From an optimization exercise on the open Yosys and OpenROAD flow, aimed at small area and a short achievable clock period; shortcuts taken in it are not production practice.
RTL that was checked went through simulation tests only; none was proved equivalent to the original.
The series may have gaps, and a smaller design here may also do less where the tests do not look.
No functional check of the RTL was part of run 6.
No activity file was given, so power comes from the tool's default toggle rates.

--- flow/design.v: outline only ---
// module alu: 874 lines
// module cpa: 141 lines
// module ltu: 3 lines
// module ovf: 57 lines
// module sfx4: 6 lines
// module ao8: 3 lines
// module ovsel: 6 lines
// module mx2: 3 lines
// module omux: 3 lines
// module outsel: 14 lines
// module fa: 4 lines
// module ha: 4 lines
module alu #(
    parameter DATA_WIDTH = 32,
    parameter INST_WIDTH = 4
)(
    input                   i_clk,
    input                   i_rst_n,
    input  [DATA_WIDTH-1:0] i_data_a,
    input  [DATA_WIDTH-1:0] i_data_b,
    input  [INST_WIDTH-1:0] i_inst,
    input                   i_valid,
    output [DATA_WIDTH-1:0] o_data,
    output                  o_overflow,
    output                  o_valid
);
  // ...
==> flow/flow/run.sh <==
#!/bin/bash
# The standard ORFS layout (standard synthesis included), except that the
# port buffers are plain buffers (buf_4) rather than the delay cell that
# buffer_ports picks on its own; every port still gets its buffer.
set -uo pipefail
export BUFFER_PORTS_ARGS="-buffer_cell sky130_fd_sc_hd__buf_4"
bash standard.sh finish > flow_make.log 2>&1
status=$?
cp -r orfs/logs flow_logs 2>/dev/null || true
exit $status
==> flow/standard.sh <==
#!/bin/bash
# synth_recipe.tcl (not shown) runs the flow's synth.tcl, then flattens the netlist and writes it again
# the make line also repeats each setting of config.mk as NAME=value (left out here)
make -C /OpenROAD-flow-scripts/flow DESIGN_CONFIG=/design/flow/config.mk WORK_HOME=/design/flow/orfs CLKGATE_MAP_FILE= SYNTH_SCRIPT=/design/flow/synth_recipe.tcl "${@:-finish}"
==> flow/config.mk <==
export PLATFORM = sky130hd
export DESIGN_NAME = alu
export DESIGN_NICKNAME = alu
export VERILOG_FILES = /design/flow/design.v
export SDC_FILE = /design/flow/constraint.sdc
export NUM_CORES = 4
export LEC_CHECK = 0
export CAP_MARGIN = 20
export CORE_MARGIN = 2
export CORE_UTILIZATION = 45
export PLACE_DENSITY = 0.6
export SETUP_SLACK_MARGIN = 5
export SLEW_MARGIN = 20
export SYNTH_HIERARCHICAL = 1
export SYNTH_MINIMUM_KEEP_SIZE = 0
==> flow/constraint.sdc <==
create_clock -name core_clock -period 13.0 [get_ports {i_clk}]
set_input_delay 2.6000 -clock core_clock [delete_from_list [all_inputs] [get_ports {i_clk}]]
set_output_delay 2.6000 -clock core_clock [all_outputs]
set_load 0.01 [all_outputs]
==> run_1/wires.png <==
Only two layers are drawn.
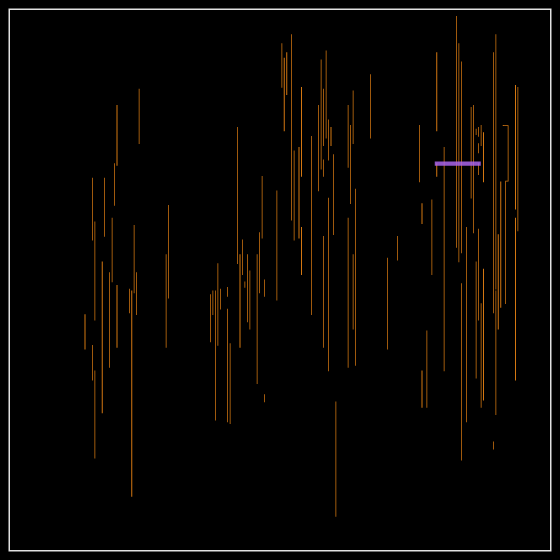
metal 4 -> orange  # wire length 3380 um
metal 5 -> purple  # wire length 15.6 um

==> run_1/cell_density.png <==
Scale bar: 50 um. The die is cut into 20 by 20 equal tiles; dark purple is low, yellow is high, 0 to 100% covered.
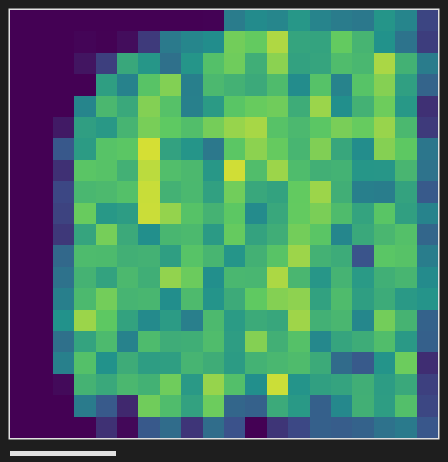
densest ninth of the die = centre
mean over tiles = 50%
nearly empty tiles = 15%
emptiest ninth of the die = upper left
tiles over 75% full = 15%

==> run_1/layer_met1.png <==
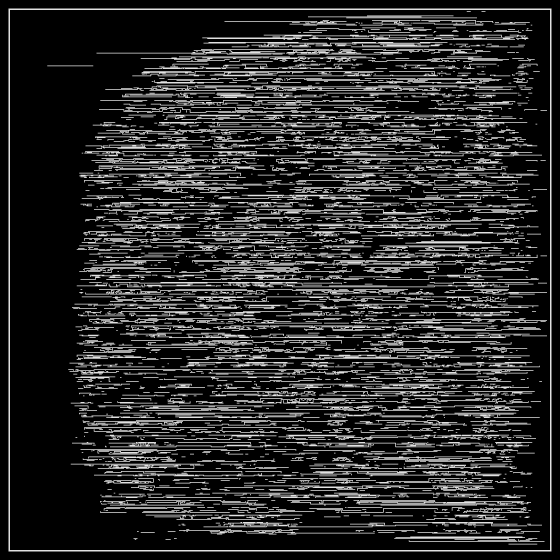
nets with wire on the layer = 2108
wire length on this layer = 27.8 mm
main direction = horizontal
longest straight run = 74.1 um
via count: 16600
met1 usage: 45.5%
final WL: 71.3 mm

==> summary.txt, run 1 <==
Outcome
  – Status: finished clean

Placed design
  – DP HPWL: 44.8 mm
  – Dpl cell area: 0.0184 mm^2
  – Port bufs: 104
  – Post-Place Cells: 2333
  – DP Worst Slack: 3.71 ns
  – GP Congestion: 0.959

Critical path
  – Buffers & Inverters on Critical Path: 2
  – Delay-heaviest family, CP: adder cells
  – WP data required: approximately 13 ns
  – Worst Path Arrival: 8.34 ns
  – Setup Crit Path Kind: input port to flop
  – Crit-path max cell delay: 0.60 ns
  – Slowest stage cell, crit path: fa_1
  – CP Max Fanout: 18
  – Setup crit end kind: flop
  – Most frequent CP cell: fa_1
  – Crit-path cells: buf_4, nand2b_1, o21ai_2, buf_6, a22oi_1, xnor2_1, fa_1, fa_1, fa_1, fa_1, fa_1, a221o_1, ha_1, o21ai_1, o21a_2, o31ai_4, mux2i_1, o311ai_2, a311oi_2, a211o_1
  – Critical path depth: 20
  – CP startpoint kind: input port

Global routing
  – GR Util met2: a little over half
  – Pin count of the biggest net entering global routing: 67
  – GRT Util Overall: 33.6%
  – Initial antenna violation count: 1
  – Number of global-route vias before repair: roughly 17000
  – First-pass GRT wire length: 105 mm
  – Total gr overflow: 0
  – Met3 Track Usage GR: ~5.4%
  – GRT Max-Usage Layer: met2

Layout
  – Clock-cell share of area: less than 1%
  – Diodes inserted: 0
  – Seq Cell Count: 34
  – Commonest non-fill, non-tap cell in the layout: xnor2_1
  – Multi-input gate share of total cell area: 79.5%
  – Seq/total area: 4.08%
  – Signal buf overhead: 11.3%
  – Final core utilization: 53.9%
  – Ratio of cells with drive above 1 in the final layout: 22.3%
  – Area growth, synth to finish: 18.1%
  – Clock Buffer Count: 7
  – Final Instance Count excl. Fillers: 2443
  – Comb_multi_in: 1598
  – Final instance area: 0.0208 mm^2
  – Non-clock buffer count: 228
  – Post-layout nets: 2346
  – Multi-input gate area: 0.0166 mm^2
  – Max reg flops: 32
  – FF/Latch Area: 851 um^2
  – Most frequent cells in the layout: xnor2_1, a22oi_1, fa_1, buf_4, nand2_1
  – Max-area cell class: multi-input gates
  – Nonclk inv count: just under 60
  – Number of fill cells: 3418

Power and ir drop
  – Top Consumer: combinational cells
  – Sequential Power Share: 4.5%
  – Clock power share: 3.3%
  – Total leakage power: 0.00830 uW
  – Peak supply drop: 0.191 mV
  – Internal cell power: 1790 uW
  – PD cells: 174 mW/mm^2
  – Logic power comb: around 3300 uW
  – Logic gate share of total power: between 90% and 100%
  – Pwr Total: 3620 uW
  – Sw frac: 50.5%
  – Sw Pwr: 1830 uW
  – Clk pwr: 119 uW
  – Seq pwr: 162 uW

Synthesis
  – Top-count cell post-synth: xnor2_1
  – Mean Syn Cell Area: about 9.4 um^2
  – Cell Area, Synth: 0.0176 mm^2
  – XOR/XNOR Fraction of Synth Area: roughly 17%
  – Seq/Total Area, Yosys: 4.82%
  – Synth cell types: 79
  – Adder-cell area share of the yosys netlist: 34.4%
  – Multiplexer share of the synthesized area: between 4 and 5%
  – Synth top cells by count: xnor2_1, a22oi_1, fa_1, ha_1, nand2_1
  – Post-synth EDFFs: 0
  – Yosys top cell area share: 25.5%
  – Largest family of logic cells by synthesized area: adder cells
  – Ys flop type: dfrtp_1
  – Compound-gate portion of the synthesized area: 21.8%
  – Synth Warn #: 8
  – Mapped Nets: 2292
  – Synth Instances: roughly 1900
  – Simple-gate portion of the synthesized area: between 10 and 15%
  – Area contributors post-synth: fa_1, xnor2_1, a22oi_1, ha_1, dfrtp_1
  – Asr flop ratio synth: 100%
  – Synth area leader: fa_1
  – Synth Register Bits: 34

Floorplan
  – Die X: 202 um
  – Top-Level Pins: 105
  – Core area: 0.0386 mm^2
  – Die ar.: 0.0408 mm^2
  – Tapcells: approximately 520
  – Initial core utilization: 45.6%
  – Die height: 202 um
  – Rows: 72

STA
  – Final period util: 62.4%
  – Hold WS: 2.29 ns
  – Setup TNS: 0 ns
  – RSZ-0062 raised after global routing: yes
  – Crit path time final: about 8.1 ns
  – Final setup viols: 0
  – Achievable Freq: around 120 MHz
  – Max-slew violations: 0
  – Slew @ Worst Pin: 0.998 ns
  – Headroom to the max-slew limit: 33.5%
  – Final-report hold violation count: 0
  – Worst Slack Setup Final: ~5 ns

Min path
  – Worst Hold Class: input port to async pin

Clocking
  – Root buffer cell: clkbuf_16
  – Postcts setup bufs: 35
  – Clock buffer depth: 2
  – Post-CTS Resized: 133
  – Clock buffer count from CTS: 5
  – Clock slew at reported path FFs: 0.05 ns
  – CTS H-tree lvls: 2
  – CTS tree: built
  – Cts-stage hold buffer count: 0
  – Clk sinks: 34

Routing
  – Iteration count of the initial detailed-routing pass: 6
  – Routed WL per cell: roughly 29 um
  – DR top layer: met5
  – Final ANT Viol Nets: 0
  – DR vias/cell: 6.78
  – WL met1: 27.8 mm
  – DR iter-0 viols: about 1900
  – Met3 WL post-DR: 7.86 mm
  – Met2 WL: around 32 mm
  – Residual DRC: 0

Job
  – Max-Cap Viols: 0
==> run_1/io_fan.png <==
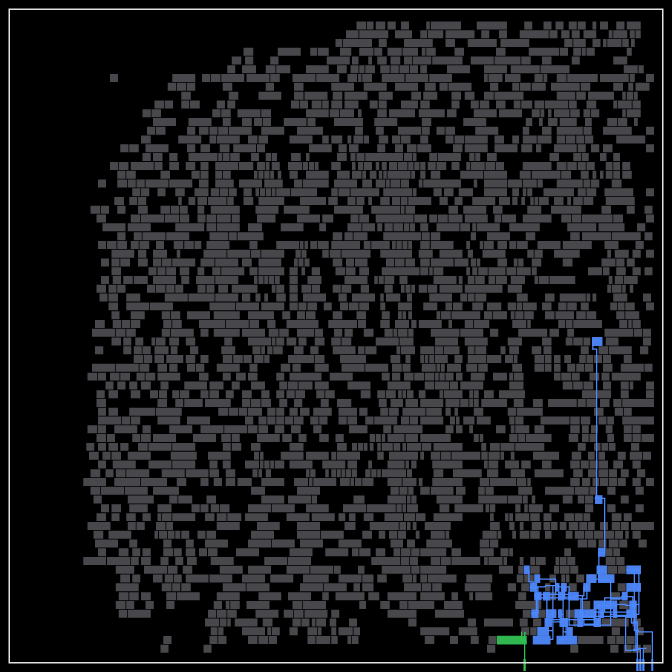

## Run 2: what changed since run 1
--- a/flow/config.mk
+++ b/flow/config.mk
@@ -9,7 +9,8 @@
 export CORE_MARGIN = 2
 export CORE_UTILIZATION = 45
 export PLACE_DENSITY = 0.6
-export SETUP_SLACK_MARGIN = 5
+export SETUP_SLACK_MARGIN = 4.5
 export SLEW_MARGIN = 20
 export SYNTH_HIERARCHICAL = 1
 export SYNTH_MINIMUM_KEEP_SIZE = 0
+export TNS_END_PERCENT = 10
==> run_2/io_fan.png <==
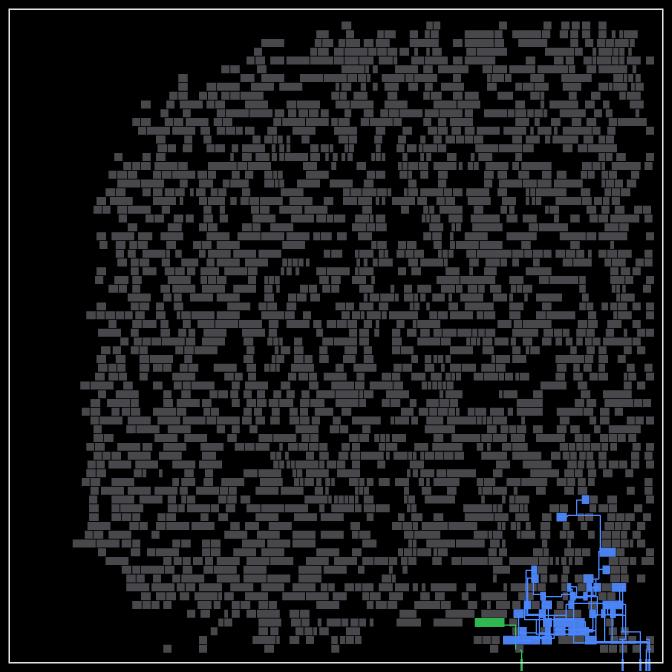
o_valid -> green  # bits 1, direction output, edge bottom, end cells 1, buffers 1, wire 14.8 um
i_inst -> blue  # bits 4, direction input, edge bottom, end cells 40, buffers 4, wire 504 um
Top-Level Pins: 105
port bufs: 104

==> run_2/cell_density.png <==
Scale bar: 50 um. The die is cut into 20 by 20 equal tiles; dark purple is low, yellow is high, 0 to 100% covered.
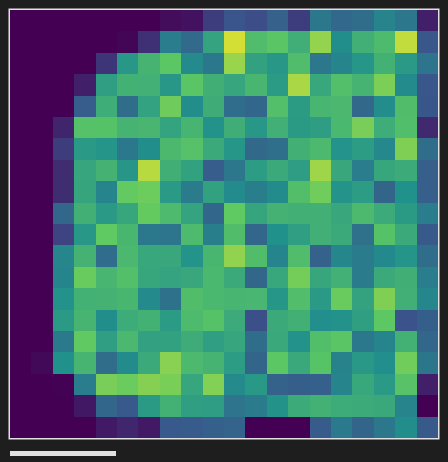
mean over tiles = 45%
fullest tile = 93%
emptiest ninth of the die = upper left
tiles over 75% full = 7.5%
nearly empty tiles = 15%

==> run_2/wires.png <==
Only two layers are drawn.
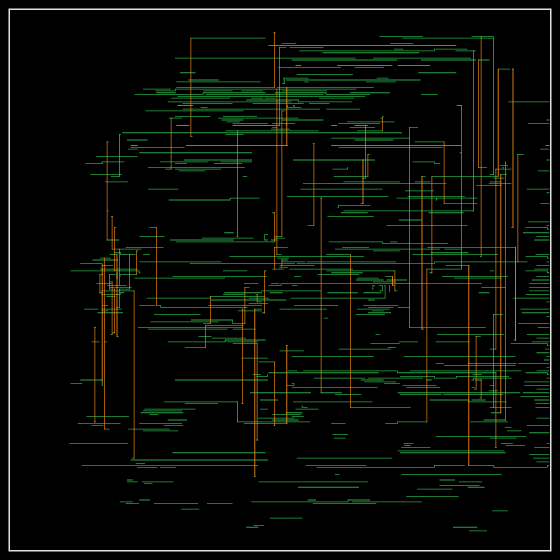
metal 4 -> orange  # wire length 2330 um
metal 3 -> green  # wire length 6970 um
Routed WL per cell: 28.3 um
GRT Util Overall: 32.2%

==> run 2 against run 1 <==
- still clean on timing, DRC and antenna
- clock power grew 8%
- fmax shrank 2.4%
- hold slack lost 0.0024 ns
- critical path depth grew 1
- non-clock buffer count shrank 90
- clock-buffer cell count unchanged
- setup slack lost 0.20 ns
- die area stayed put
- sequential power about the same
- via count down 4.4%
- utilization shrank 4.8 points
- total power down 5.5%
==> summary.txt, run 2 <==
Power and ir drop
  – Total leakage power: 0.00761 uW (-8.3%)
  – Logic power comb: 3130 uW (-6.3%)
  – PD cells: 180 mW/mm^2 (+3.6%)
  – Internal cell power: 1640 uW (-8.4%)
  – Clock power share: 3.8% (+0.5 points)
  – Sw Pwr: 1780 uW (-2.8%)
  – Top Consumer: combinational cells
  – Seq pwr: 162 uW (about the same)
  – Peak supply drop: 0.181 mV (-5.2%)
  – Sw frac: 51.9% (+1.5 points)
  – Pwr Total: 3420 uW (-5.5%)
  – Clk pwr: 129 uW (+8%)
  – Logic gate share of total power: 91.5% (-0.7 points)

STA
  – Headroom to the max-slew limit: 19.6% (-14 points)
  – Final setup viols: 0 (unchanged)
  – Setup TNS: 0 ns (unchanged)
  – Final-report hold violation count: 0 (unchanged)
  – Max-slew violations: 0 (unchanged)
  – Final period util: 64.0% (+1.6 points)
  – Achievable Freq: 120 MHz (-2.4%)
  – Hold WS: 2.28 ns (-0.00239 ns)
  – RSZ-0062 raised after global routing: yes

Layout
  – Most frequent cells in the layout: xnor2_1, a22oi_1, fa_1, buf_4, ha_1
  – Nonclk inv count: 56 (-3.4%)
  – Final Instance Count excl. Fillers: 2351 (-3.8%)
  – Clock Buffer Count: 7 (unchanged)
  – Comb_multi_in: 1597 (-0.063%)
  – Seq Cell Count: 34 (unchanged)
  – FF/Latch Area: 851 um^2 (unchanged)
  – Max reg flops: 32 (unchanged)
  – Seq/total area: 4.48% (+0.40 points)
  – Diodes inserted: 0 (unchanged)
  – Signal buf overhead: 6.11% (-5.1 points)
  – Multi-input gate share of total cell area: 83.7% (+4.2 points)
  – Commonest non-fill, non-tap cell in the layout: xnor2_1
  – Max-area cell class: multi-input gates
  – Area growth, synth to finish: 7.68%
  – Number of fill cells: 3649 (+6.8%)
  – Multi-input gate area: 0.0159 mm^2 (-4.1%)
  – Post-layout nets: 2253 (-4.0%)
  – Ratio of cells with drive above 1 in the final layout: 12.9% (-9.4 points)
  – Non-clock buffer count: 138 (-39%)
  – Final instance area: 0.0190 mm^2 (-8.8%)
  – Final core utilization: 49.1% (-4.8 points)

Synthesis
  – Yosys top cell area share: 25.5% (unchanged)
  – Post-synth EDFFs: 0 (unchanged)
  – Multiplexer share of the synthesized area: 4.85% (unchanged)
  – Synth top cells by count: xnor2_1, a22oi_1, fa_1, ha_1, nand2_1
  – Synth Warn #: 8 (unchanged)
  – Mapped Nets: 2292 (unchanged)
  – Asr flop ratio synth: 100% (unchanged)
  – Largest family of logic cells by synthesized area: adder cells
  – Seq/Total Area, Yosys: 4.82% (unchanged)
  – Top-count cell post-synth: xnor2_1
  – Cell Area, Synth: 0.0176 mm^2 (unchanged)
  – Ys flop type: dfrtp_1
  – Area contributors post-synth: fa_1, xnor2_1, a22oi_1, ha_1, dfrtp_1
  – XOR/XNOR Fraction of Synth Area: 17.1% (unchanged)
  – Synth area leader: fa_1
  – Synth Instances: 1871 (unchanged)
  – Synth cell types: 79 (unchanged)
  – Adder-cell area share of the yosys netlist: 34.4% (unchanged)
  – Simple-gate portion of the synthesized area: 10.9% (unchanged)
  – Compound-gate portion of the synthesized area: 21.8% (unchanged)

Floorplan
  – Core area: 0.0386 mm^2 (unchanged)
  – Die height: 202 um (unchanged)
  – Initial core utilization: 45.6% (unchanged)
  – Rows: 72 (unchanged)
  – Die X: 202 um (unchanged)
  – Tapcells: 518 (unchanged)
  – Die ar.: 0.0408 mm^2 (unchanged)

Global routing
  – GRT Max-Usage Layer: met2
  – Total gr overflow: 0 (unchanged)
  – Number of global-route vias before repair: 16000 (-4.4%)
  – Met1 usage: 43.6% (-1.9 points)
  – GR Util met2: 50.9% (-2.4 points)
  – Pin count of the biggest net entering global routing: 74 (+10%)
  – Met3 Track Usage GR: 5.45% (+0.032 points)
  – First-pass GRT wire length: 100 mm (-4.1%)

Routing
  – Met2 WL: 30.4 mm (-5.8%)
  – DR iter-0 viols: 1742 (-7.7%)
  – Residual DRC: 0 (unchanged)
  – WL met1: 26.8 mm (-3.5%)
  – Met3 WL post-DR: 6.97 mm (-11%)
  – DR vias/cell: 6.73 (-0.70%)
  – Final ANT Viol Nets: 0 (unchanged)
  – Iteration count of the initial detailed-routing pass: 6 (unchanged)
  – Final WL: 66.5 mm (-6.7%)
  – Via count: 15800 (-4.4%)

Clocking
  – Clock buffer depth: 2 (unchanged)
  – Postcts setup bufs: 0 (-100%)
  – Cts-stage hold buffer count: 0 (unchanged)
  – Post-CTS Resized: 18 (-86%)
  – Clock buffer count from CTS: 5 (unchanged)
  – CTS H-tree lvls: 2 (unchanged)
  – Clk sinks: 34 (unchanged)
  – CTS tree: built

Placed design
  – Post-Place Cells: 2333 (unchanged)
  – GP Congestion: 0.921 (-4.0%)
  – DP HPWL: 44.6 mm (-0.37%)

Job
  – Max-Cap Viols: 0 (unchanged)

Critical path
  – Most frequent CP cell: fa_1
  – CP Max Fanout: 19 (+1)
  – Crit-path cells: buf_4, ha_4, buf_6, a22oi_1, xnor2_1, fa_1, fa_1, fa_1, fa_1, fa_1, a221o_1, ha_1, a21o_1, a21o_1, a221o_1, o21ai_2, a21oi_1, ha_1, nor2_1, xnor2_1, a211o_1
  – Crit-path max cell delay: 0.50 ns (-0.10 ns)
  – Slowest stage cell, crit path: fa_1
  – Worst Path Arrival: 8.50 ns (+0.16 ns)
  – CP startpoint kind: input port
  – Setup crit end kind: flop
  – Setup Crit Path Kind: input port to flop
  – WP data required: 13.18 ns (-0.05 ns)
  – Delay-heaviest family, CP: adder cells
  – Critical path depth: 21 (+5.0%)
  – Buffers & Inverters on Critical Path: 2 (unchanged)

Min path
  – Worst Hold Class: input port to async pin

Outcome
  – Status: finished clean
==> run_2/layer_met1.png <==
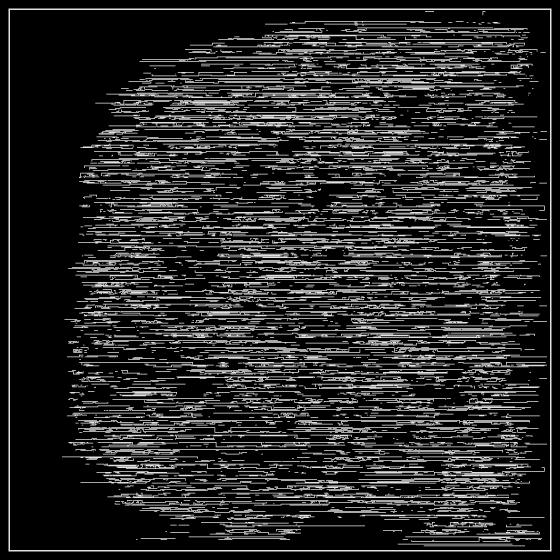

## Run 3: what changed since run 2
--- a/flow/config.mk
+++ b/flow/config.mk
@@ -9,8 +9,7 @@
 export CORE_MARGIN = 2
 export CORE_UTILIZATION = 45
 export PLACE_DENSITY = 0.6
-export SETUP_SLACK_MARGIN = 4.5
+export SETUP_SLACK_MARGIN = 4
 export SLEW_MARGIN = 20
 export SYNTH_HIERARCHICAL = 1
 export SYNTH_MINIMUM_KEEP_SIZE = 0
-export TNS_END_PERCENT = 10
==> run_3/layer_met1.png <==
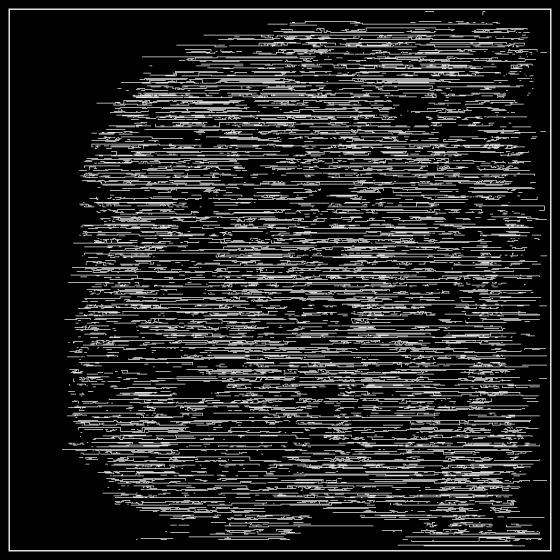
share of all routed wire = 41%
wire length on this layer = 26.8 mm
nets with wire on the layer = 1971
longest straight run = 67.2 um
met1 usage: 43.8%
via count: 15700
final WL: 66.2 mm

==> run_3/cell_density.png <==
Scale bar: 50 um. The die is cut into 20 by 20 equal tiles; dark purple is low, yellow is high, 0 to 100% covered.
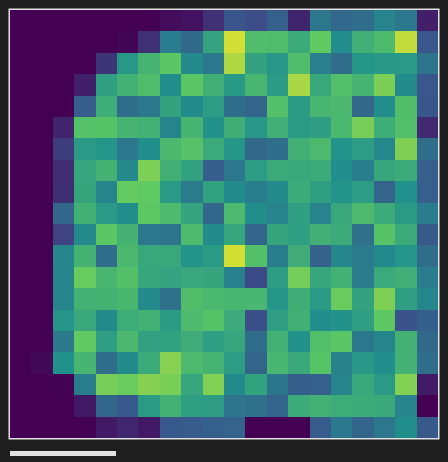
mean over tiles = 44%
tiles over 75% full = 6.0%
nearly empty tiles = 15%
fullest tile = 93%
emptiest ninth of the die = upper left
core area: 0.0386 mm^2
initial core utilization: 45.6%
final core utilization: 48.2%

==> run 3 against run 2 <==
- first-iteration DRC count grew 1.6%
- area after synthesis unchanged
- via count fell by 0.83%
- largest power group unchanged
- die area is the same
- critical path depth is 2 lower
==> summary.txt, run 3 <==
Outcome
  – Status: finished clean

Power and ir drop
  – Sw Pwr: 1780 uW (+0.16%)
  – Clock power share: 3.8% (about the same)
  – PD cells: 183 mW/mm^2 (+1.8%)
  – Total leakage power: 0.00749 uW (-1.6%)
  – Sw frac: 52.2% (+0.22 points)
  – Top Consumer: combinational cells
  – Internal cell power: 1630 uW (-0.70%)
  – Logic gate share of total power: 91.5% (about the same)
  – Pwr Total: 3410 uW (-0.25%)
  – Peak supply drop: 0.180 mV (-0.30%)
  – Clk pwr: 128 uW (about the same)

STA
  – Hold WS: 2.27 ns (-0.00997 ns)
  – RSZ-0062 raised after global routing: no
  – Max-slew violations: 0 (unchanged)
  – Headroom to the max-slew limit: 18.4% (-1.2 points)
  – Setup TNS: 0 ns (unchanged)
  – Achievable Freq: 114 MHz (-5.1%)
  – Final period util: 67.4% (+3.4 points)
  – Final setup viols: 0 (unchanged)
  – Final-report hold violation count: 0 (unchanged)

Routing
  – WL met1: 26.8 mm (+0.13%)
  – Routed WL per cell: 28.3 um (about the same)
  – Residual DRC: 0 (unchanged)
  – DR vias/cell: 6.70 (-0.41%)
  – Met3 WL post-DR: 6.75 mm (-3.1%)
  – Met2 WL: 30.0 mm (-1.4%)
  – DR iter-0 viols: 1770 (+1.6%)
  – Final ANT Viol Nets: 0 (unchanged)

Floorplan
  – Die ar.: 0.0408 mm^2 (unchanged)
  – Top-Level Pins: 105 (unchanged)
  – Rows: 72 (unchanged)
  – Die height: 202 um (unchanged)
  – Die X: 202 um (unchanged)

Layout
  – Signal buf overhead: 5.23% (-0.88 points)
  – Seq Cell Count: 34 (unchanged)
  – Seq/total area: 4.57% (+0.092 points)
  – Non-clock buffer count: 128 (-7.2%)
  – Max-area cell class: multi-input gates
  – FF/Latch Area: 851 um^2 (unchanged)
  – Final Instance Count excl. Fillers: 2341 (-0.43%)
  – Number of fill cells: 3674 (+0.69%)
  – Commonest non-fill, non-tap cell in the layout: xnor2_1
  – Final instance area: 0.0186 mm^2 (-2.0%)
  – Multi-input gate area: 0.0158 mm^2 (-0.77%)
  – Max reg flops: 32 (unchanged)
  – Comb_multi_in: 1597 (unchanged)
  – Diodes inserted: 0 (unchanged)
  – Multi-input gate share of total cell area: 84.8% (+1.1 points)
  – Most frequent cells in the layout: xnor2_1, a22oi_1, fa_1, buf_4, ha_1
  – Area growth, synth to finish: 5.53%
  – Clock Buffer Count: 7 (unchanged)

Min path
  – Worst Hold Class: input port to async pin

Critical path
  – Setup crit end kind: flop
  – Worst Path Arrival: 8.99 ns (+0.49 ns)
  – WP data required: 13.23 ns (+0.05 ns)
  – CP Max Fanout: 12 (-7)
  – Critical path depth: 19 (-9.5%)
  – Delay-heaviest family, CP: compound AO/OA/AOI/OAI gates
  – Crit-path cells: buf_4, nand2b_1, o21ai_1, a22oi_1, xnor2_1, fa_1, fa_1, fa_1, fa_1, fa_1, a221o_1, ha_1, o21ai_0, o21a_1, o31ai_2, mux2i_1, o311ai_0, a311oi_1, a211o_1
  – Buffers & Inverters on Critical Path: 1 (-1)

Synthesis
  – Yosys top cell area share: 25.5% (unchanged)
  – Top-count cell post-synth: xnor2_1
  – Multiplexer share of the synthesized area: 4.85% (unchanged)
  – Largest family of logic cells by synthesized area: adder cells
  – XOR/XNOR Fraction of Synth Area: 17.1% (unchanged)
  – Area contributors post-synth: fa_1, xnor2_1, a22oi_1, ha_1, dfrtp_1
  – Synth top cells by count: xnor2_1, a22oi_1, fa_1, ha_1, nand2_1
  – Seq/Total Area, Yosys: 4.82% (unchanged)
  – Asr flop ratio synth: 100% (unchanged)
  – Post-synth EDFFs: 0 (unchanged)
  – Synth Instances: 1871 (unchanged)
  – Cell Area, Synth: 0.0176 mm^2 (unchanged)
  – Mapped Nets: 2292 (unchanged)

Global routing
  – GRT Max-Usage Layer: met2
  – Total gr overflow: 0 (unchanged)
  – Met3 Track Usage GR: 5.51% (+0.064 points)
  – Number of global-route vias before repair: 16000 (+0.037%)
  – First-pass GRT wire length: 100 mm (about the same)
  – Pin count of the biggest net entering global routing: 74 (unchanged)
  – GRT Util Overall: 32.2% (about the same)

Clocking
  – Cts-stage hold buffer count: 0 (unchanged)
  – Clk sinks: 34 (unchanged)
  – Postcts setup bufs: 0 (unchanged)
  – Clock buffer count from CTS: 5 (unchanged)

Placed design
  – DP HPWL: 44.6 mm (unchanged)
==> run_3/wires.png <==
Only two layers are drawn.
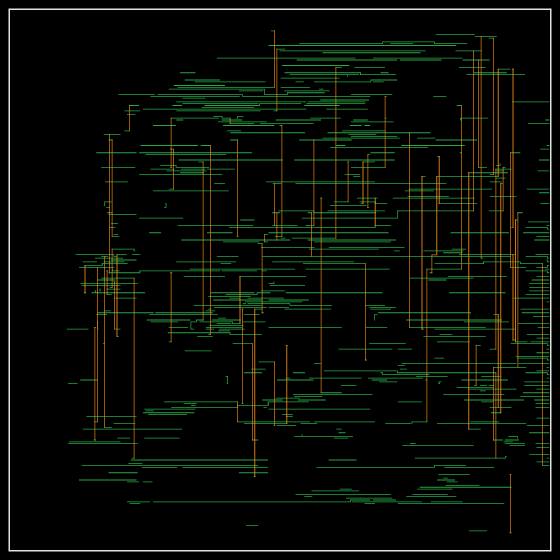
metal 3 -> green  # wire length 6750 um
metal 4 -> orange  # wire length 2580 um

==> run_3/io_fan.png <==
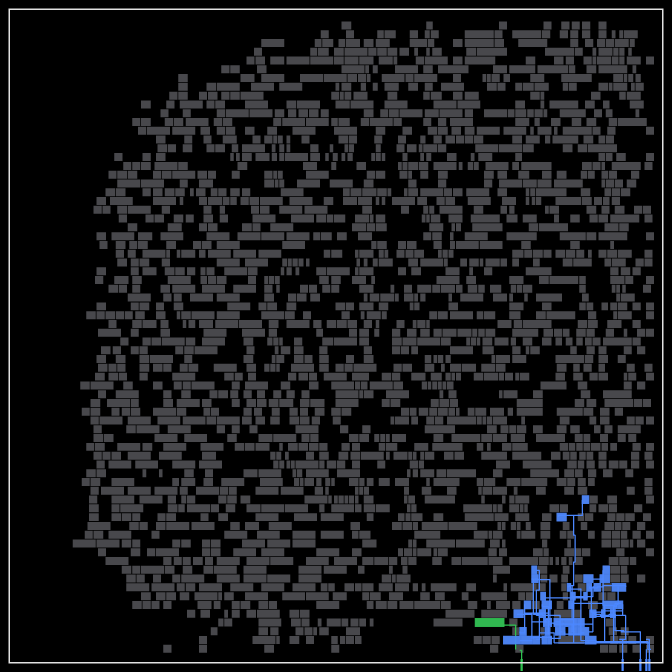

## Run 4: what changed since run 3
--- a/flow/config.mk
+++ b/flow/config.mk
@@ -7,9 +7,9 @@
 export LEC_CHECK = 0
 export CAP_MARGIN = 20
 export CORE_MARGIN = 2
-export CORE_UTILIZATION = 45
-export PLACE_DENSITY = 0.6
-export SETUP_SLACK_MARGIN = 4
+export CORE_UTILIZATION = 60
+export PLACE_DENSITY = 0.75
+export SETUP_SLACK_MARGIN = 4.5
 export SLEW_MARGIN = 20
 export SYNTH_HIERARCHICAL = 1
 export SYNTH_MINIMUM_KEEP_SIZE = 0
==> run_4/io_fan.png <==
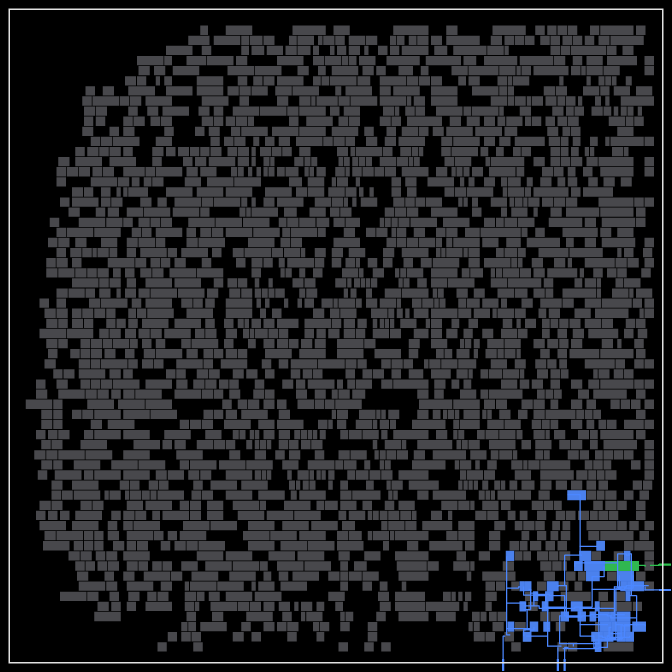
i_inst -> blue  # bits 4, direction input, edge 3 bottom, 1 right, end cells 40, buffers 4, wire 462 um
o_valid -> green  # bits 1, direction output, edge right, end cells 1, buffers 1, wire 5.30 um

==> run_4/wires.png <==
Only two layers are drawn.
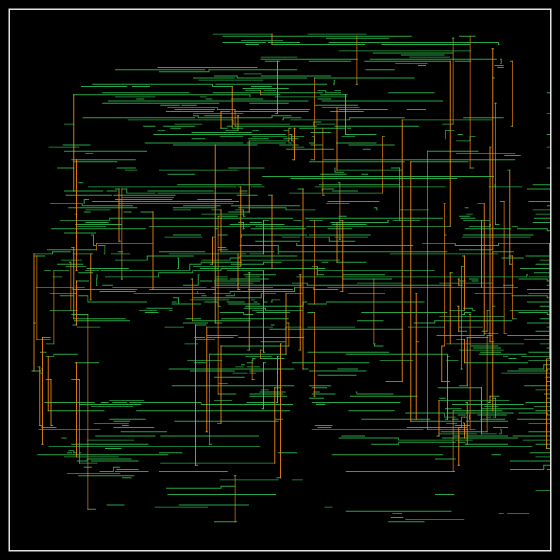
metal 3 -> green  # wire length 8440 um
metal 4 -> orange  # wire length 2750 um
GRT Util Overall: 40.0%
via count: 16200
final WL: 62.7 mm
Routed WL per cell: 28.2 um

==> run_4/layer_met1.png <==
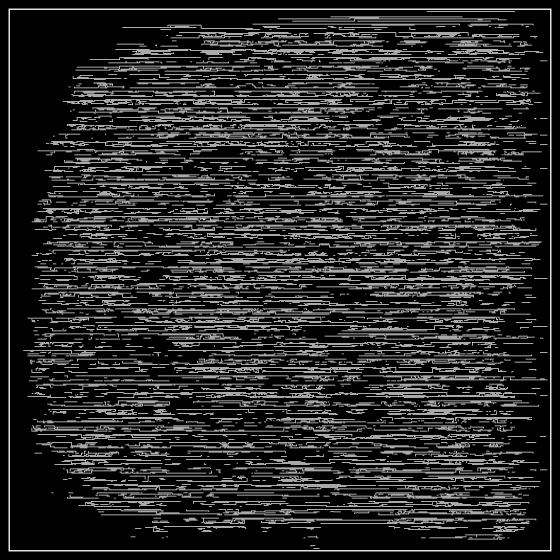
wire length on this layer = 23.3 mm
nets with wire on the layer = 1978
share of all routed wire = 37%
longest straight run = 67.2 um
main direction = horizontal

==> run 4 against run 3 <==
- sequential cell count unchanged
- global-route usage increased by 7.8 points
- utilization increased by 17 points
- clock power decreased by 7%
- sequential share of layout area decreased by 0.053 points
- die area decreased by 25%
- hold slack improved by 0.0010 ns
- via count increased by 3.2%
- cell count decreased by 5.0%
- setup slack improved by 0.40 ns
- design area increased by 1.2%
- largest power group unchanged
==> summary.txt, run 4 <==
Synthesis
  – Asr flop ratio synth: 100% (unchanged)
  – Synth area leader: fa_1
  – Synth top cells by count: xnor2_1, a22oi_1, fa_1, ha_1, nand2_1
  – Largest family of logic cells by synthesized area: adder cells
  – Mapped Nets: 2292 (unchanged)
  – Synth Warn #: 8
  – Area contributors post-synth: fa_1, xnor2_1, a22oi_1, ha_1, dfrtp_1
  – XOR/XNOR Fraction of Synth Area: 17.1% (unchanged)
  – Synth Register Bits: 34
  – Multiplexer share of the synthesized area: 4.85% (unchanged)
  – Synth Instances: 1871 (unchanged)
  – Compound-gate portion of the synthesized area: between 20 and 25%
  – Seq/Total Area, Yosys: 4.82% (unchanged)
  – Cell Area, Synth: 0.0176 mm^2 (unchanged)
  – Top-count cell post-synth: xnor2_1
  – Post-synth EDFFs: 0 (unchanged)
  – Yosys top cell area share: 25.5% (unchanged)

Layout
  – Area growth, synth to finish: 6.77%
  – Final core utilization: 65.3% (+17 points)
  – Clock-cell share of area: 0.718%
  – Max reg flops: 32 (unchanged)
  – Clock Buffer Count: 5 (-2)
  – Most frequent cells in the layout: xnor2_1, a22oi_1, fa_1, buf_4, ha_1
  – Final instance area: 0.0188 mm^2 (+1.2%)
  – Commonest non-fill, non-tap cell in the layout: xnor2_1
  – Seq/total area: 4.52% (-0.053 points)
  – Multi-input gate area: 0.0159 mm^2 (+0.60%)
  – Comb_multi_in: 1597 (unchanged)
  – Number of fill cells: 2384 (-35%)
  – Signal buf overhead: 6.52% (+1.3 points)
  – Final Instance Count excl. Fillers: 2223 (-5.0%)
  – Diodes inserted: 0 (unchanged)
  – Seq Cell Count: 34 (unchanged)
  – Multi-input gate share of total cell area: 84.3% (-0.49 points)
  – FF/Latch Area: 851 um^2 (unchanged)
  – Max-area cell class: multi-input gates
  – Non-clock buffer count: 145 (+13%)

Clocking
  – Clock slew at reported path FFs: 0.06 ns
  – Cts-stage hold buffer count: 0 (unchanged)
  – Clock buffer count from CTS: 5 (unchanged)
  – Postcts setup bufs: 4 (+4)
  – Root buffer cell: clkbuf_16
  – Clk sinks: 34 (unchanged)

STA
  – Final period util: 64.3% (-3.1 points)
  – RSZ-0062 raised after global routing: yes
  – Final setup viols: 0 (unchanged)
  – Headroom to the max-slew limit: 34.1% (+16 points)
  – Achievable Freq: 120 MHz (+4.8%)
  – Hold WS: 2.28 ns (+0.00102 ns)
  – Final-report hold violation count: 0 (unchanged)
  – Setup TNS: 0 ns (unchanged)
  – Worst Slack Setup Final: 4.64 ns
  – Max-slew violations: 0 (unchanged)

Floorplan
  – Top-Level Pins: 105 (unchanged)
  – Tapcells: roughly 380
  – Core area: 0.0289 mm^2 (-25%)
  – Rows: 62 (-14%)
  – Die X: 175 um (-13%)
  – Initial core utilization: 61.1% (+15 points)
  – Die ar.: 0.0308 mm^2 (-25%)
  – Die height: 175 um (-13%)

Critical path
  – WP data required: 13.23 ns (about the same)
  – Crit-path cells: buf_4, ha_2, a22oi_1, xnor2_1, fa_1, fa_1, fa_1, fa_1, fa_1, a221o_1, ha_1, a211oi_1, o21a_1, o31ai_4, mux2i_1, o311ai_0, a311oi_1, a211o_1
  – Setup crit end kind: flop
  – CP Max Fanout: 17 (+5)
  – Critical path depth: 18 (-1)
  – Slowest stage cell, crit path: ha_2
  – Worst Path Arrival: 8.59 ns (-0.40 ns)
  – Buffers & Inverters on Critical Path: 1 (unchanged)
  – Delay-heaviest family, CP: adder cells

Global routing
  – Total gr overflow: 0 (unchanged)
  – Number of global-route vias before repair: 16000 (+0.0062%)
  – First-pass GRT wire length: 94.2 mm (-6.1%)
  – Met3 Track Usage GR: 9.39% (+3.9 points)
  – Met1 usage: 53.3% (+9.6 points)
  – GRT Max-Usage Layer: met2
  – Pin count of the biggest net entering global routing: 67 (-9.5%)

Power and ir drop
  – Internal cell power: 1590 uW (-2.5%)
  – Sw frac: 51.5% (-0.65 points)
  – Pwr Total: 3280 uW (-3.8%)
  – Seq pwr: approximately 160 uW
  – Logic gate share of total power: 91.4% (about the same)
  – Clk pwr: 119 uW (-7%)
  – Sw Pwr: 1690 uW (-5.0%)
  – Peak supply drop: 0.146 mV (-19%)
  – Total leakage power: 0.00761 uW (+1.6%)
  – Top Consumer: combinational cells
  – Clock power share: 3.6% (-0.2 points)
  – PD cells: 174 mW/mm^2 (-4.9%)

Min path
  – Worst Hold Class: input port to async pin

Routing
  – DR vias/cell: 7.28 (+8.6%)
  – DR top layer: met4
  – Residual DRC: 0 (unchanged)
  – Met2 WL: 28.3 mm (-5.8%)
  – Met3 WL post-DR: 8.44 mm (+25%)
  – WL met1: 23.3 mm (-13%)
  – Final ANT Viol Nets: 0 (unchanged)
  – DR iter-0 viols: 2252 (+27%)

Placed design
  – DP HPWL: 41.8 mm (-6.3%)
  – GP Congestion: 1.01
  – Port bufs: 104

Outcome
  – Status: finished clean
==> run_4/cell_density.png <==
Scale bar: 50 um. The die is cut into 18 by 18 equal tiles; dark purple is low, yellow is high, 0 to 100% covered.
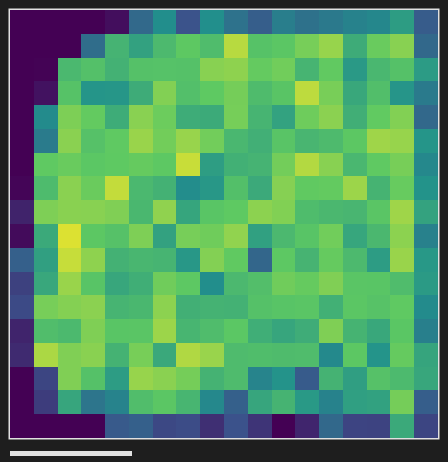

## Run 5: what changed since run 4
==> flow/flow/run.sh (replaced) <==
#!/bin/bash
# The standard ORFS layout (standard synthesis included), except that the
# port buffers are plain buffers (buf_2) rather than the delay cell that
# buffer_ports picks on its own; every port still gets its buffer.
set -uo pipefail
export BUFFER_PORTS_ARGS="-buffer_cell sky130_fd_sc_hd__buf_2"
bash standard.sh finish > flow_make.log 2>&1
status=$?
cp -r orfs/logs flow_logs 2>/dev/null || true
exit $status
--- a/flow/config.mk
+++ b/flow/config.mk
@@ -7,8 +7,8 @@
 export LEC_CHECK = 0
 export CAP_MARGIN = 20
 export CORE_MARGIN = 2
-export CORE_UTILIZATION = 60
-export PLACE_DENSITY = 0.75
+export CORE_UTILIZATION = 45
+export PLACE_DENSITY = 0.6
 export SETUP_SLACK_MARGIN = 4.5
 export SLEW_MARGIN = 20
 export SYNTH_HIERARCHICAL = 1
==> run_5/cell_density.png <==
Scale bar: 50 um. The die is cut into 20 by 20 equal tiles; dark purple is low, yellow is high, 0 to 100% covered.
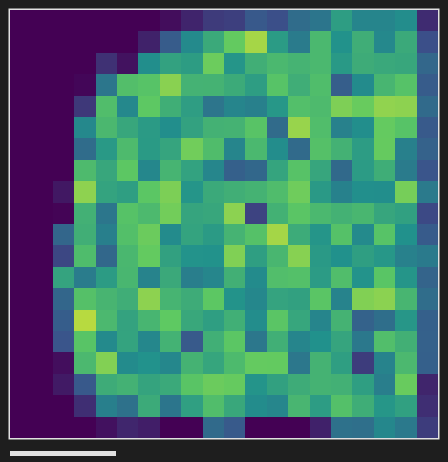
tiles over 75% full = 8.3%
densest ninth of the die = centre
fullest tile = 89%
nearly empty tiles = 17%
mean over tiles = 45%
emptiest ninth of the die = upper left
final core utilization: 49.2%

==> run_5/layer_met1.png <==
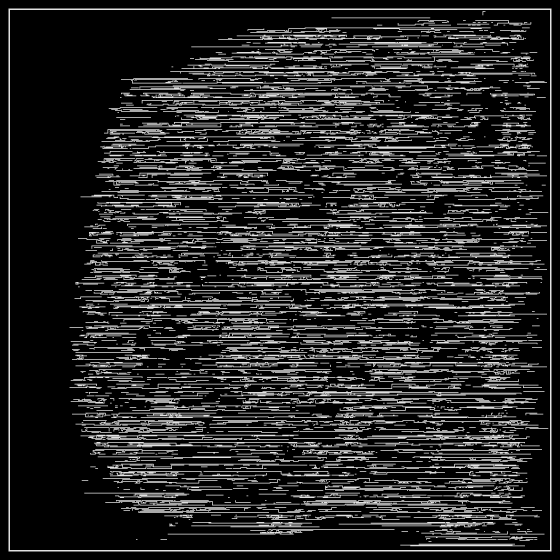
share of all routed wire = 41%
wire length on this layer = 26.7 mm
longest straight run = 69.2 um
met1 usage: 42.1%
via count: 15700
final WL: 64.9 mm

==> run 5 against run 4 <==
- setup slack worse by 0.067 ns
- global-route usage down 8.5 points
- die area up 33%
- clock-buffer cell count unchanged
- hold slack better by 0.15 ns
- still clean
- combinational power up 5%
- first-iteration DRC count down 33%
==> summary.txt, run 5 <==
Layout
  – Clock-cell share of area: 0.770% (+0.053 points)
  – Non-clock buffer count: 157 (+8.3%)
  – Final Instance Count excl. Fillers: 2370 (+6.6%)
  – Number of fill cells: 3626 (+52%)
  – Nonclk inv count: 56
  – Max reg flops: 32 (unchanged)
  – Most frequent cells in the layout: xnor2_1, a22oi_1, fa_1, ha_1, buf_2
  – Area growth, synth to finish: 7.77%
  – Final instance area: 0.0190 mm^2 (+0.93%)
  – Multi-input gate area: 0.0160 mm^2 (+0.95%)
  – Comb_multi_in: 1597 (unchanged)
  – Clock Buffer Count: 5 (unchanged)
  – Multi-input gate share of total cell area: 84.3% (about the same)
  – Seq/total area: 4.48% (-0.042 points)
  – Post-layout nets: approximately 2300
  – Max-area cell class: multi-input gates
  – Ratio of cells with drive above 1 in the final layout: between 10% and 20%
  – Seq Cell Count: 34 (unchanged)
  – Signal buf overhead: 5.73% (-0.79 points)
  – FF/Latch Area: 851 um^2 (unchanged)
  – Commonest non-fill, non-tap cell in the layout: xnor2_1
  – Diodes inserted: 0 (unchanged)

STA
  – Crit path time final: 8.43 ns
  – Max-slew violations: 0 (unchanged)
  – Setup TNS: 0 ns (unchanged)
  – Hold WS: 2.42 ns (+0.146 ns)
  – Final period util: 64.8% (+0.52 points)
  – Achievable Freq: 119 MHz (-0.80%)
  – Headroom to the max-slew limit: 33.0% (-1.1 points)
  – Slew @ Worst Pin: 1.01 ns
  – Final-report hold violation count: 0 (unchanged)
  – Final setup viols: 0 (unchanged)
  – RSZ-0062 raised after global routing: yes
  – Worst Slack Setup Final: 4.57 ns (-0.0675 ns)

Global routing
  – First-pass GRT wire length: 98.8 mm (+4.9%)
  – Met3 Track Usage GR: 4.72% (-4.7 points)
  – GRT Util Overall: 31.5% (-8.5 points)
  – GRT Max-Usage Layer: met2
  – Initial antenna violation count: 0
  – Pin count of the biggest net entering global routing: 67 (unchanged)
  – Number of global-route vias before repair: 16000 (+0.17%)
  – GR Util met2: 51.6%
  – Total gr overflow: 0 (unchanged)

Placed design
  – GP Congestion: 0.933 (-7.3%)
  – Post-Place Cells: 2344
  – Dpl cell area: about 0.018 mm^2
  – Port bufs: 104 (unchanged)
  – DP HPWL: 44.3 mm (+6.2%)
  – DP Worst Slack: 3.73 ns

Routing
  – DR vias/cell: 6.61 (-9.3%)
  – Final ANT Viol Nets: 0 (unchanged)
  – Iteration count of the initial detailed-routing pass: 6
  – DR iter-0 viols: 1502 (-33%)
  – Met2 WL: 30.2 mm (+6.9%)
  – DR top layer: met4
  – WL met1: 26.7 mm (+15%)
  – Routed WL per cell: 27.4 um (-2.9%)
  – Met3 WL post-DR: 5.77 mm (-32%)
  – Residual DRC: 0 (unchanged)

Floorplan
  – Die ar.: 0.0408 mm^2 (+33%)
  – Die height: 202 um (+15%)
  – Initial core utilization: 45.6% (-15 points)
  – Tapcells: 518 (+35%)
  – Rows: 72 (+16%)
  – Die X: 202 um (+15%)
  – Core area: 0.0386 mm^2 (+34%)
  – Top-Level Pins: 105 (unchanged)

Outcome
  – Status: finished clean

Power and ir drop
  – Clk pwr: 123 uW (+3%)
  – Internal cell power: 1660 uW (+4.1%)
  – Top Consumer: combinational cells
  – PD cells: 181 mW/mm^2 (+3.7%)
  – Logic gate share of total power: 91.8% (+0.4 points)
  – Total leakage power: 0.00760 uW (-0.14%)
  – Sw Pwr: 1780 uW (+5.2%)
  – Logic power comb: roughly 3200 uW
  – Seq pwr: 158 uW (-3%)
  – Pwr Total: 3430 uW (+4.7%)
  – Sw frac: 51.8% (+0.25 points)
  – Peak supply drop: 0.157 mV (+7.3%)
  – Clock power share: 3.6% (about the same)
  – Sequential Power Share: 4.6%

Clocking
  – Postcts setup bufs: 6 (+2)
  – CTS tree: built
  – Cts-stage hold buffer count: 0 (unchanged)
  – Clock buffer count from CTS: 5 (unchanged)
  – Root buffer cell: clkbuf_16
  – Clk sinks: 34 (unchanged)
  – Clock slew at reported path FFs: 0.06 ns (about the same)
  – CTS H-tree lvls: 2
  – Clock buffer depth: 2
  – Post-CTS Resized: 29

Synthesis
  – Synth top cells by count: xnor2_1, a22oi_1, fa_1, ha_1, nand2_1
  – Synth area leader: fa_1
  – Largest family of logic cells by synthesized area: adder cells
  – Asr flop ratio synth: 100% (unchanged)
  – Ys flop type: dfrtp_1
  – XOR/XNOR Fraction of Synth Area: 17.1% (unchanged)
  – Seq/Total Area, Yosys: 4.82% (unchanged)
  – Yosys top cell area share: 25.5% (unchanged)
  – Adder-cell area share of the yosys netlist: 34.4%
  – Mapped Nets: 2292 (unchanged)
  – Synth Register Bits: 34 (unchanged)
  – Compound-gate portion of the synthesized area: 21.8% (unchanged)
  – Synth cell types: 79
  – Top-count cell post-synth: xnor2_1
  – Synth Instances: 1871 (unchanged)
  – Cell Area, Synth: 0.0176 mm^2 (unchanged)
  – Mean Syn Cell Area: 9.43 um^2
  – Post-synth EDFFs: 0 (unchanged)
  – Area contributors post-synth: fa_1, xnor2_1, a22oi_1, ha_1, dfrtp_1
  – Synth Warn #: 8 (unchanged)
  – Multiplexer share of the synthesized area: 4.85% (unchanged)
  – Simple-gate portion of the synthesized area: a little over a tenth

Critical path
  – Crit-path cells: buf_2, ha_1, buf_4, a22oi_1, xnor2_1, ha_1, fa_1, fa_1, fa_1, fa_1, fa_1, a221o_1, ha_1, o21a_1, nor2_1, o31ai_4, buf_4, buf_4, nor4_2, a311oi_2, a211o_1
  – CP Max Fanout: 25 (+8)
  – Worst Path Arrival: 8.61 ns (+0.02 ns)
  – Crit-path max cell delay: roughly 0.53 ns
  – Slowest stage cell, crit path: fa_1
  – Setup crit end kind: flop
  – Setup Crit Path Kind: input port to flop
  – Delay-heaviest family, CP: adder cells
  – Most frequent CP cell: fa_1
  – Critical path depth: 21 (+3)
  – Buffers & Inverters on Critical Path: 4 (+3)
  – WP data required: 13.18 ns (-0.05 ns)
  – CP startpoint kind: input port

Job
  – Max-Cap Viols: 0

Min path
  – Worst Hold Class: input port to async pin
==> run_5/io_fan.png <==
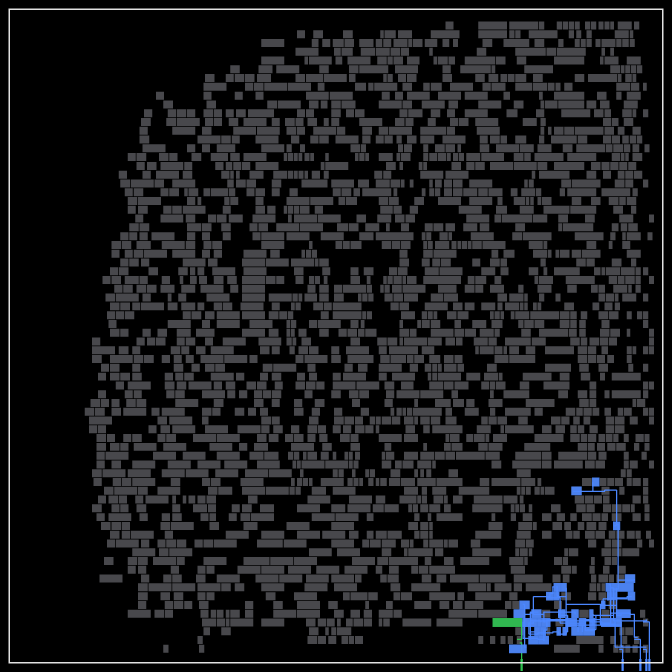
i_inst -> blue  # bits 4, direction input, edge bottom, end cells 40, buffers 4, wire 444 um
o_valid -> green  # bits 1, direction output, edge bottom, end cells 1, buffers 1, wire 13.6 um

==> run_5/wires.png <==
Only two layers are drawn.
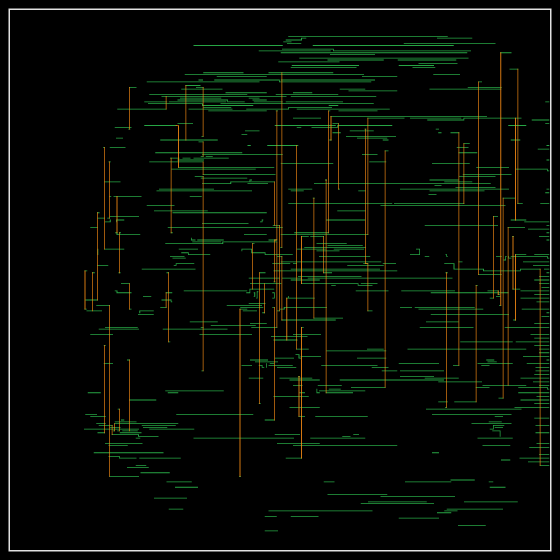

## Run 6: what changed since run 5
--- a/flow/design.v
+++ b/flow/design.v
@@ -12,18 +12,13 @@
     output                  o_overflow,
     output                  o_valid
 );
-reg [31:0] o_data_r;
-reg        o_overflow_r;
-reg        o_valid_r;
-assign o_data     = o_data_r;
-assign o_overflow = o_overflow_r;
-assign o_valid    = o_valid_r;
 wire [31:0] a  = i_data_a;
 wire [31:0] b  = i_data_b;
 wire [3:0]  op = i_inst;
 wire is_mul = i_valid & ((op == 4'd2) | (op == 4'd7));
 wire addop  = i_valid & ((op == 4'd0) | (op == 4'd1) | (op == 4'd5) | (op == 4'd6));
 wire sub    = i_valid & ((op == 4'd1) | (op == 4'd6));
+wire addp   = addop & ~sub;
 wire [32:0] bx = {b, 1'b0};
 wire [15:0] bt_one, bt_two, bt_neg;
 genvar gi;
@@ -836,17 +831,9 @@
 fa u_fa255 (.x(fs224), .y(fs195), .z(fc223), .s(fs255), .c(fc255));
 wire [32:0] tr0 = {fc254, fc253, fc252, fc251, fc250, fc249, fc248, fc247, fc246, fc245, fc244, fc243, fc242, fc241, fc240, fc239, fc238, fc237, fc236, fc235, fc234, fc233, fc232, fc231, fc230, fc229, fc228, fc227, fc226, fc225, pp1_0, pp0_1, bt_neg[0]};
 wire [32:0] tr1 = {fs255, fs254, fs253, fs252, fs251, fs250, fs249, fs248, fs247, fs246, fs245, fs244, fs243, fs242, fs241, fs240, fs239, fs238, fs237, fs236, fs235, fs234, fs233, fs232, fs231, fs230, fs229, fs228, fs227, fs226, fs225, 1'b0, pp0_0};
-wire [31:0] s;
-wire c31, p31, g31, q32;
-cpa u_cpa (.t0(tr0), .t1(tr1), .a(a), .b(b), .mul(is_mul), .addop(addop),
-           .sub(sub), .s(s), .c31(c31), .p31(p31), .g31(g31), .q32(q32));
 wire lt_u;
 ltu u_ltu (.a(a), .b(b), .lt(lt_u));
 wire lt_s = a[31] ^ b[31] ^ lt_u;
-wire [3:0] ovt;
-ovf u_ovf (.a(a), .b(b), .op(op), .valid(i_valid), .sub(sub), .ovt(ovt));
-wire ov_w;
-ovsel u_ovsel (.t(ovt), .p31(p31), .g31(g31), .q32(q32), .c31(c31), .y(ov_w));
 wire lt = op[3] ? lt_u : lt_s;           
 wire mx = (op == 4'd3) | (op == 4'd8);
 wire mn = (op == 4'd4) | (op == 4'd9);
@@ -857,31 +844,50 @@
 wire e01 = i_valid & (sel_b | (op == 4'd11) | (op == 4'd12) | (op == 4'd13));
 wire e00 = i_valid & (op == 4'd13);
 wire erev = i_valid & (op == 4'd14);
-wire [31:0] d_w;
-outsel u_out (.a(a), .b(b), .s(s), .e11(e11), .e10(e10), .e01(e01),
-              .e00(e00), .erev(erev), .d(d_w));
+wire [31:0] lg;
+logic_unit u_lg (.a(a), .b(b), .e11(e11), .e10(e10), .e01(e01), .e00(e00),
+                 .erev(erev), .d(lg));
+wire [31:0] ax = (a & {32{addop}}) | lg;
+wire [31:0] by = (b & {32{addp}}) | (~b & {32{sub}});
+wire [32:0] x_w = (tr0 & {33{is_mul}}) | {1'b0, ax};
+wire [32:0] y_w = (tr1 & {33{is_mul}}) | {1'b0, by};
+wire [3:0] ovt;
+ovf u_ovf (.a(a), .b(b), .op(op), .valid(i_valid), .sub(sub), .ovt(ovt));
+reg [32:0] x_r, y_r;
+reg        sub_r;
+reg [3:0]  ovt_r;
+reg        valid_r;
 always @(posedge i_clk or negedge i_rst_n) begin
     if (~i_rst_n) begin
-        o_data_r     <= 32'd0;
-        o_overflow_r <= 1'b0;
-        o_valid_r    <= 1'b0;
+        x_r     <= 33'd0;
+        y_r     <= 33'd0;
+        sub_r   <= 1'b0;
+        ovt_r   <= 4'd0;
+        valid_r <= 1'b0;
     end else begin
-        o_data_r     <= d_w;
-        o_overflow_r <= ov_w;
-        o_valid_r    <= i_valid;
+        x_r     <= x_w;
+        y_r     <= y_w;
+        sub_r   <= sub;
+        ovt_r   <= ovt;
+        valid_r <= i_valid;
     end
 end
+wire [31:0] s;
+wire c31, p31, g31, q32;
+cpa u_cpa (.x(x_r), .y(y_r), .sub(sub_r), .s(s), .c31(c31), .p31(p31),
+           .g31(g31), .q32(q32));
+wire ov;
+ovsel u_ovsel (.t(ovt_r), .p31(p31), .g31(g31), .q32(q32), .c31(c31), .y(ov));
+assign o_data     = s;
+assign o_overflow = ov;
+assign o_valid    = valid_r;
 endmodule
 module cpa (
-    input  [32:0] t0, t1,
-    input  [31:0] a, b,
-    input         mul, addop, sub,
+    input  [32:0] x, y,
+    input         sub,
     output [31:0] s,
     output        c31, p31, g31, q32    
 );                                      
-wire addp = addop & ~sub;
-wire [32:0] x = (t0 & {33{mul}}) | {1'b0, a & {32{addop}}};
-wire [32:0] y = (t1 & {33{mul}}) | {1'b0, (b & {32{addp}}) | (~b & {32{sub}})};
 wire [32:0] p0, g0;
 genvar k;
 generate
@@ -1094,8 +1100,8 @@
 module omux (input [3:0] t, input s31, input s32, output y);
 assign y = t[{s31, s32}];
 endmodule
-module outsel (
-    input  [31:0] a, b, s,
+module logic_unit (
+    input  [31:0] a, b,
     input         e11, e10, e01, e00, erev,
     output [31:0] d
 );
@@ -1104,7 +1110,7 @@
     for (k = 0; k < 32; k = k + 1) begin : g
         wire f = (a[k] & b[k] & e11) | (a[k] & ~b[k] & e10) |
                  (~a[k] & b[k] & e01) | (~a[k] & ~b[k] & e00);
-        assign d[k] = s[k] | f | (a[31-k] & erev);
+        assign d[k] = f | (a[31-k] & erev);
     end
 endgenerate
 endmodule
==> flow/flow/run.sh (replaced) <==
#!/bin/bash
# The standard ORFS layout (standard synthesis included), except that the
# port buffers are plain buffers (buf_4) rather than the delay cell that
# buffer_ports picks on its own; every port still gets its buffer.
set -uo pipefail
export BUFFER_PORTS_ARGS="-buffer_cell sky130_fd_sc_hd__buf_4"
bash standard.sh finish > flow_make.log 2>&1
status=$?
cp -r orfs/logs flow_logs 2>/dev/null || true
exit $status
--- a/flow/config.mk
+++ b/flow/config.mk
@@ -9,7 +9,7 @@
 export CORE_MARGIN = 2
 export CORE_UTILIZATION = 45
 export PLACE_DENSITY = 0.6
-export SETUP_SLACK_MARGIN = 4.5
+export SETUP_SLACK_MARGIN = 5
 export SLEW_MARGIN = 20
 export SYNTH_HIERARCHICAL = 1
 export SYNTH_MINIMUM_KEEP_SIZE = 0
==> run_6/wires.png <==
Only two layers are drawn.
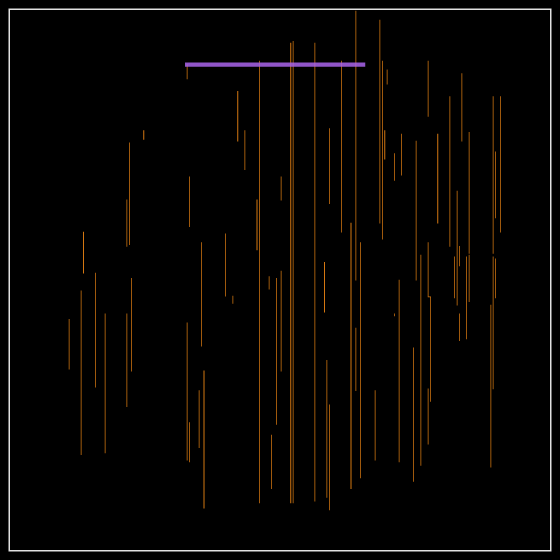
metal 4 -> orange  # wire length 3080 um
metal 5 -> purple  # wire length 67.2 um
Routed WL per cell: 27.3 um
via count: 15900
final WL: 66.0 mm
GRT Util Overall: 31.6%

==> run_6/cell_density.png <==
Scale bar: 50 um. The die is cut into 21 by 21 equal tiles; dark purple is low, yellow is high, 0 to 100% covered.
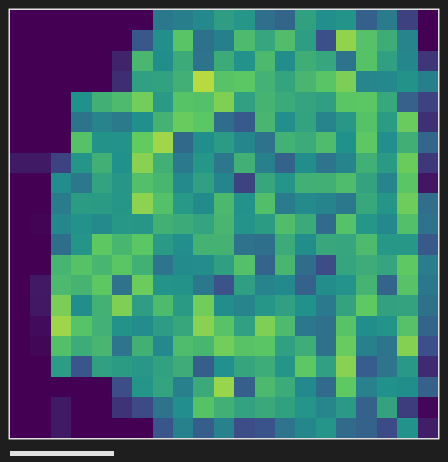
mean over tiles = 44%
tiles over 75% full = 5.9%
nearly empty tiles = 15%
core area: 0.0406 mm^2
final core utilization: 48.2%
initial core utilization: 45.3%

==> run_6/placement.png <==
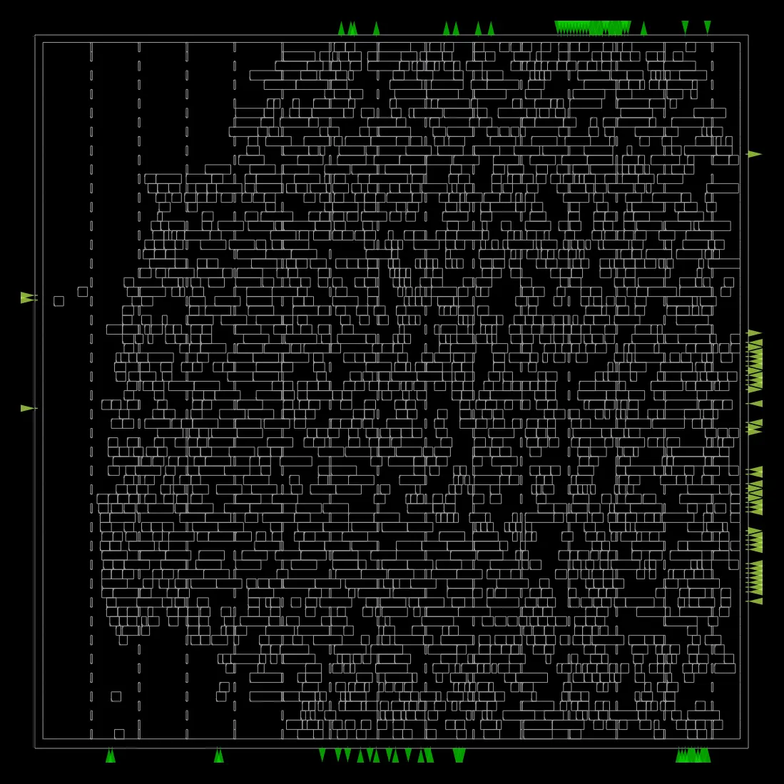
Tapcells: 532
Seq Cell Count: 72
number of fill cells: 3783
Seq/total area: 9.21%
Final Instance Count excl. Fillers: 2413

==> run 6 against run 5 <==
- setup slack better by 0.76 ns
- area after synthesis rose by 4.3%
- hold slack worse by 0.29 ns
- via count rose by 1.4%
- non-clock buffer count fell by 23
==> summary.txt, run 6 <==
Synthesis
  – Post-synth EDFFs: 0 (unchanged)
  – Asr flop ratio synth: 100% (unchanged)
  – Adder-cell area share of the yosys netlist: 33.0% (-1.4 points)
  – Synth area leader: fa_1
  – Cell Area, Synth: 0.0184 mm^2 (+4.3%)
  – Synth top cells by count: xnor2_1, a22oi_1, fa_1, ha_1, nand2_1
  – Multiplexer share of the synthesized area: 4.30% (-0.55 points)
  – Mapped Nets: 2339 (+2.1%)
  – Yosys top cell area share: 24.5% (-1.0 points)
  – Simple-gate portion of the synthesized area: 9.44% (-1.5 points)
  – Top-count cell post-synth: xnor2_1
  – Largest family of logic cells by synthesized area: adder cells
  – XOR/XNOR Fraction of Synth Area: 16.3% (-0.78 points)
  – Seq/Total Area, Yosys: 9.80% (+5.0 points)
  – Ys flop type: dfrtp_1
  – Synth cell types: 74 (-6.3%)
  – Mean Syn Cell Area: 9.59 um^2 (+1.7%)

Clocking
  – Clk sinks: 72 (+110%)
  – Postcts setup bufs: 0 (-6)
  – Root buffer cell: clkbuf_16
  – Post-CTS Resized: 0 (-100%)
  – CTS H-tree lvls: 3 (+1)
  – Cts-stage hold buffer count: 0 (unchanged)
  – Clock buffer depth: 2 (unchanged)
  – CTS tree: built

STA
  – Hold WS: 2.13 ns (-0.293 ns)
  – Headroom to the max-slew limit: 27.7% (-5.3 points)
  – Max-slew violations: 0 (unchanged)
  – Achievable Freq: 130 MHz (+10%)
  – Worst Slack Setup Final: 5.34 ns (+0.763 ns)
  – Crit path time final: 7.66 ns (-0.763 ns)
  – RSZ-0062 raised after global routing: no
  – Slew @ Worst Pin: 1.08 ns (+0.0794 ns)
  – Setup TNS: 0 ns (unchanged)
  – Final setup viols: 0 (unchanged)

Floorplan
  – Rows: 74 (+2.8%)
  – Die ar.: 0.0425 mm^2 (+4.2%)
  – Die height: 206 um (+2.1%)
  – Die X: 206 um (+2.1%)
  – Top-Level Pins: 105 (unchanged)

Power and ir drop
  – Logic power comb: 2820 uW (-10%)
  – Logic gate share of total power: 83.6% (-8.2 points)
  – Total leakage power: 0.00796 uW (+4.8%)
  – Clock power share: 7.7% (+4.1 points)
  – Peak supply drop: 0.172 mV (+9.8%)
  – Sw frac: 49.4% (-2.3 points)
  – Clk pwr: 261 uW (+110%)
  – Internal cell power: 1700 uW (+2.9%)
  – Top Consumer: combinational cells
  – Sequential Power Share: 8.6% (+4.0 points)

Routing
  – DR top layer: met5
  – DR vias/cell: 6.58 (-0.42%)
  – Residual DRC: 0 (unchanged)
  – Met2 WL: 29.9 mm (-0.97%)
  – Met3 WL post-DR: 6.29 mm (+9.0%)
  – Iteration count of the initial detailed-routing pass: 8 (+2)
  – DR iter-0 viols: 1871 (+25%)

Layout
  – Ratio of cells with drive above 1 in the final layout: 12.1% (-2.9 points)
  – Non-clock buffer count: 134 (-15%)
  – Comb_multi_in: 1602 (+0.31%)
  – Final instance area: 0.0196 mm^2 (+2.9%)
  – Area growth, synth to finish: 6.33%
  – Clock Buffer Count: 12 (+7)
  – Max-area cell class: multi-input gates
  – Post-layout nets: 2297 (+1.1%)
  – Clock-cell share of area: 1.44% (+0.67 points)
  – FF/Latch Area: 0.00180 mm^2 (+110%)
  – Multi-input gate share of total cell area: 79.7% (-4.6 points)
  – Nonclk inv count: 57 (+1.8%)
  – Signal buf overhead: 5.14% (-0.59 points)

Placed design
  – DP Worst Slack: 4.92 ns (+1.19 ns)
  – DP HPWL: 45.0 mm (+1.4%)
  – GP Congestion: 0.960 (+2.9%)
  – Post-Place Cells: 2397 (+2.3%)

Critical path
  – Crit-path cells: buf_4, ha_1, nand2b_1, clkinv_1, buf_4, xnor2_1, fa_1, fa_1, fa_1, fa_1, fa_1, fa_1, a22oi_1, o21ai_0
  – Setup crit end kind: flop
  – Most frequent CP cell: fa_1
  – Delay-heaviest family, CP: adder cells
  – Buffers & Inverters on Critical Path: 3 (-1)
  – Slowest stage cell, crit path: clkinv_1
  – CP Max Fanout: 73 (+190%)
  – Crit-path max cell delay: 0.71 ns (+0.18 ns)
  – CP startpoint kind: input port
  – Worst Path Arrival: 7.89 ns (-0.72 ns)
  – WP data required: 13.22 ns (+0.04 ns)
  – Setup Crit Path Kind: input port to flop

Outcome
  – Status: finished clean

Global routing
  – Met1 usage: 41.5% (-0.59 points)
  – Initial antenna violation count: 1 (+1)
  – GR Util met2: 49.3% (-2.4 points)
  – Pin count of the biggest net entering global routing: 74 (+10%)
  – First-pass GRT wire length: 99.5 mm (+0.67%)
  – GRT Max-Usage Layer: met2

Job
  – Max-Cap Viols: 0 (unchanged)

Min path
  – Worst Hold Class: input port to async pin
==> run_6/io_fan.png <==
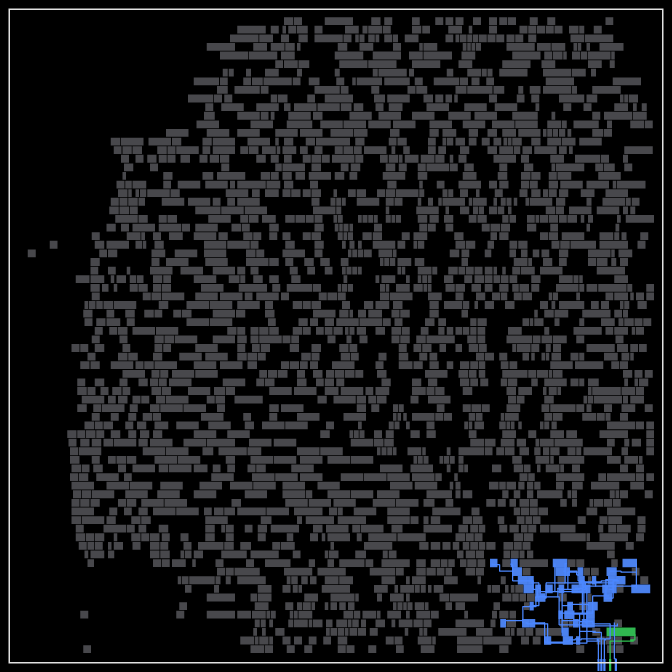

==> run 7: too many edits to list; what changed since run 6 <==
flow/design.v: 1124 -> 1251 lines; modules unchanged: 10
  alu: edited, 884 -> 988 lines
  mulov: new, 62 lines
  ovtab: new, 18 lines
  removed: ovf
==> module mulov as of run 7 <==
module mulov (
    input  [31:0] a, b,
    input         sgn,
    output        ge32, ge31
);
wire [31:0] xa = a ^ {32{sgn & a[31]}};
wire [31:0] xb = b ^ {32{sgn & b[31]}};
wire [31:0] lb;                           
wire [8:0]  hb;                           
wire [32:0] tb;                           
genvar g;
generate
    for (g = 0; g < 8; g = g + 1) begin : g_sfx
        sfx4 u (.x(xb[4*g+3:4*g]), .t(lb[4*g+3:4*g]));
    end
endgenerate
wire [7:0] l1, l2;
generate
    for (g = 0; g < 8; g = g + 1) begin : g_hb
        assign l1[g] = (g % 2 == 0) ? (lb[4*g] | lb[4*g+4]) : lb[4*g];
    end
endgenerate
assign l2[7] = l1[7];
assign l2[6] = l1[6];
assign l2[5] = l1[5] | l1[6];
assign l2[4] = l1[4] | l1[6];
assign l2[3] = l1[3] | l1[4];
assign l2[2] = l1[2] | l1[4];
assign l2[1] = l1[1] | l1[2];
assign l2[0] = l1[0] | l1[2];
assign hb[8] = 1'b0;
assign hb[7] = l2[7];
assign hb[6] = l2[6];
assign hb[5] = l2[5];
assign hb[4] = l2[4];
assign hb[3] = l2[3] | l2[4];
assign hb[2] = l2[2] | l2[4];
assign hb[1] = l2[1] | l2[4];
assign hb[0] = l2[0] | l2[4];
assign tb[32] = 1'b0;
generate
    for (g = 0; g < 8; g = g + 1) begin : g_tb
        assign tb[4*g+3:4*g] = lb[4*g+3:4*g] | {4{hb[g+1]}};
    end
endgenerate
wire [31:0] q32, q31;
generate
    for (g = 0; g < 32; g = g + 1) begin : g_q
        assign q32[g] = (g == 0) ? 1'b0 : tb[32-g];
        assign q31[g] = tb[31-g];
    end
endgenerate
wire [3:0] h32, h31;
generate
    for (g = 0; g < 4; g = g + 1) begin : g_h
        ao8 u32 (.p(xa[8*g+7:8*g]), .q(q32[8*g+7:8*g]), .y(h32[g]));
        ao8 u31 (.p(xa[8*g+7:8*g]), .q(q31[8*g+7:8*g]), .y(h31[g]));
    end
endgenerate
assign ge32 = |h32;
assign ge31 = |h31;
endmodule
==> module ovtab as of run 7 <==
module ovtab (
    input            mul_s, mul_u, add, cout, bout,    
    input            ge32, ge31, sneg, k32, x31,
    output reg [3:0] t
);
wire e31 = ge31 & ~ge32;
always @(*) begin
    t = 4'b0000;
    if (add)   t = {x31, ~x31, ~x31, x31};                
    if (cout)  t = 4'b1010;                               
    if (bout)  t = 4'b0101;                               
    if (mul_u) t = {1'b1, ge32, 1'b1, ge32};
    if (mul_s) t = {ge32 | ~sneg | (sneg & e31 & k32),
                    ge32 | ~sneg | (sneg & e31 & ~k32),
                    ge32 | (~sneg & (e31 | ~k32)) | (sneg & e31 & k32),
                    ge32 | (~sneg & (e31 | k32)) | (sneg & e31 & ~k32)};
end
endmodule
==> run_7/io_fan.png <==
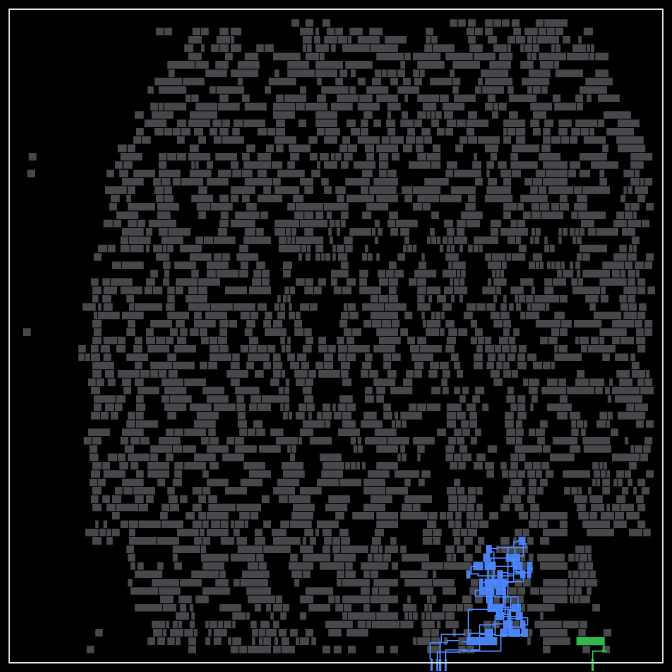
i_inst -> blue  # bits 4, direction input, edge bottom, end cells 36, buffers 4, wire 465 um
o_valid -> green  # bits 1, direction output, edge bottom, end cells 1, buffers 1, wire 10.3 um

==> run_7/wires.png <==
Only two layers are drawn.
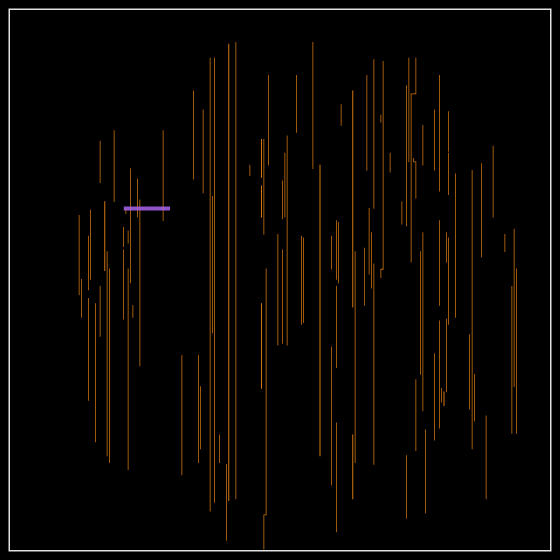
metal 5 -> purple  # wire length 16.6 um
metal 4 -> orange  # wire length 4370 um
Routed WL per cell: 27.8 um
GRT Util Overall: 32.2%
final WL: 70.5 mm

==> run_7/placement.png <==
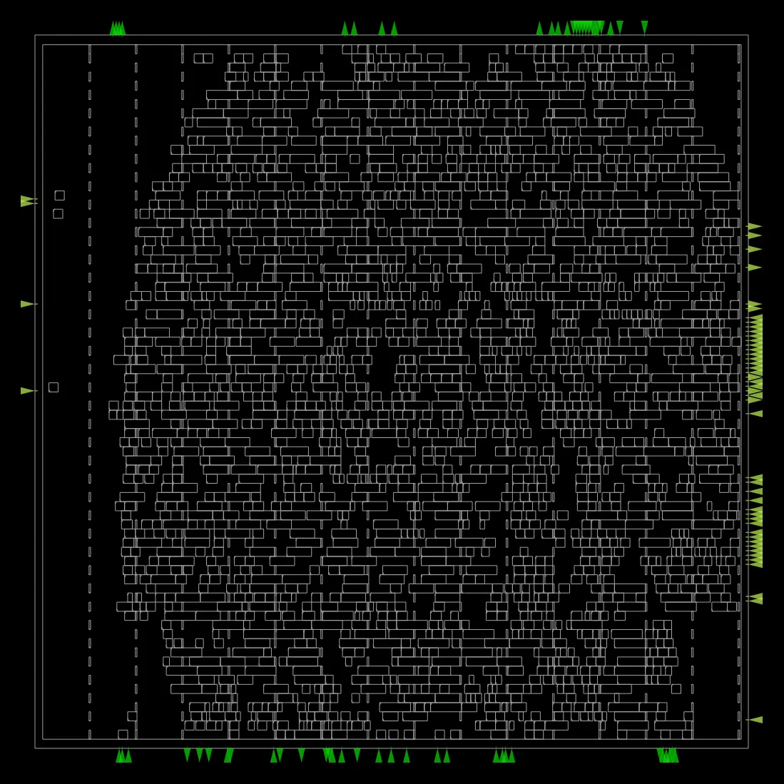
Final Instance Count excl. Fillers: 2533
final core utilization: 48.2%
core area: 0.0430 mm^2
number of fill cells: 4090
Seq/total area: 13.0%

==> run 7 against run 6 <==
- still clean on timing, DRC and antenna
- total power down 12%
- via count up 5.3%
- sequential cell count up 36
- design area up 6.1%
- utilization about the same
- first-iteration DRC count down 4.5%
- clock power up 13%
- non-clock buffer count down 2
- cell count up 5.0%
- critical path type is now flop to output port
- highest routed layer unchanged
==> summary.txt, run 7 <==
Outcome
  – Status: finished clean

Power and ir drop
  – Seq pwr: ~420 uW
  – Sw Pwr: 1430 uW
  – Internal cell power: 1520 uW (-11%)
  – Peak supply drop: 0.0934 mV (-46%)
  – Clock power share: 10.0% (+2.3 points)
  – PD cells: 142 mW/mm^2
  – Clk pwr: 296 uW (+13%)
  – Sequential Power Share: 14.1% (+5.5 points)
  – Logic gate share of total power: 75.9% (-7.7 points)
  – Top Consumer: combinational cells
  – Pwr Total: 2950 uW
  – Sw frac: 48.4% (-1.0 points)
  – Logic power comb: 2240 uW (-21%)
  – Total leakage power: 0.00863 uW (+8.4%)

Layout
  – Max reg flops: 96
  – FF/Latch Area: 0.00270 mm^2 (+50%)
  – Final instance area: 0.0207 mm^2 (+6.1%)
  – Comb_multi_in: 1636 (+2.1%)
  – Ratio of cells with drive above 1 in the final layout: 12.3% (+0.21 points)
  – Area growth, synth to finish: 6.16%
  – Most frequent cells in the layout: xnor2_1, a22oi_1, fa_1, buf_4, ha_1
  – Seq Cell Count: 108 (+50%)
  – Nonclk inv count: 55 (-3.5%)
  – Diodes inserted: 1
  – Multi-input gate area: 0.0158 mm^2
  – Signal buf overhead: 4.78% (-0.37 points)
  – Clock Buffer Count: 11 (-1)
  – Clock-cell share of area: 1.42% (-0.016 points)
  – Max-area cell class: multi-input gates
  – Post-layout nets: 2363 (+2.9%)
  – Multi-input gate share of total cell area: 76.2% (-3.5 points)
  – Non-clock buffer count: 132 (-1.5%)

STA
  – Hold WS: 2.24 ns (+0.110 ns)
  – Slew @ Worst Pin: 1.13 ns (+0.0483 ns)
  – Final-report hold violation count: 0
  – Worst Slack Setup Final: 6.47 ns (+1.13 ns)
  – Setup TNS: 0 ns (unchanged)
  – Achievable Freq: 153 MHz (+17%)
  – Headroom to the max-slew limit: 24.5% (-3.2 points)
  – Max-slew violations: 0 (unchanged)
  – Final period util: 50.3%
  – Crit path time final: 6.53 ns (-1.13 ns)
  – RSZ-0062 raised after global routing: no
  – Final setup viols: 0 (unchanged)

Global routing
  – Pin count of the biggest net entering global routing: 96 (+30%)
  – Total gr overflow: 0
  – Initial antenna violation count: 1 (unchanged)
  – Met1 usage: 41.9% (+0.40 points)
  – Met3 Track Usage GR: 6.03%
  – GR Util met2: 50.2% (+0.94 points)
  – First-pass GRT wire length: 107 mm (+7.8%)
  – GRT Max-Usage Layer: met2

Floorplan
  – Rows: 76 (+2.7%)
  – Die ar.: 0.0451 mm^2 (+6.1%)
  – Top-Level Pins: 105 (unchanged)
  – Die height: 212 um (+3.0%)
  – Initial core utilization: 45.4% (+0.10 points)
  – Die X: 212 um (+3.0%)
  – Tapcells: 585 (+10%)

Synthesis
  – Simple-gate portion of the synthesized area: 10.2% (+0.81 points)
  – XOR/XNOR Fraction of Synth Area: 15.2% (-1.1 points)
  – Mean Syn Cell Area: 9.80 um^2 (+2.2%)
  – Largest family of logic cells by synthesized area: adder cells
  – Area contributors post-synth: fa_1, xnor2_1, dfrtp_1, a22oi_1, ha_1
  – Compound-gate portion of the synthesized area: 20.0%
  – Synth cell types: 77 (+4.1%)
  – Post-synth EDFFs: 0 (unchanged)
  – Synth top cells by count: xnor2_1, a22oi_1, fa_1, ha_1
  – Adder-cell area share of the yosys netlist: 31.1% (-1.9 points)
  – Synth Warn #: 8
  – Seq/Total Area, Yosys: 13.8% (+4.0 points)
  – Asr flop ratio synth: 100% (unchanged)
  – Multiplexer share of the synthesized area: 4.16% (-0.14 points)
  – Cell Area, Synth: 0.0195 mm^2 (+6.2%)
  – Yosys top cell area share: 23.1% (-1.4 points)
  – Synth Instances: 1993
  – Top-count cell post-synth: xnor2_1
  – Mapped Nets: 2414 (+3.2%)
  – Synth area leader: fa_1
  – Ys flop type: dfrtp_1

Clocking
  – Post-CTS Resized: 0 (unchanged)
  – Clk sinks: 108 (+50%)
  – Postcts setup bufs: 0 (unchanged)
  – Clock buffer count from CTS: 9
  – Clock buffer depth: 2 (unchanged)
  – CTS H-tree lvls: 3 (unchanged)
  – Clock slew at reported path FFs: around 0.07 ns
  – Cts-stage hold buffer count: 0 (unchanged)
  – CTS tree: built
  – Root buffer cell: clkbuf_16

Placed design
  – Port bufs: approximately 100
  – DP Worst Slack: 6.12 ns (+1.19 ns)
  – GP Congestion: 0.890 (-7.3%)
  – Post-Place Cells: 2516 (+5.0%)
  – Dpl cell area: 0.0204 mm^2
  – DP HPWL: 47.0 mm (+4.6%)

Routing
  – Residual DRC: 0 (unchanged)
  – DR vias/cell: 6.60 (+0.30%)
  – DR top layer: met5
  – Met3 WL post-DR: 6.73 mm (+7.0%)
  – Iteration count of the initial detailed-routing pass: 9 (+1)
  – Met2 WL: 32.0 mm (+6.8%)
  – Via count: 16700 (+5.3%)
  – WL met1: roughly 27 mm
  – Final ANT Viol Nets: 0
  – DR iter-0 viols: 1786 (-4.5%)

Critical path
  – Delay-heaviest family, CP: compound AO/OA/AOI/OAI gates
  – Buffers & Inverters on Critical Path: 2 (-1)
  – Critical path depth: 11
  – Crit-path max cell delay: 0.48 ns (-0.23 ns)
  – CP startpoint kind: flop
  – Setup Crit Path Kind: flop to output port
  – Most frequent CP cell: buf_4
  – CP Max Fanout: 7 (-90%)
  – Setup crit end kind: output port
  – WP data required: 10.40 ns (-2.82 ns)
  – Worst Path Arrival: 3.93 ns (-3.96 ns)
  – Slowest stage cell, crit path: fa_1
  – Crit-path cells: fa_1, ha_1, a21o_1, nor3b_1, nor3_2, o31ai_4, buf_4, a31oi_1, o21bai_1, mux2_4, buf_4

Job
  – Max-Cap Viols: 0 (unchanged)

Min path
  – Worst Hold Class: input port to async pin
==> run_7/cell_density.png <==
Scale bar: 50 um. The die is cut into 21 by 21 equal tiles; dark purple is low, yellow is high, 0 to 100% covered.
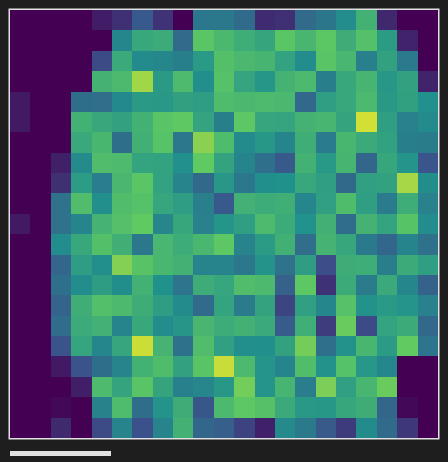

## Run 8: what changed since run 7
--- a/flow/design.v
+++ b/flow/design.v
@@ -895,18 +895,16 @@
 reg        sub_r;
 reg [9:0]  ovi_r;
 reg        valid_r;
+always @(posedge i_clk) begin
+    cs_r  <= cs_w;
+    sub_r <= sub;
+    ovi_r <= ovi;
+end
 always @(posedge i_clk or negedge i_rst_n) begin
-    if (~i_rst_n) begin
-        cs_r    <= 96'd0;
-        sub_r   <= 1'b0;
-        ovi_r   <= 10'd0;
+    if (~i_rst_n)
         valid_r <= 1'b0;
-    end else begin
-        cs_r    <= cs_w;
-        sub_r   <= sub;
-        ovi_r   <= ovi;
+    else
         valid_r <= i_valid;
-    end
 end
 wire fs225, fc225;
 ha u_ha225 (.x(cs_r[4]), .y(cs_r[5]), .s(fs225), .c(fc225));
@@ -982,8 +980,8 @@
                .k32(ovi_r[1]), .x31(ovi_r[0]), .t(ovt));
 wire ov;
 ovsel u_ovsel (.t(ovt), .p31(p31), .g31(g31), .q32(q32), .c31(c31), .y(ov));
-assign o_data     = s;
-assign o_overflow = ov;
+assign o_data     = s & {32{valid_r}};
+assign o_overflow = ov & valid_r;
 assign o_valid    = valid_r;
 endmodule
 module cpa (
==> flow/flow/run.sh (replaced) <==
#!/bin/bash
# The standard ORFS layout (standard synthesis included), with two
# changes to how it is made:
#  - the port buffers are plain buffers (buf_4) rather than the delay cell
#    that buffer_ports picks on its own; every port still gets its buffer;
set -uo pipefail
MARGIN=5
export BUFFER_PORTS_ARGS="-buffer_cell sky130_fd_sc_hd__buf_4"
bash standard.sh SETUP_SLACK_MARGIN=$MARGIN finish > flow_make.log 2>&1
status=$?
cp -r orfs/logs flow_logs 2>/dev/null || true
exit $status
--- a/flow/config.mk
+++ b/flow/config.mk
@@ -9,7 +9,6 @@
 export CORE_MARGIN = 2
 export CORE_UTILIZATION = 45
 export PLACE_DENSITY = 0.6
-export SETUP_SLACK_MARGIN = 5
 export SLEW_MARGIN = 20
 export SYNTH_HIERARCHICAL = 1
 export SYNTH_MINIMUM_KEEP_SIZE = 0
==> run_8/cell_density.png <==
Scale bar: 50 um. The die is cut into 21 by 21 equal tiles; dark purple is low, yellow is high, 0 to 100% covered.
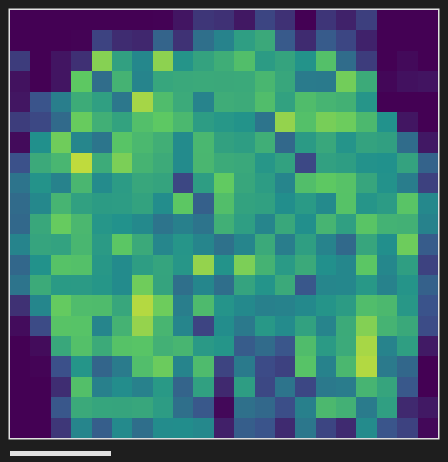
nearly empty tiles = 8.8%
mean over tiles = 44%
tiles over 75% full = 5.7%
fullest tile = 90%

==> run_8/placement.png <==
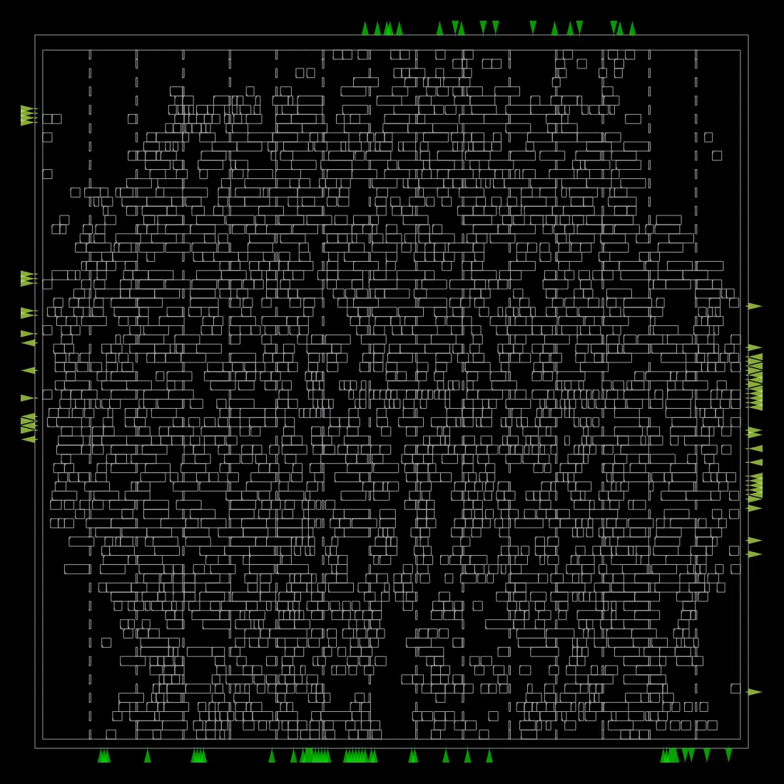
Tapcells: 539
Seq Cell Count: 108
number of fill cells: 4006
Rows: 75

==> run 8 against run 7 <==
- still clean
- hold slack worse by 0.24 ns
- setup slack got worse by 0.33 ns
- critical path depth stayed put
- wire length is 1.7% lower
- critical endpoint unchanged
- highest routed layer unchanged
==> summary.txt, run 8 <==
Outcome
  – Status: finished clean

Global routing
  – Number of global-route vias before repair: 16800
  – GRT Max-Usage Layer: met2
  – Met1 usage: 41.4% (-0.47 points)
  – GR Util met2: 50.8% (+0.58 points)
  – Initial antenna violation count: 3 (+2)
  – Pin count of the biggest net entering global routing: 75 (-22%)
  – Total gr overflow: 0 (unchanged)
  – GRT Util Overall: 31.7% (-0.53 points)
  – Met3 Track Usage GR: 6.47% (+0.44 points)
  – First-pass GRT wire length: 105 mm (-2.2%)

Routing
  – Met3 WL post-DR: 6.40 mm (-4.9%)
  – Final ANT Viol Nets: 0 (unchanged)
  – DR iter-0 viols: 1783 (-0.17%)
  – Iteration count of the initial detailed-routing pass: 6 (-3)
  – Final WL: 69.3 mm (-1.7%)
  – DR vias/cell: 6.56 (-0.65%)
  – Residual DRC: 0 (unchanged)
  – Via count: 16600 (-0.92%)
  – WL met1: 27.9 mm (+1.6%)
  – Routed WL per cell: 27.4 um (-1.4%)
  – Met2 WL: 32.2 mm (+0.82%)
  – DR top layer: met5

Floorplan
  – Die X: 211 um (-0.54%)
  – Top-Level Pins: 105 (unchanged)
  – Die height: 211 um (-0.54%)
  – Initial core utilization: 45.9% (+0.40 points)
  – Core area: 0.0421 mm^2 (-2.0%)
  – Die ar.: 0.0446 mm^2 (-1.1%)

Critical path
  – Slowest stage cell, crit path: o21bai_1
  – Setup Crit Path Kind: flop to output port
  – Crit-path max cell delay: 0.64 ns (+0.16 ns)
  – Worst Path Arrival: 4.26 ns (+0.33 ns)
  – Setup crit end kind: output port
  – CP Max Fanout: 7 (unchanged)
  – Buffers & Inverters on Critical Path: 1 (-1)
  – Crit-path cells: fa_1, ha_1, nand3_1, a211oi_1, nor3_2, o31ai_4, a31oi_1, o21bai_1, mux2_4, and2_1, buf_4
  – CP startpoint kind: flop
  – Critical path depth: 11 (unchanged)
  – Delay-heaviest family, CP: compound AO/OA/AOI/OAI gates
  – WP data required: 10.40 ns (about the same)

STA
  – Crit path time final: 6.86 ns (+0.329 ns)
  – Final-report hold violation count: 0 (unchanged)
  – Final period util: 52.8% (+2.5 points)
  – Hold WS: 2.00 ns (-0.241 ns)
  – RSZ-0062 raised after global routing: no
  – Setup TNS: 0 ns (unchanged)
  – Achievable Freq: 146 MHz (-4.8%)
  – Max-slew violations: 0 (unchanged)
  – Slew @ Worst Pin: 1.03 ns (-0.101 ns)
  – Headroom to the max-slew limit: 31.2% (+6.8 points)
  – Worst Slack Setup Final: 6.14 ns (-0.329 ns)
  – Final setup viols: 0 (unchanged)

Synthesis
  – Largest family of logic cells by synthesized area: adder cells
  – Yosys top cell area share: 23.3% (+0.26 points)
  – Area contributors post-synth: fa_1, xnor2_1, dfxtp_1, a22oi_1, ha_1
  – Mean Syn Cell Area: 9.50 um^2 (-3.0%)
  – Synth cell types: 81 (+5.2%)
  – Synth top cells by count: xnor2_1, a22oi_1, fa_1, ha_1, dfxtp_1
  – XOR/XNOR Fraction of Synth Area: 15.3% (+0.072 points)
  – Ys flop type: dfxtp_1
  – Simple-gate portion of the synthesized area: 12.2% (+2.0 points)
  – Top-count cell post-synth: xnor2_1
  – Synth Register Bits: 108
  – Post-synth EDFFs: 0 (unchanged)
  – Synth area leader: fa_1
  – Cell Area, Synth: 0.0193 mm^2 (-1.1%)
  – Mapped Nets: 2454 (+1.7%)
  – Adder-cell area share of the yosys netlist: 31.4% (+0.35 points)
  – Seq/Total Area, Yosys: 11.2% (-2.6 points)
  – Synth Warn #: 8 (unchanged)
  – Compound-gate portion of the synthesized area: 20.0% (+0.054 points)
  – Multiplexer share of the synthesized area: 4.15% (-0.0055 points)
  – Synth Instances: 2033 (+2.0%)
  – Asr flop ratio synth: 0.926% (-99 points)

Layout
  – Max reg flops: 96 (unchanged)
  – Commonest non-fill, non-tap cell in the layout: xnor2_1
  – Nonclk inv count: 54 (-1.8%)
  – FF/Latch Area: 0.00217 mm^2 (-20%)
  – Signal buf overhead: 5.03% (+0.25 points)
  – Clock Buffer Count: 11 (unchanged)
  – Seq/total area: 10.6% (-2.4 points)
  – Multi-input gate area: 0.0161 mm^2 (+1.9%)
  – Clock-cell share of area: 1.33% (-0.090 points)
  – Comb_multi_in: 1673 (+2.3%)
  – Final instance area: 0.0205 mm^2 (-1.4%)
  – Most frequent cells in the layout: xnor2_1, a22oi_1, fa_1, buf_4, ha_1
  – Diodes inserted: 1 (unchanged)
  – Post-layout nets: 2404 (+1.7%)
  – Ratio of cells with drive above 1 in the final layout: 12.2% (-0.14 points)
  – Final Instance Count excl. Fillers: 2526 (-0.28%)
  – Non-clock buffer count: 137 (+3.8%)
  – Area growth, synth to finish: 5.88%
  – Max-area cell class: multi-input gates
  – Final core utilization: 48.5% (+0.30 points)
  – Multi-input gate share of total cell area: 78.7% (+2.5 points)

Power and ir drop
  – Total leakage power: 0.00827 uW (-4.3%)
  – PD cells: 134 mW/mm^2 (-6.1%)
  – Internal cell power: 1460 uW (-4.5%)
  – Clk pwr: 277 uW (-6%)
  – Sw Pwr: 1280 uW (-10%)
  – Top Consumer: combinational cells
  – Sequential Power Share: 15.1% (+1.0 points)
  – Peak supply drop: 0.0886 mV (-5.2%)
  – Sw frac: 46.8% (-1.6 points)
  – Clock power share: 10.1% (about the same)
  – Logic gate share of total power: 74.7% (-1.2 points)
  – Logic power comb: 2040 uW (-9%)
  – Seq pwr: 414 uW (about the same)
  – Pwr Total: 2740 uW (-7.4%)

Clocking
  – CTS H-tree lvls: 3 (unchanged)
  – Clock slew at reported path FFs: 0.08 ns (about the same)
  – Post-CTS Resized: 0 (unchanged)
  – Clock buffer count from CTS: 9 (unchanged)
  – Root buffer cell: clkbuf_16
  – Clock buffer depth: 2 (unchanged)
  – CTS tree: built
  – Clk sinks: 108 (unchanged)
  – Postcts setup bufs: 0 (unchanged)
  – Cts-stage hold buffer count: 0 (unchanged)

Placed design
  – Dpl cell area: 0.0202 mm^2 (-1.2%)
  – DP HPWL: 47.2 mm (+0.46%)
  – GP Congestion: 0.943 (+6.0%)
  – Port bufs: 104 (unchanged)
  – Post-Place Cells: 2511 (-0.20%)
  – DP Worst Slack: 6.12 ns (+0.00856 ns)

Min path
  – Worst Hold Class: input port to async pin

Job
  – Max-Cap Viols: 0 (unchanged)
==> run_8/io_fan.png <==
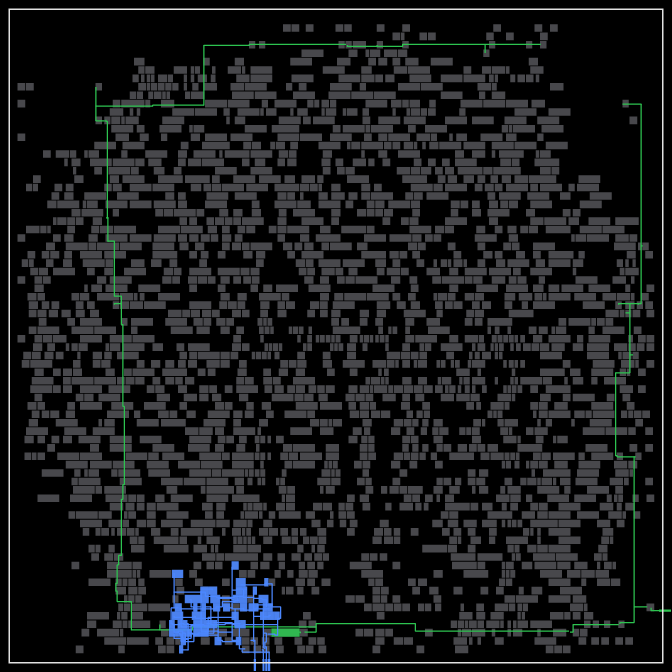
i_inst -> blue  # bits 4, direction input, edge bottom, end cells 46, buffers 4, wire 464 um
o_valid -> green  # bits 1, direction output, edge right, end cells 1, buffers 2, wire 745 um

==> run_8/layer_met1.png <==
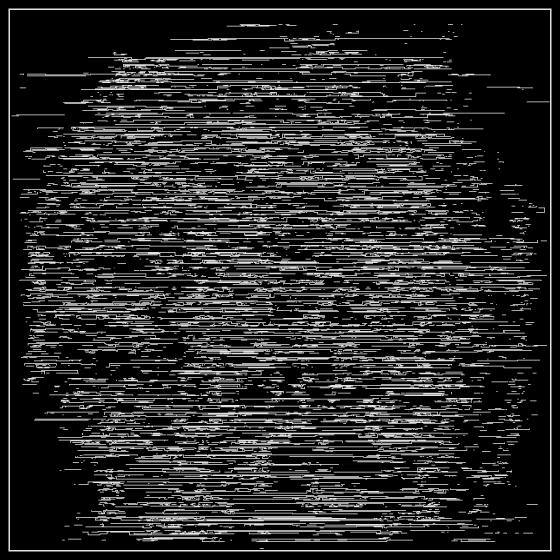

## Run 9: what changed since run 8
--- a/flow/flow/run.sh
+++ b/flow/flow/run.sh
@@ -4,7 +4,7 @@
 #  - the port buffers are plain buffers (buf_4) rather than the delay cell
 #    that buffer_ports picks on its own; every port still gets its buffer;
 set -uo pipefail
-MARGIN=5
+MARGIN=7.5
 export BUFFER_PORTS_ARGS="-buffer_cell sky130_fd_sc_hd__buf_4"
 bash standard.sh SETUP_SLACK_MARGIN=$MARGIN finish > flow_make.log 2>&1
 status=$?
==> run_9/layer_met1.png <==
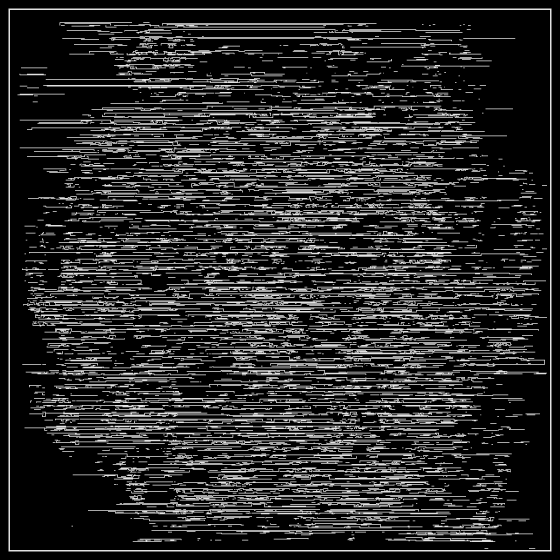
nets with wire on the layer = 2264
share of all routed wire = 38%

==> run_9/io_fan.png <==
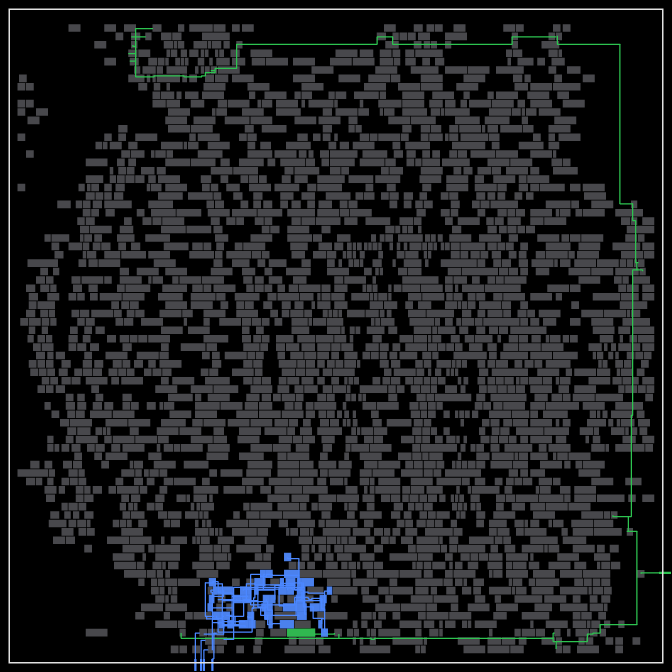
o_valid -> green  # bits 1, direction output, edge right, end cells 1, buffers 2, wire 594 um
i_inst -> blue  # bits 4, direction input, edge bottom, end cells 46, buffers 5, wire 542 um

==> run 9 against run 8 <==
- highest routed layer is now met4
- still clean on timing, DRC and antenna
- sequential power barely moved
- sequential share of layout area shrank 1.6 points
- non-clock buffer count grew 125
- hold slack worse by 0.013 ns
- die area did not move
==> summary.txt, run 9 <==
Outcome
  – Status: finished clean

Layout
  – Comb_multi_in: 1675 (+0.12%)
  – Multi-input gate share of total cell area: 73.0% (-5.8 points)
  – Signal buf overhead: 12.5% (+7.5 points)
  – Clock Buffer Count: 9 (-2)
  – Most frequent cells in the layout: xnor2_1, a22oi_1, fa_1, buf_4, dfxtp_1
  – Number of fill cells: 3531 (-12%)
  – Post-layout nets: 2534 (+5.4%)
  – Final core utilization: 57.4% (+8.8 points)
  – FF/Latch Area: 0.00217 mm^2 (+0.23%)
  – Non-clock buffer count: 262 (+91%)
  – Diodes inserted: 0 (-1)
  – Ratio of cells with drive above 1 in the final layout: 30.0% (+18 points)
  – Max-area cell class: multi-input gates
  – Final instance area: 0.0242 mm^2 (+18%)
  – Max reg flops: 96 (unchanged)
  – Area growth, synth to finish: 25.1%
  – Commonest non-fill, non-tap cell in the layout: xnor2_1
  – Multi-input gate area: 0.0176 mm^2 (+9.5%)
  – Clock-cell share of area: 1.26% (-0.076 points)
  – Nonclk inv count: 57 (+5.6%)
  – Seq Cell Count: 108 (unchanged)

Power and ir drop
  – Seq pwr: 417 uW (about the same)
  – Logic power comb: 2370 uW (+16%)
  – Sw Pwr: 1400 uW (+9.3%)
  – Total leakage power: 0.00959 uW (+16%)
  – PD cells: 127 mW/mm^2 (-4.8%)
  – Peak supply drop: 0.0722 mV (-18%)
  – Sw frac: 45.4% (-1.4 points)
  – Sequential Power Share: 13.5% (-1.6 points)
  – Top Consumer: combinational cells
  – Clock power share: 9.7% (-0.4 points)
  – Logic gate share of total power: 76.8% (+2.1 points)
  – Clk pwr: 298 uW (+7.6%)
  – Pwr Total: 3080 uW (+13%)
  – Internal cell power: 1680 uW (+15%)

Critical path
  – Crit-path max cell delay: 0.52 ns (-0.12 ns)
  – Setup crit end kind: output port
  – CP Max Fanout: 4 (-3)
  – Worst Path Arrival: 3.61 ns (-0.65 ns)
  – Slowest stage cell, crit path: fa_1
  – Most frequent CP cell: buf_4
  – WP data required: 10.40 ns (about the same)
  – Critical path depth: 14 (+3)
  – Crit-path cells: fa_1, ha_4, nand3_4, a211oi_2, nor3_2, buf_4, o31ai_4, buf_6, buf_12, a31oi_4, o21bai_4, mux2_4, and2_1, buf_4
  – CP startpoint kind: flop
  – Delay-heaviest family, CP: adder cells
  – Buffers & Inverters on Critical Path: 4 (+3)
  – Setup Crit Path Kind: flop to output port

Job
  – Max-Cap Viols: 0 (unchanged)

Routing
  – DR vias/cell: 6.62 (+0.91%)
  – Met2 WL: 34.7 mm (+7.7%)
  – DR top layer: met4
  – Iteration count of the initial detailed-routing pass: 8 (+2)
  – Final ANT Viol Nets: 0 (unchanged)
  – Residual DRC: 0 (unchanged)
  – WL met1: 28.3 mm (+1.7%)
  – Met3 WL post-DR: 7.83 mm (+22%)
  – Routed WL per cell: 28.2 um (+2.8%)
  – DR iter-0 viols: 1957 (+9.8%)
  – Final WL: 74.9 mm (+8.1%)
  – Via count: 17600 (+6.1%)

Synthesis
  – Mapped Nets: 2454 (unchanged)
  – Area contributors post-synth: fa_1, xnor2_1, dfxtp_1, a22oi_1, ha_1
  – Top-count cell post-synth: xnor2_1
  – Post-synth EDFFs: 0 (unchanged)
  – Synth Instances: 2033 (unchanged)
  – Synth top cells by count: xnor2_1, a22oi_1, fa_1, ha_1, dfxtp_1
  – Synth cell types: 81 (unchanged)
  – Synth Warn #: 8 (unchanged)
  – Simple-gate portion of the synthesized area: 12.2% (unchanged)
  – XOR/XNOR Fraction of Synth Area: 15.3% (unchanged)
  – Yosys top cell area share: 23.3% (unchanged)
  – Largest family of logic cells by synthesized area: adder cells
  – Cell Area, Synth: 0.0193 mm^2 (unchanged)
  – Asr flop ratio synth: 0.926% (unchanged)
  – Synth area leader: fa_1
  – Compound-gate portion of the synthesized area: 20.0% (unchanged)
  – Ys flop type: dfxtp_1
  – Mean Syn Cell Area: 9.50 um^2 (unchanged)
  – Adder-cell area share of the yosys netlist: 31.4% (unchanged)
  – Multiplexer share of the synthesized area: 4.15% (unchanged)
  – Seq/Total Area, Yosys: 11.2% (unchanged)
  – Synth Register Bits: 108 (unchanged)

Global routing
  – First-pass GRT wire length: 111 mm (+6.0%)
  – Initial antenna violation count: 0 (-3)
  – GRT Util Overall: 33.5% (+1.9 points)
  – GRT Max-Usage Layer: met2
  – Number of global-route vias before repair: 17700 (+5.2%)
  – Total gr overflow: 0 (unchanged)
  – Pin count of the biggest net entering global routing: 49 (-35%)
  – Met1 usage: 42.5% (+1.0 points)
  – Met3 Track Usage GR: 7.52% (+1.1 points)
  – GR Util met2: 53.8% (+3.0 points)

Clocking
  – Postcts setup bufs: 92 (+92)
  – Clock buffer depth: 2 (unchanged)
  – Cts-stage hold buffer count: 0 (unchanged)
  – CTS tree: built
  – Post-CTS Resized: 278 (+278)
  – CTS H-tree lvls: 3 (unchanged)
  – Clock slew at reported path FFs: 0.08 ns (about the same)
  – Root buffer cell: clkbuf_16
  – Clock buffer count from CTS: 9 (unchanged)
  – Clk sinks: 108 (unchanged)

Placed design
  – GP Congestion: 0.915 (-2.9%)
  – Dpl cell area: 0.0205 mm^2 (+1.7%)
  – Post-Place Cells: 2507 (-0.16%)
  – DP HPWL: 47.4 mm (+0.26%)
  – Port bufs: 104 (unchanged)
  – DP Worst Slack: 6.06 ns (-0.0602 ns)

Floorplan
  – Initial core utilization: 45.9% (unchanged)
  – Tapcells: 539 (unchanged)
  – Core area: 0.0421 mm^2 (unchanged)
  – Die ar.: 0.0446 mm^2 (unchanged)
  – Top-Level Pins: 105 (unchanged)
  – Die height: 211 um (unchanged)
  – Rows: 75 (unchanged)
  – Die X: 211 um (unchanged)

STA
  – Final setup viols: 0 (unchanged)
  – Headroom to the max-slew limit: 30.6% (-0.59 points)
  – Achievable Freq: 161 MHz (+10%)
  – Slew @ Worst Pin: 1.04 ns (+0.00890 ns)
  – Worst Slack Setup Final: 6.79 ns (+0.650 ns)
  – Crit path time final: 6.21 ns (-0.650 ns)
  – Final period util: 47.8% (-5.0 points)
  – RSZ-0062 raised after global routing: yes
  – Final-report hold violation count: 0 (unchanged)
  – Hold WS: 1.98 ns (-0.0133 ns)
  – Max-slew violations: 0 (unchanged)

Min path
  – Worst Hold Class: input port to async pin
==> run_9/placement.png <==
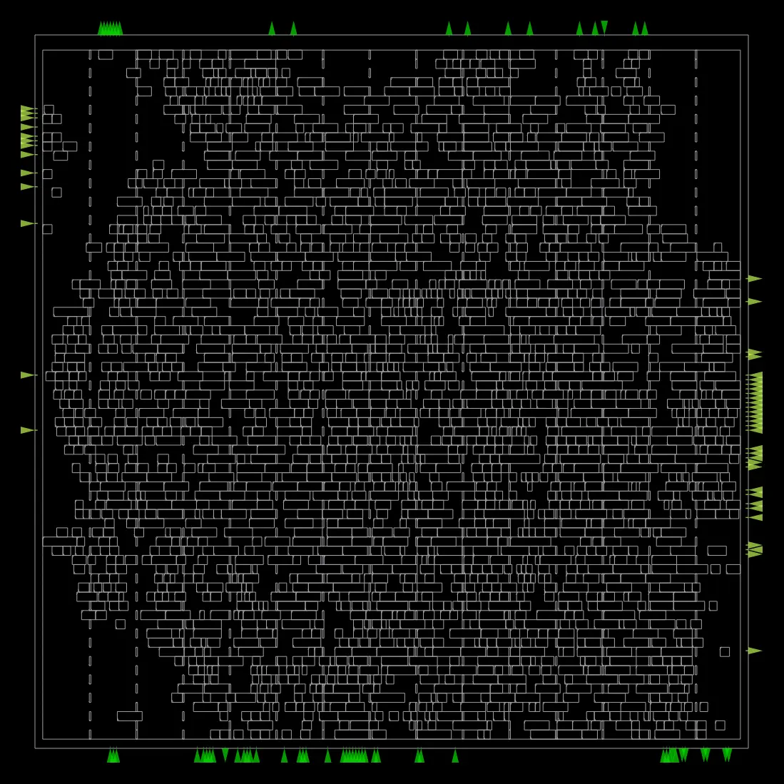
Seq/total area: 8.98%
Final Instance Count excl. Fillers: 2657

==> run_9/wires.png <==
Only two layers are drawn.
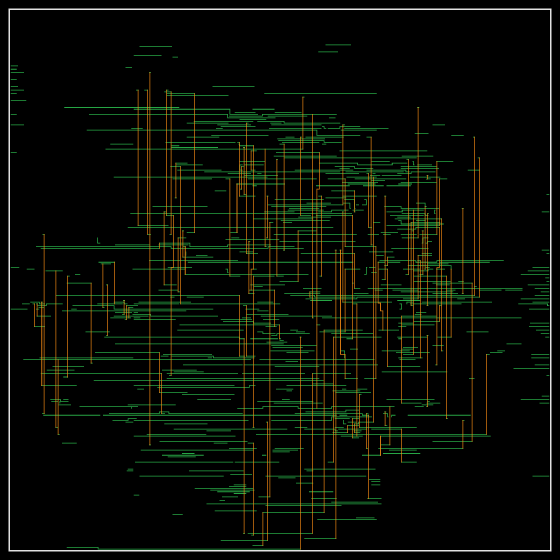

## Run 10: what changed since run 9
--- a/flow/flow/run.sh
+++ b/flow/flow/run.sh
@@ -4,7 +4,7 @@
 #  - the port buffers are plain buffers (buf_4) rather than the delay cell
 #    that buffer_ports picks on its own; every port still gets its buffer;
 set -uo pipefail
-MARGIN=7.5
+MARGIN=6.5
 export BUFFER_PORTS_ARGS="-buffer_cell sky130_fd_sc_hd__buf_4"
 bash standard.sh SETUP_SLACK_MARGIN=$MARGIN finish > flow_make.log 2>&1
 status=$?
==> run_10/wires.png <==
Only two layers are drawn.
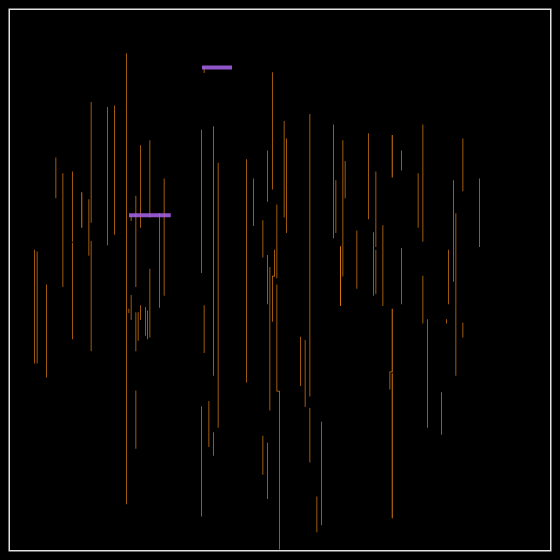
metal 5 -> purple  # wire length 24.8 um
metal 4 -> orange  # wire length 2820 um

==> run_10/cell_density.png <==
Scale bar: 50 um. The die is cut into 21 by 21 equal tiles; dark purple is low, yellow is high, 0 to 100% covered.
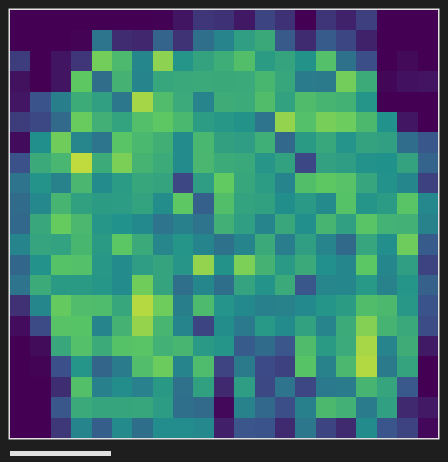
nearly empty tiles = 8.8%
tiles over 75% full = 5.7%
fullest tile = 90%
mean over tiles = 45%

==> run 10 against run 9 <==
- still clean on timing, DRC and antenna
- critical path depth shrank 3
- via count decreased by 5.9%
- fmax is 2.4% lower
- sequential share of layout area increased by 1.6 points
- non-clock buffer count shrank 122
- critical endpoint is now cs_r[95]$_DFF_P_
- largest cell class unchanged
- largest power group unchanged
==> summary.txt, run 10 <==
Outcome
  – Status: finished clean

Synthesis
  – Asr flop ratio synth: 0.926% (unchanged)
  – Mean Syn Cell Area: 9.50 um^2 (unchanged)
  – XOR/XNOR Fraction of Synth Area: 15.3% (unchanged)
  – Compound-gate portion of the synthesized area: 20.0% (unchanged)
  – Largest family of logic cells by synthesized area: adder cells
  – Yosys top cell area share: 23.3% (unchanged)
  – Multiplexer share of the synthesized area: 4.15% (unchanged)
  – Mapped Nets: 2454 (unchanged)
  – Top-count cell post-synth: xnor2_1
  – Synth area leader: fa_1
  – Synth top cells by count: xnor2_1, a22oi_1, fa_1, ha_1, dfxtp_1
  – Synth Register Bits: 108 (unchanged)
  – Synth cell types: 81 (unchanged)
  – Cell Area, Synth: 0.0193 mm^2 (unchanged)
  – Synth Warn #: 8 (unchanged)
  – Adder-cell area share of the yosys netlist: 31.4% (unchanged)
  – Ys flop type: dfxtp_1
  – Post-synth EDFFs: 0 (unchanged)
  – Seq/Total Area, Yosys: 11.2% (unchanged)
  – Synth Instances: 2033 (unchanged)

Layout
  – Number of fill cells: 3993 (+13%)
  – Final core utilization: 48.8% (-8.6 points)
  – Signal buf overhead: 5.29% (-7.2 points)
  – Clock Buffer Count: 11 (+2)
  – Seq/total area: 10.5% (+1.6 points)
  – Multi-input gate area: 0.0162 mm^2 (-8.4%)
  – Final instance area: 0.0206 mm^2 (-15%)
  – Max reg flops: 96 (unchanged)
  – Final Instance Count excl. Fillers: 2529 (-4.8%)
  – Seq Cell Count: 108 (unchanged)
  – Max-area cell class: multi-input gates
  – FF/Latch Area: 0.00217 mm^2 (-0.23%)
  – Area growth, synth to finish: 6.44%
  – Diodes inserted: 1 (+1)
  – Most frequent cells in the layout: xnor2_1, a22oi_1, fa_1, buf_4, ha_1
  – Nonclk inv count: 54 (-5.3%)
  – Post-layout nets: 2407 (-5.0%)
  – Comb_multi_in: 1673 (-0.12%)
  – Ratio of cells with drive above 1 in the final layout: 12.6% (-17 points)

Global routing
  – GRT Max-Usage Layer: met2
  – First-pass GRT wire length: 105 mm (-5.5%)
  – GRT Util Overall: 31.7% (-1.8 points)
  – GR Util met2: 50.9% (-2.9 points)
  – Total gr overflow: 0 (unchanged)
  – Pin count of the biggest net entering global routing: 75 (+53%)

Critical path
  – Crit-path max cell delay: 0.64 ns (+0.12 ns)
  – Critical path depth: 11 (-3)
  – WP data required: 13.28 ns (+2.88 ns)
  – Slowest stage cell, crit path: inv_2
  – Setup crit end kind: flop
  – Buffers & Inverters on Critical Path: 2 (-2)
  – Setup Crit Path Kind: input port to flop
  – Most frequent CP cell: fa_1
  – CP startpoint kind: input port

Floorplan
  – Core area: 0.0421 mm^2 (unchanged)
  – Tapcells: 539 (unchanged)
  – Top-Level Pins: 105 (unchanged)
  – Die X: 211 um (unchanged)
  – Rows: 75 (unchanged)
  – Initial core utilization: 45.9% (unchanged)
  – Die height: 211 um (unchanged)
  – Die ar.: 0.0446 mm^2 (unchanged)

STA
  – Final period util: 49.0% (+1.2 points)
  – Headroom to the max-slew limit: 31.3% (+0.62 points)
  – Final-report hold violation count: 0 (unchanged)
  – Crit path time final: 6.37 ns (+0.155 ns)
  – RSZ-0062 raised after global routing: yes
  – Hold WS: 2.00 ns (+0.0167 ns)
  – Worst Slack Setup Final: 6.63 ns (-0.155 ns)
  – Slew @ Worst Pin: 1.03 ns (-0.00932 ns)

Power and ir drop
  – PD cells: 133 mW/mm^2 (+4.5%)
  – Sw frac: 46.8% (+1.3 points)
  – Logic power comb: 2050 uW (-14%)
  – Clk pwr: 276 uW (-7.4%)
  – Logic gate share of total power: 74.8% (-2.0 points)
  – Seq pwr: 415 uW (about the same)
  – Clock power share: 10.1% (+0.4 points)
  – Top Consumer: combinational cells
  – Pwr Total: 2740 uW (-11%)
  – Peak supply drop: 0.0887 mV (+23%)
  – Internal cell power: 1460 uW (-13%)

Routing
  – Via count: 16500 (-5.9%)
  – DR iter-0 viols: 1732 (-11%)
  – DR vias/cell: 6.54 (-1.2%)
  – Met3 WL post-DR: 6.28 mm (-20%)
  – WL met1: 28.1 mm (-0.91%)
  – DR top layer: met5
  – Final WL: 69.4 mm (-7.3%)
  – Routed WL per cell: 27.5 um (-2.6%)
  – Residual DRC: 0 (unchanged)
  – Iteration count of the initial detailed-routing pass: 6 (-2)

Placed design
  – Port bufs: 104 (unchanged)
  – Post-Place Cells: 2511 (+0.16%)
  – DP HPWL: 47.2 mm (-0.26%)
  – GP Congestion: 0.943 (+3.0%)
  – Dpl cell area: 0.0202 mm^2 (-1.6%)

Clocking
  – Clock slew at reported path FFs: 0.08 ns (about the same)
  – Postcts setup bufs: 1 (-99%)
  – Clock buffer depth: 2 (unchanged)
  – Clock buffer count from CTS: 9 (unchanged)
  – CTS tree: built
  – Root buffer cell: clkbuf_16
  – CTS H-tree lvls: 3 (unchanged)
==> run_10/layer_met1.png <==
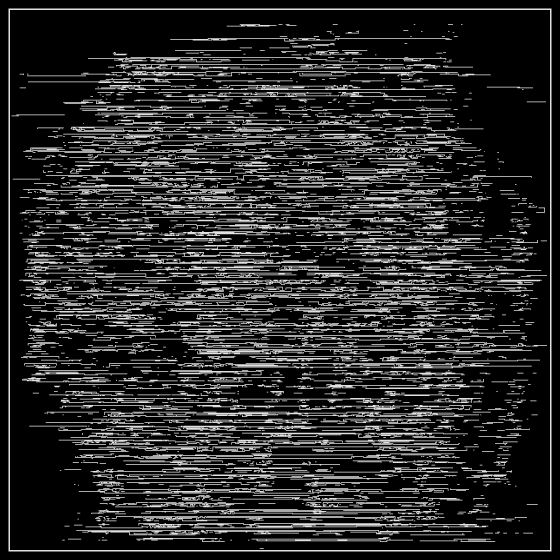
nets with wire on the layer = 2154
main direction = horizontal

==> run_10/placement.png <==
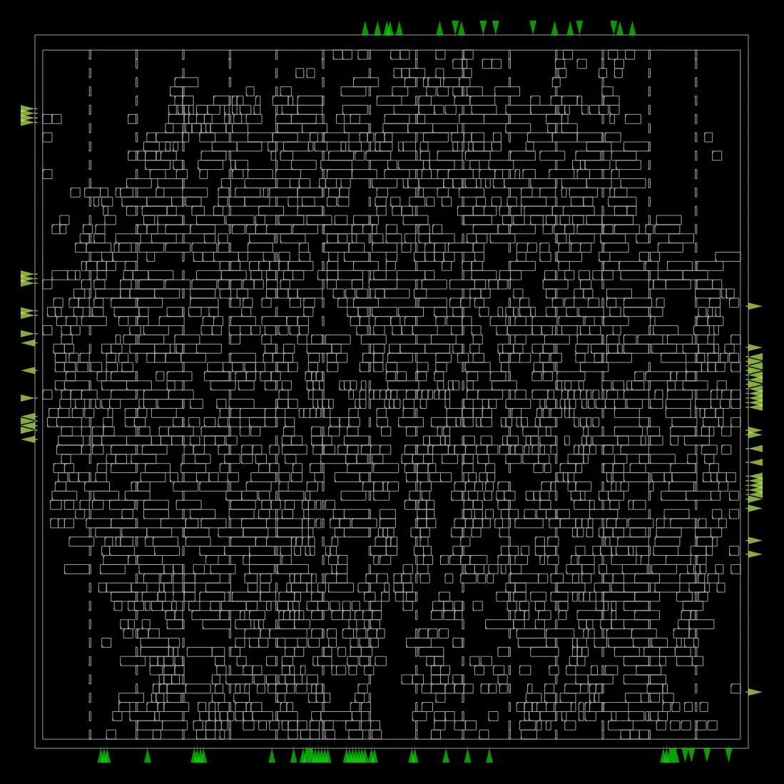

## Run 11: what changed since run 10
--- a/flow/flow/run.sh
+++ b/flow/flow/run.sh
@@ -4,7 +4,7 @@
 #  - the port buffers are plain buffers (buf_4) rather than the delay cell
 #    that buffer_ports picks on its own; every port still gets its buffer;
 set -uo pipefail
-MARGIN=6.5
+MARGIN=7
 export BUFFER_PORTS_ARGS="-buffer_cell sky130_fd_sc_hd__buf_4"
 bash standard.sh SETUP_SLACK_MARGIN=$MARGIN finish > flow_make.log 2>&1
 status=$?
==> run_11/placement.png <==
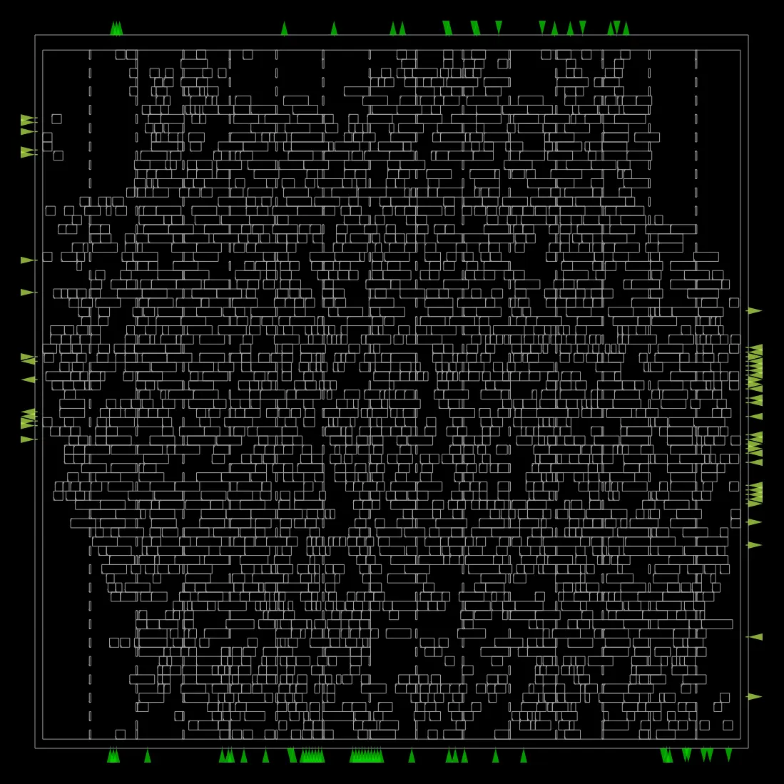
number of fill cells: 3868
final core utilization: 51.2%
Final Instance Count excl. Fillers: 2555

==> run_11/layer_met1.png <==
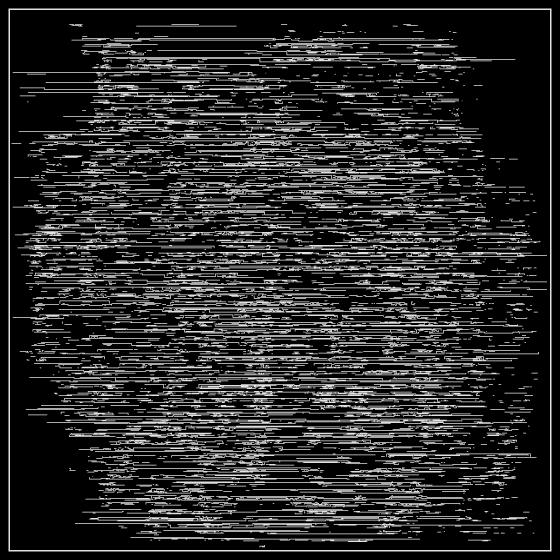
longest straight run = 97.1 um
wire length on this layer = 28.3 mm
nets with wire on the layer = 2162
share of all routed wire = 40%
main direction = horizontal
via count: 16900
final WL: 70.2 mm
met1 usage: 41.8%

==> run 11 against run 10 <==
- still clean
- non-clock buffer count increased by 24
- design area increased by 4.8%
- critical path depth increased by 4
- via count increased by 1.9%
- global-route usage increased by 0.078 points
- sequential cell count unchanged
- fmax increased by 2.9%
- cell count increased by 1.0%
- critical path type is now flop to output port
==> summary.txt, run 11 <==
Power and ir drop
  – Sequential Power Share: between 10% and 20%
  – PD cells: 132 mW/mm^2 (-0.51%)
  – Pwr Total: 2860 uW (+4.3%)
  – Sw frac: 46.4% (-0.37 points)
  – Peak supply drop: 0.0879 mV (-0.98%)
  – Clock power share: 10.6% (+0.5 points)
  – Logic gate share of total power: 74.8% (about the same)
  – Clk pwr: 303 uW (+9.8%)
  – Sw Pwr: 1320 uW
  – Internal cell power: 1530 uW (+5.0%)
  – Logic power comb: 2140 uW (+4%)
  – Seq pwr: 416 uW (about the same)
  – Total leakage power: roughly 0.0086 uW
  – Top Consumer: combinational cells

STA
  – Worst Slack Setup Final: 6.81 ns (+0.182 ns)
  – Final-report hold violation count: 0 (unchanged)
  – Final period util: 47.6% (-1.4 points)
  – Headroom to the max-slew limit: 28.4% (-2.9 points)
  – Final setup viols: 0
  – Setup TNS: 0 ns
  – Max-slew violations: 0
  – Hold WS: 1.97 ns (-0.0315 ns)
  – Crit path time final: 6.19 ns (-0.182 ns)
  – Slew @ Worst Pin: 1.07 ns (+0.0429 ns)
  – RSZ-0062 raised after global routing: yes
  – Achievable Freq: 162 MHz

Routing
  – DR top layer: met4
  – DR vias/cell: 6.59 (+0.88%)
  – Met2 WL: about 32 mm
  – Routed WL per cell: 27.5 um (about the same)
  – Residual DRC: 0 (unchanged)
  – Final ANT Viol Nets: 0
  – DR iter-0 viols: 1788 (+3.2%)
  – WL met1: 28.3 mm (+0.92%)
  – Iteration count of the initial detailed-routing pass: 6 (unchanged)
  – Met3 WL post-DR: 6.14 mm (-2.2%)

Layout
  – Seq Cell Count: 108 (unchanged)
  – Commonest non-fill, non-tap cell in the layout: xnor2_1
  – Multi-input gate area: 0.0166 mm^2 (+2.7%)
  – Clock-cell share of area: 1.43%
  – Post-layout nets: 2432 (+1.0%)
  – Ratio of cells with drive above 1 in the final layout: 16.9% (+4.3 points)
  – Comb_multi_in: 1674 (+0.060%)
  – Diodes inserted: 0 (-1)
  – Seq/total area: 10.1% (-0.47 points)
  – Max-area cell class: multi-input gates
  – Nonclk inv count: 54 (unchanged)
  – Max reg flops: 96 (unchanged)
  – Final instance area: 0.0216 mm^2 (+4.8%)
  – Multi-input gate share of total cell area: 77.0%
  – FF/Latch Area: 0.00217 mm^2 (+0.12%)
  – Area growth, synth to finish: 11.6%
  – Most frequent cells in the layout: xnor2_1, a22oi_1, fa_1, buf_4, dfxtp_1
  – Non-clock buffer count: 164
  – Signal buf overhead: 7.12% (+1.8 points)
  – Clock Buffer Count: 10 (-1)

Synthesis
  – Synth cell types: 81 (unchanged)
  – Seq/Total Area, Yosys: 11.2% (unchanged)
  – Cell Area, Synth: 0.0193 mm^2 (unchanged)
  – Largest family of logic cells by synthesized area: adder cells
  – Post-synth EDFFs: 0 (unchanged)
  – Compound-gate portion of the synthesized area: 20.0% (unchanged)
  – Mapped Nets: 2454 (unchanged)
  – Synth Warn #: 8 (unchanged)
  – Synth top cells by count: xnor2_1, a22oi_1, fa_1, ha_1, dfxtp_1
  – Simple-gate portion of the synthesized area: 12.2%
  – Synth area leader: fa_1
  – Ys flop type: dfxtp_1
  – Top-count cell post-synth: xnor2_1
  – Mean Syn Cell Area: 9.50 um^2 (unchanged)
  – Area contributors post-synth: fa_1, xnor2_1, dfxtp_1, a22oi_1, ha_1
  – Adder-cell area share of the yosys netlist: 31.4% (unchanged)
  – XOR/XNOR Fraction of Synth Area: 15.3% (unchanged)
  – Yosys top cell area share: 23.3% (unchanged)
  – Synth Register Bits: 108 (unchanged)
  – Synth Instances: 2033 (unchanged)
  – Asr flop ratio synth: 0.926% (unchanged)
  – Multiplexer share of the synthesized area: 4.15% (unchanged)

Global routing
  – Met3 Track Usage GR: 5.46%
  – Pin count of the biggest net entering global routing: 96 (+28%)
  – GRT Max-Usage Layer: met2
  – Total gr overflow: 0 (unchanged)
  – Number of global-route vias before repair: roughly 17000
  – GRT Util Overall: 31.8% (+0.078 points)
  – GR Util met2: 50.3% (-0.54 points)
  – Initial antenna violation count: 0
  – First-pass GRT wire length: 106 mm (+0.74%)

Clocking
  – Clock slew at reported path FFs: 0.08 ns (about the same)
  – Clock buffer depth: 2 (unchanged)
  – CTS tree: built
  – Postcts setup bufs: 21 (+20)
  – Post-CTS Resized: between 90 and 100
  – Clock buffer count from CTS: 9 (unchanged)
  – CTS H-tree lvls: 3 (unchanged)
  – Root buffer cell: clkbuf_16
  – Clk sinks: 108
  – Cts-stage hold buffer count: 0

Outcome
  – Status: finished clean

Critical path
  – Setup Crit Path Kind: flop to output port
  – Slowest stage cell, crit path: fa_1
  – WP data required: 10.40 ns (-2.88 ns)
  – CP Max Fanout: 4
  – Setup crit end kind: output port
  – Worst Path Arrival: 3.59 ns
  – Critical path depth: 15 (+4)
  – CP startpoint kind: flop
  – Buffers & Inverters on Critical Path: 3 (+1)
  – Crit-path max cell delay: 0.51 ns (-0.13 ns)
  – Crit-path cells: fa_1, ha_4, a21o_1, nor3b_4, nor3_2, buf_4, o31ai_4, buf_12, nand4_1, a31oi_4, ha_4, nor2_1, xnor2_1, and2_4, buf_6
  – Delay-heaviest family, CP: adder cells
  – Most frequent CP cell: ha_4

Floorplan
  – Die height: 211 um (unchanged)
  – Die ar.: 0.0446 mm^2 (unchanged)
  – Rows: 75 (unchanged)
  – Die X: 211 um (unchanged)
  – Top-Level Pins: 105 (unchanged)
  – Tapcells: 539 (unchanged)

Job
  – Max-Cap Viols: 0

Placed design
  – GP Congestion: 0.911 (-3.4%)
  – DP HPWL: 45.8 mm (-3.0%)
  – Dpl cell area: 0.0202 mm^2 (about the same)
  – DP Worst Slack: 5.98 ns
  – Post-Place Cells: 2507 (-0.16%)
  – Port bufs: 104 (unchanged)

Min path
  – Worst Hold Class: input port to async pin
==> run_11/cell_density.png <==
Scale bar: 50 um. The die is cut into 21 by 21 equal tiles; dark purple is low, yellow is high, 0 to 100% covered.
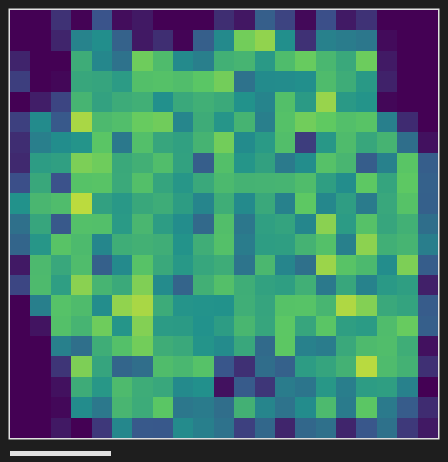
tiles over 75% full = 7.3%
nearly empty tiles = 9.3%
mean over tiles = 47%
fullest tile = 90%
core area: 0.0421 mm^2
initial core utilization: 45.9%

## static timing again, ports no longer ideal
The results above use ideal ports. As a check the final layouts listed here were re-extracted and re-timed, cells and wires unchanged. Step 1 assumes that a clkbuf_16 drives the clock port and a buf_2 every other input. Step 2 also shifts input and output timing later by t, the mid clock arrival at the registers, as if the neighbouring blocks saw the same clock. Slacks: ideal / step 1 / step 2; pairs: ideal / step 1.
run	t, ns	setup slack, ns	clock arrival spread, ns
run 1	0.331	4.883 / 4.766 / 4.435	0.006 / 0.007
run 2	0.345	4.680 / 4.655 / 4.310	0.005 / 0.005
run 3	0.340	4.238 / 4.245 / 3.906	0.007 / 0.007
run 4	0.326	4.639 / 4.660 / 4.334	0.009 / 0.009
run 5	0.335	4.572 / 4.596 / 4.261	0.008 / 0.008
run 6	0.425	5.335 / 5.359 / 4.934	0.012 / 0.012
run 7	0.444	6.466 / 6.411 / 6.058	0.020 / 0.019
run 8	0.429	6.137 / 6.087 / 6.083	0.022 / 0.021
run 9	0.422	6.787 / 6.737 / 6.612	0.015 / 0.015
run 10	0.427	6.632 / 6.631 / 6.223	0.020 / 0.020
run 11	0.440	6.814 / 6.764 / 6.629	0.017 / 0.017
After both steps setup and hold are still met in every run listed. For run 1, which loses most, drivers alone change the setup slack by -0.117 ns; drivers and shift together by -0.448 ns.
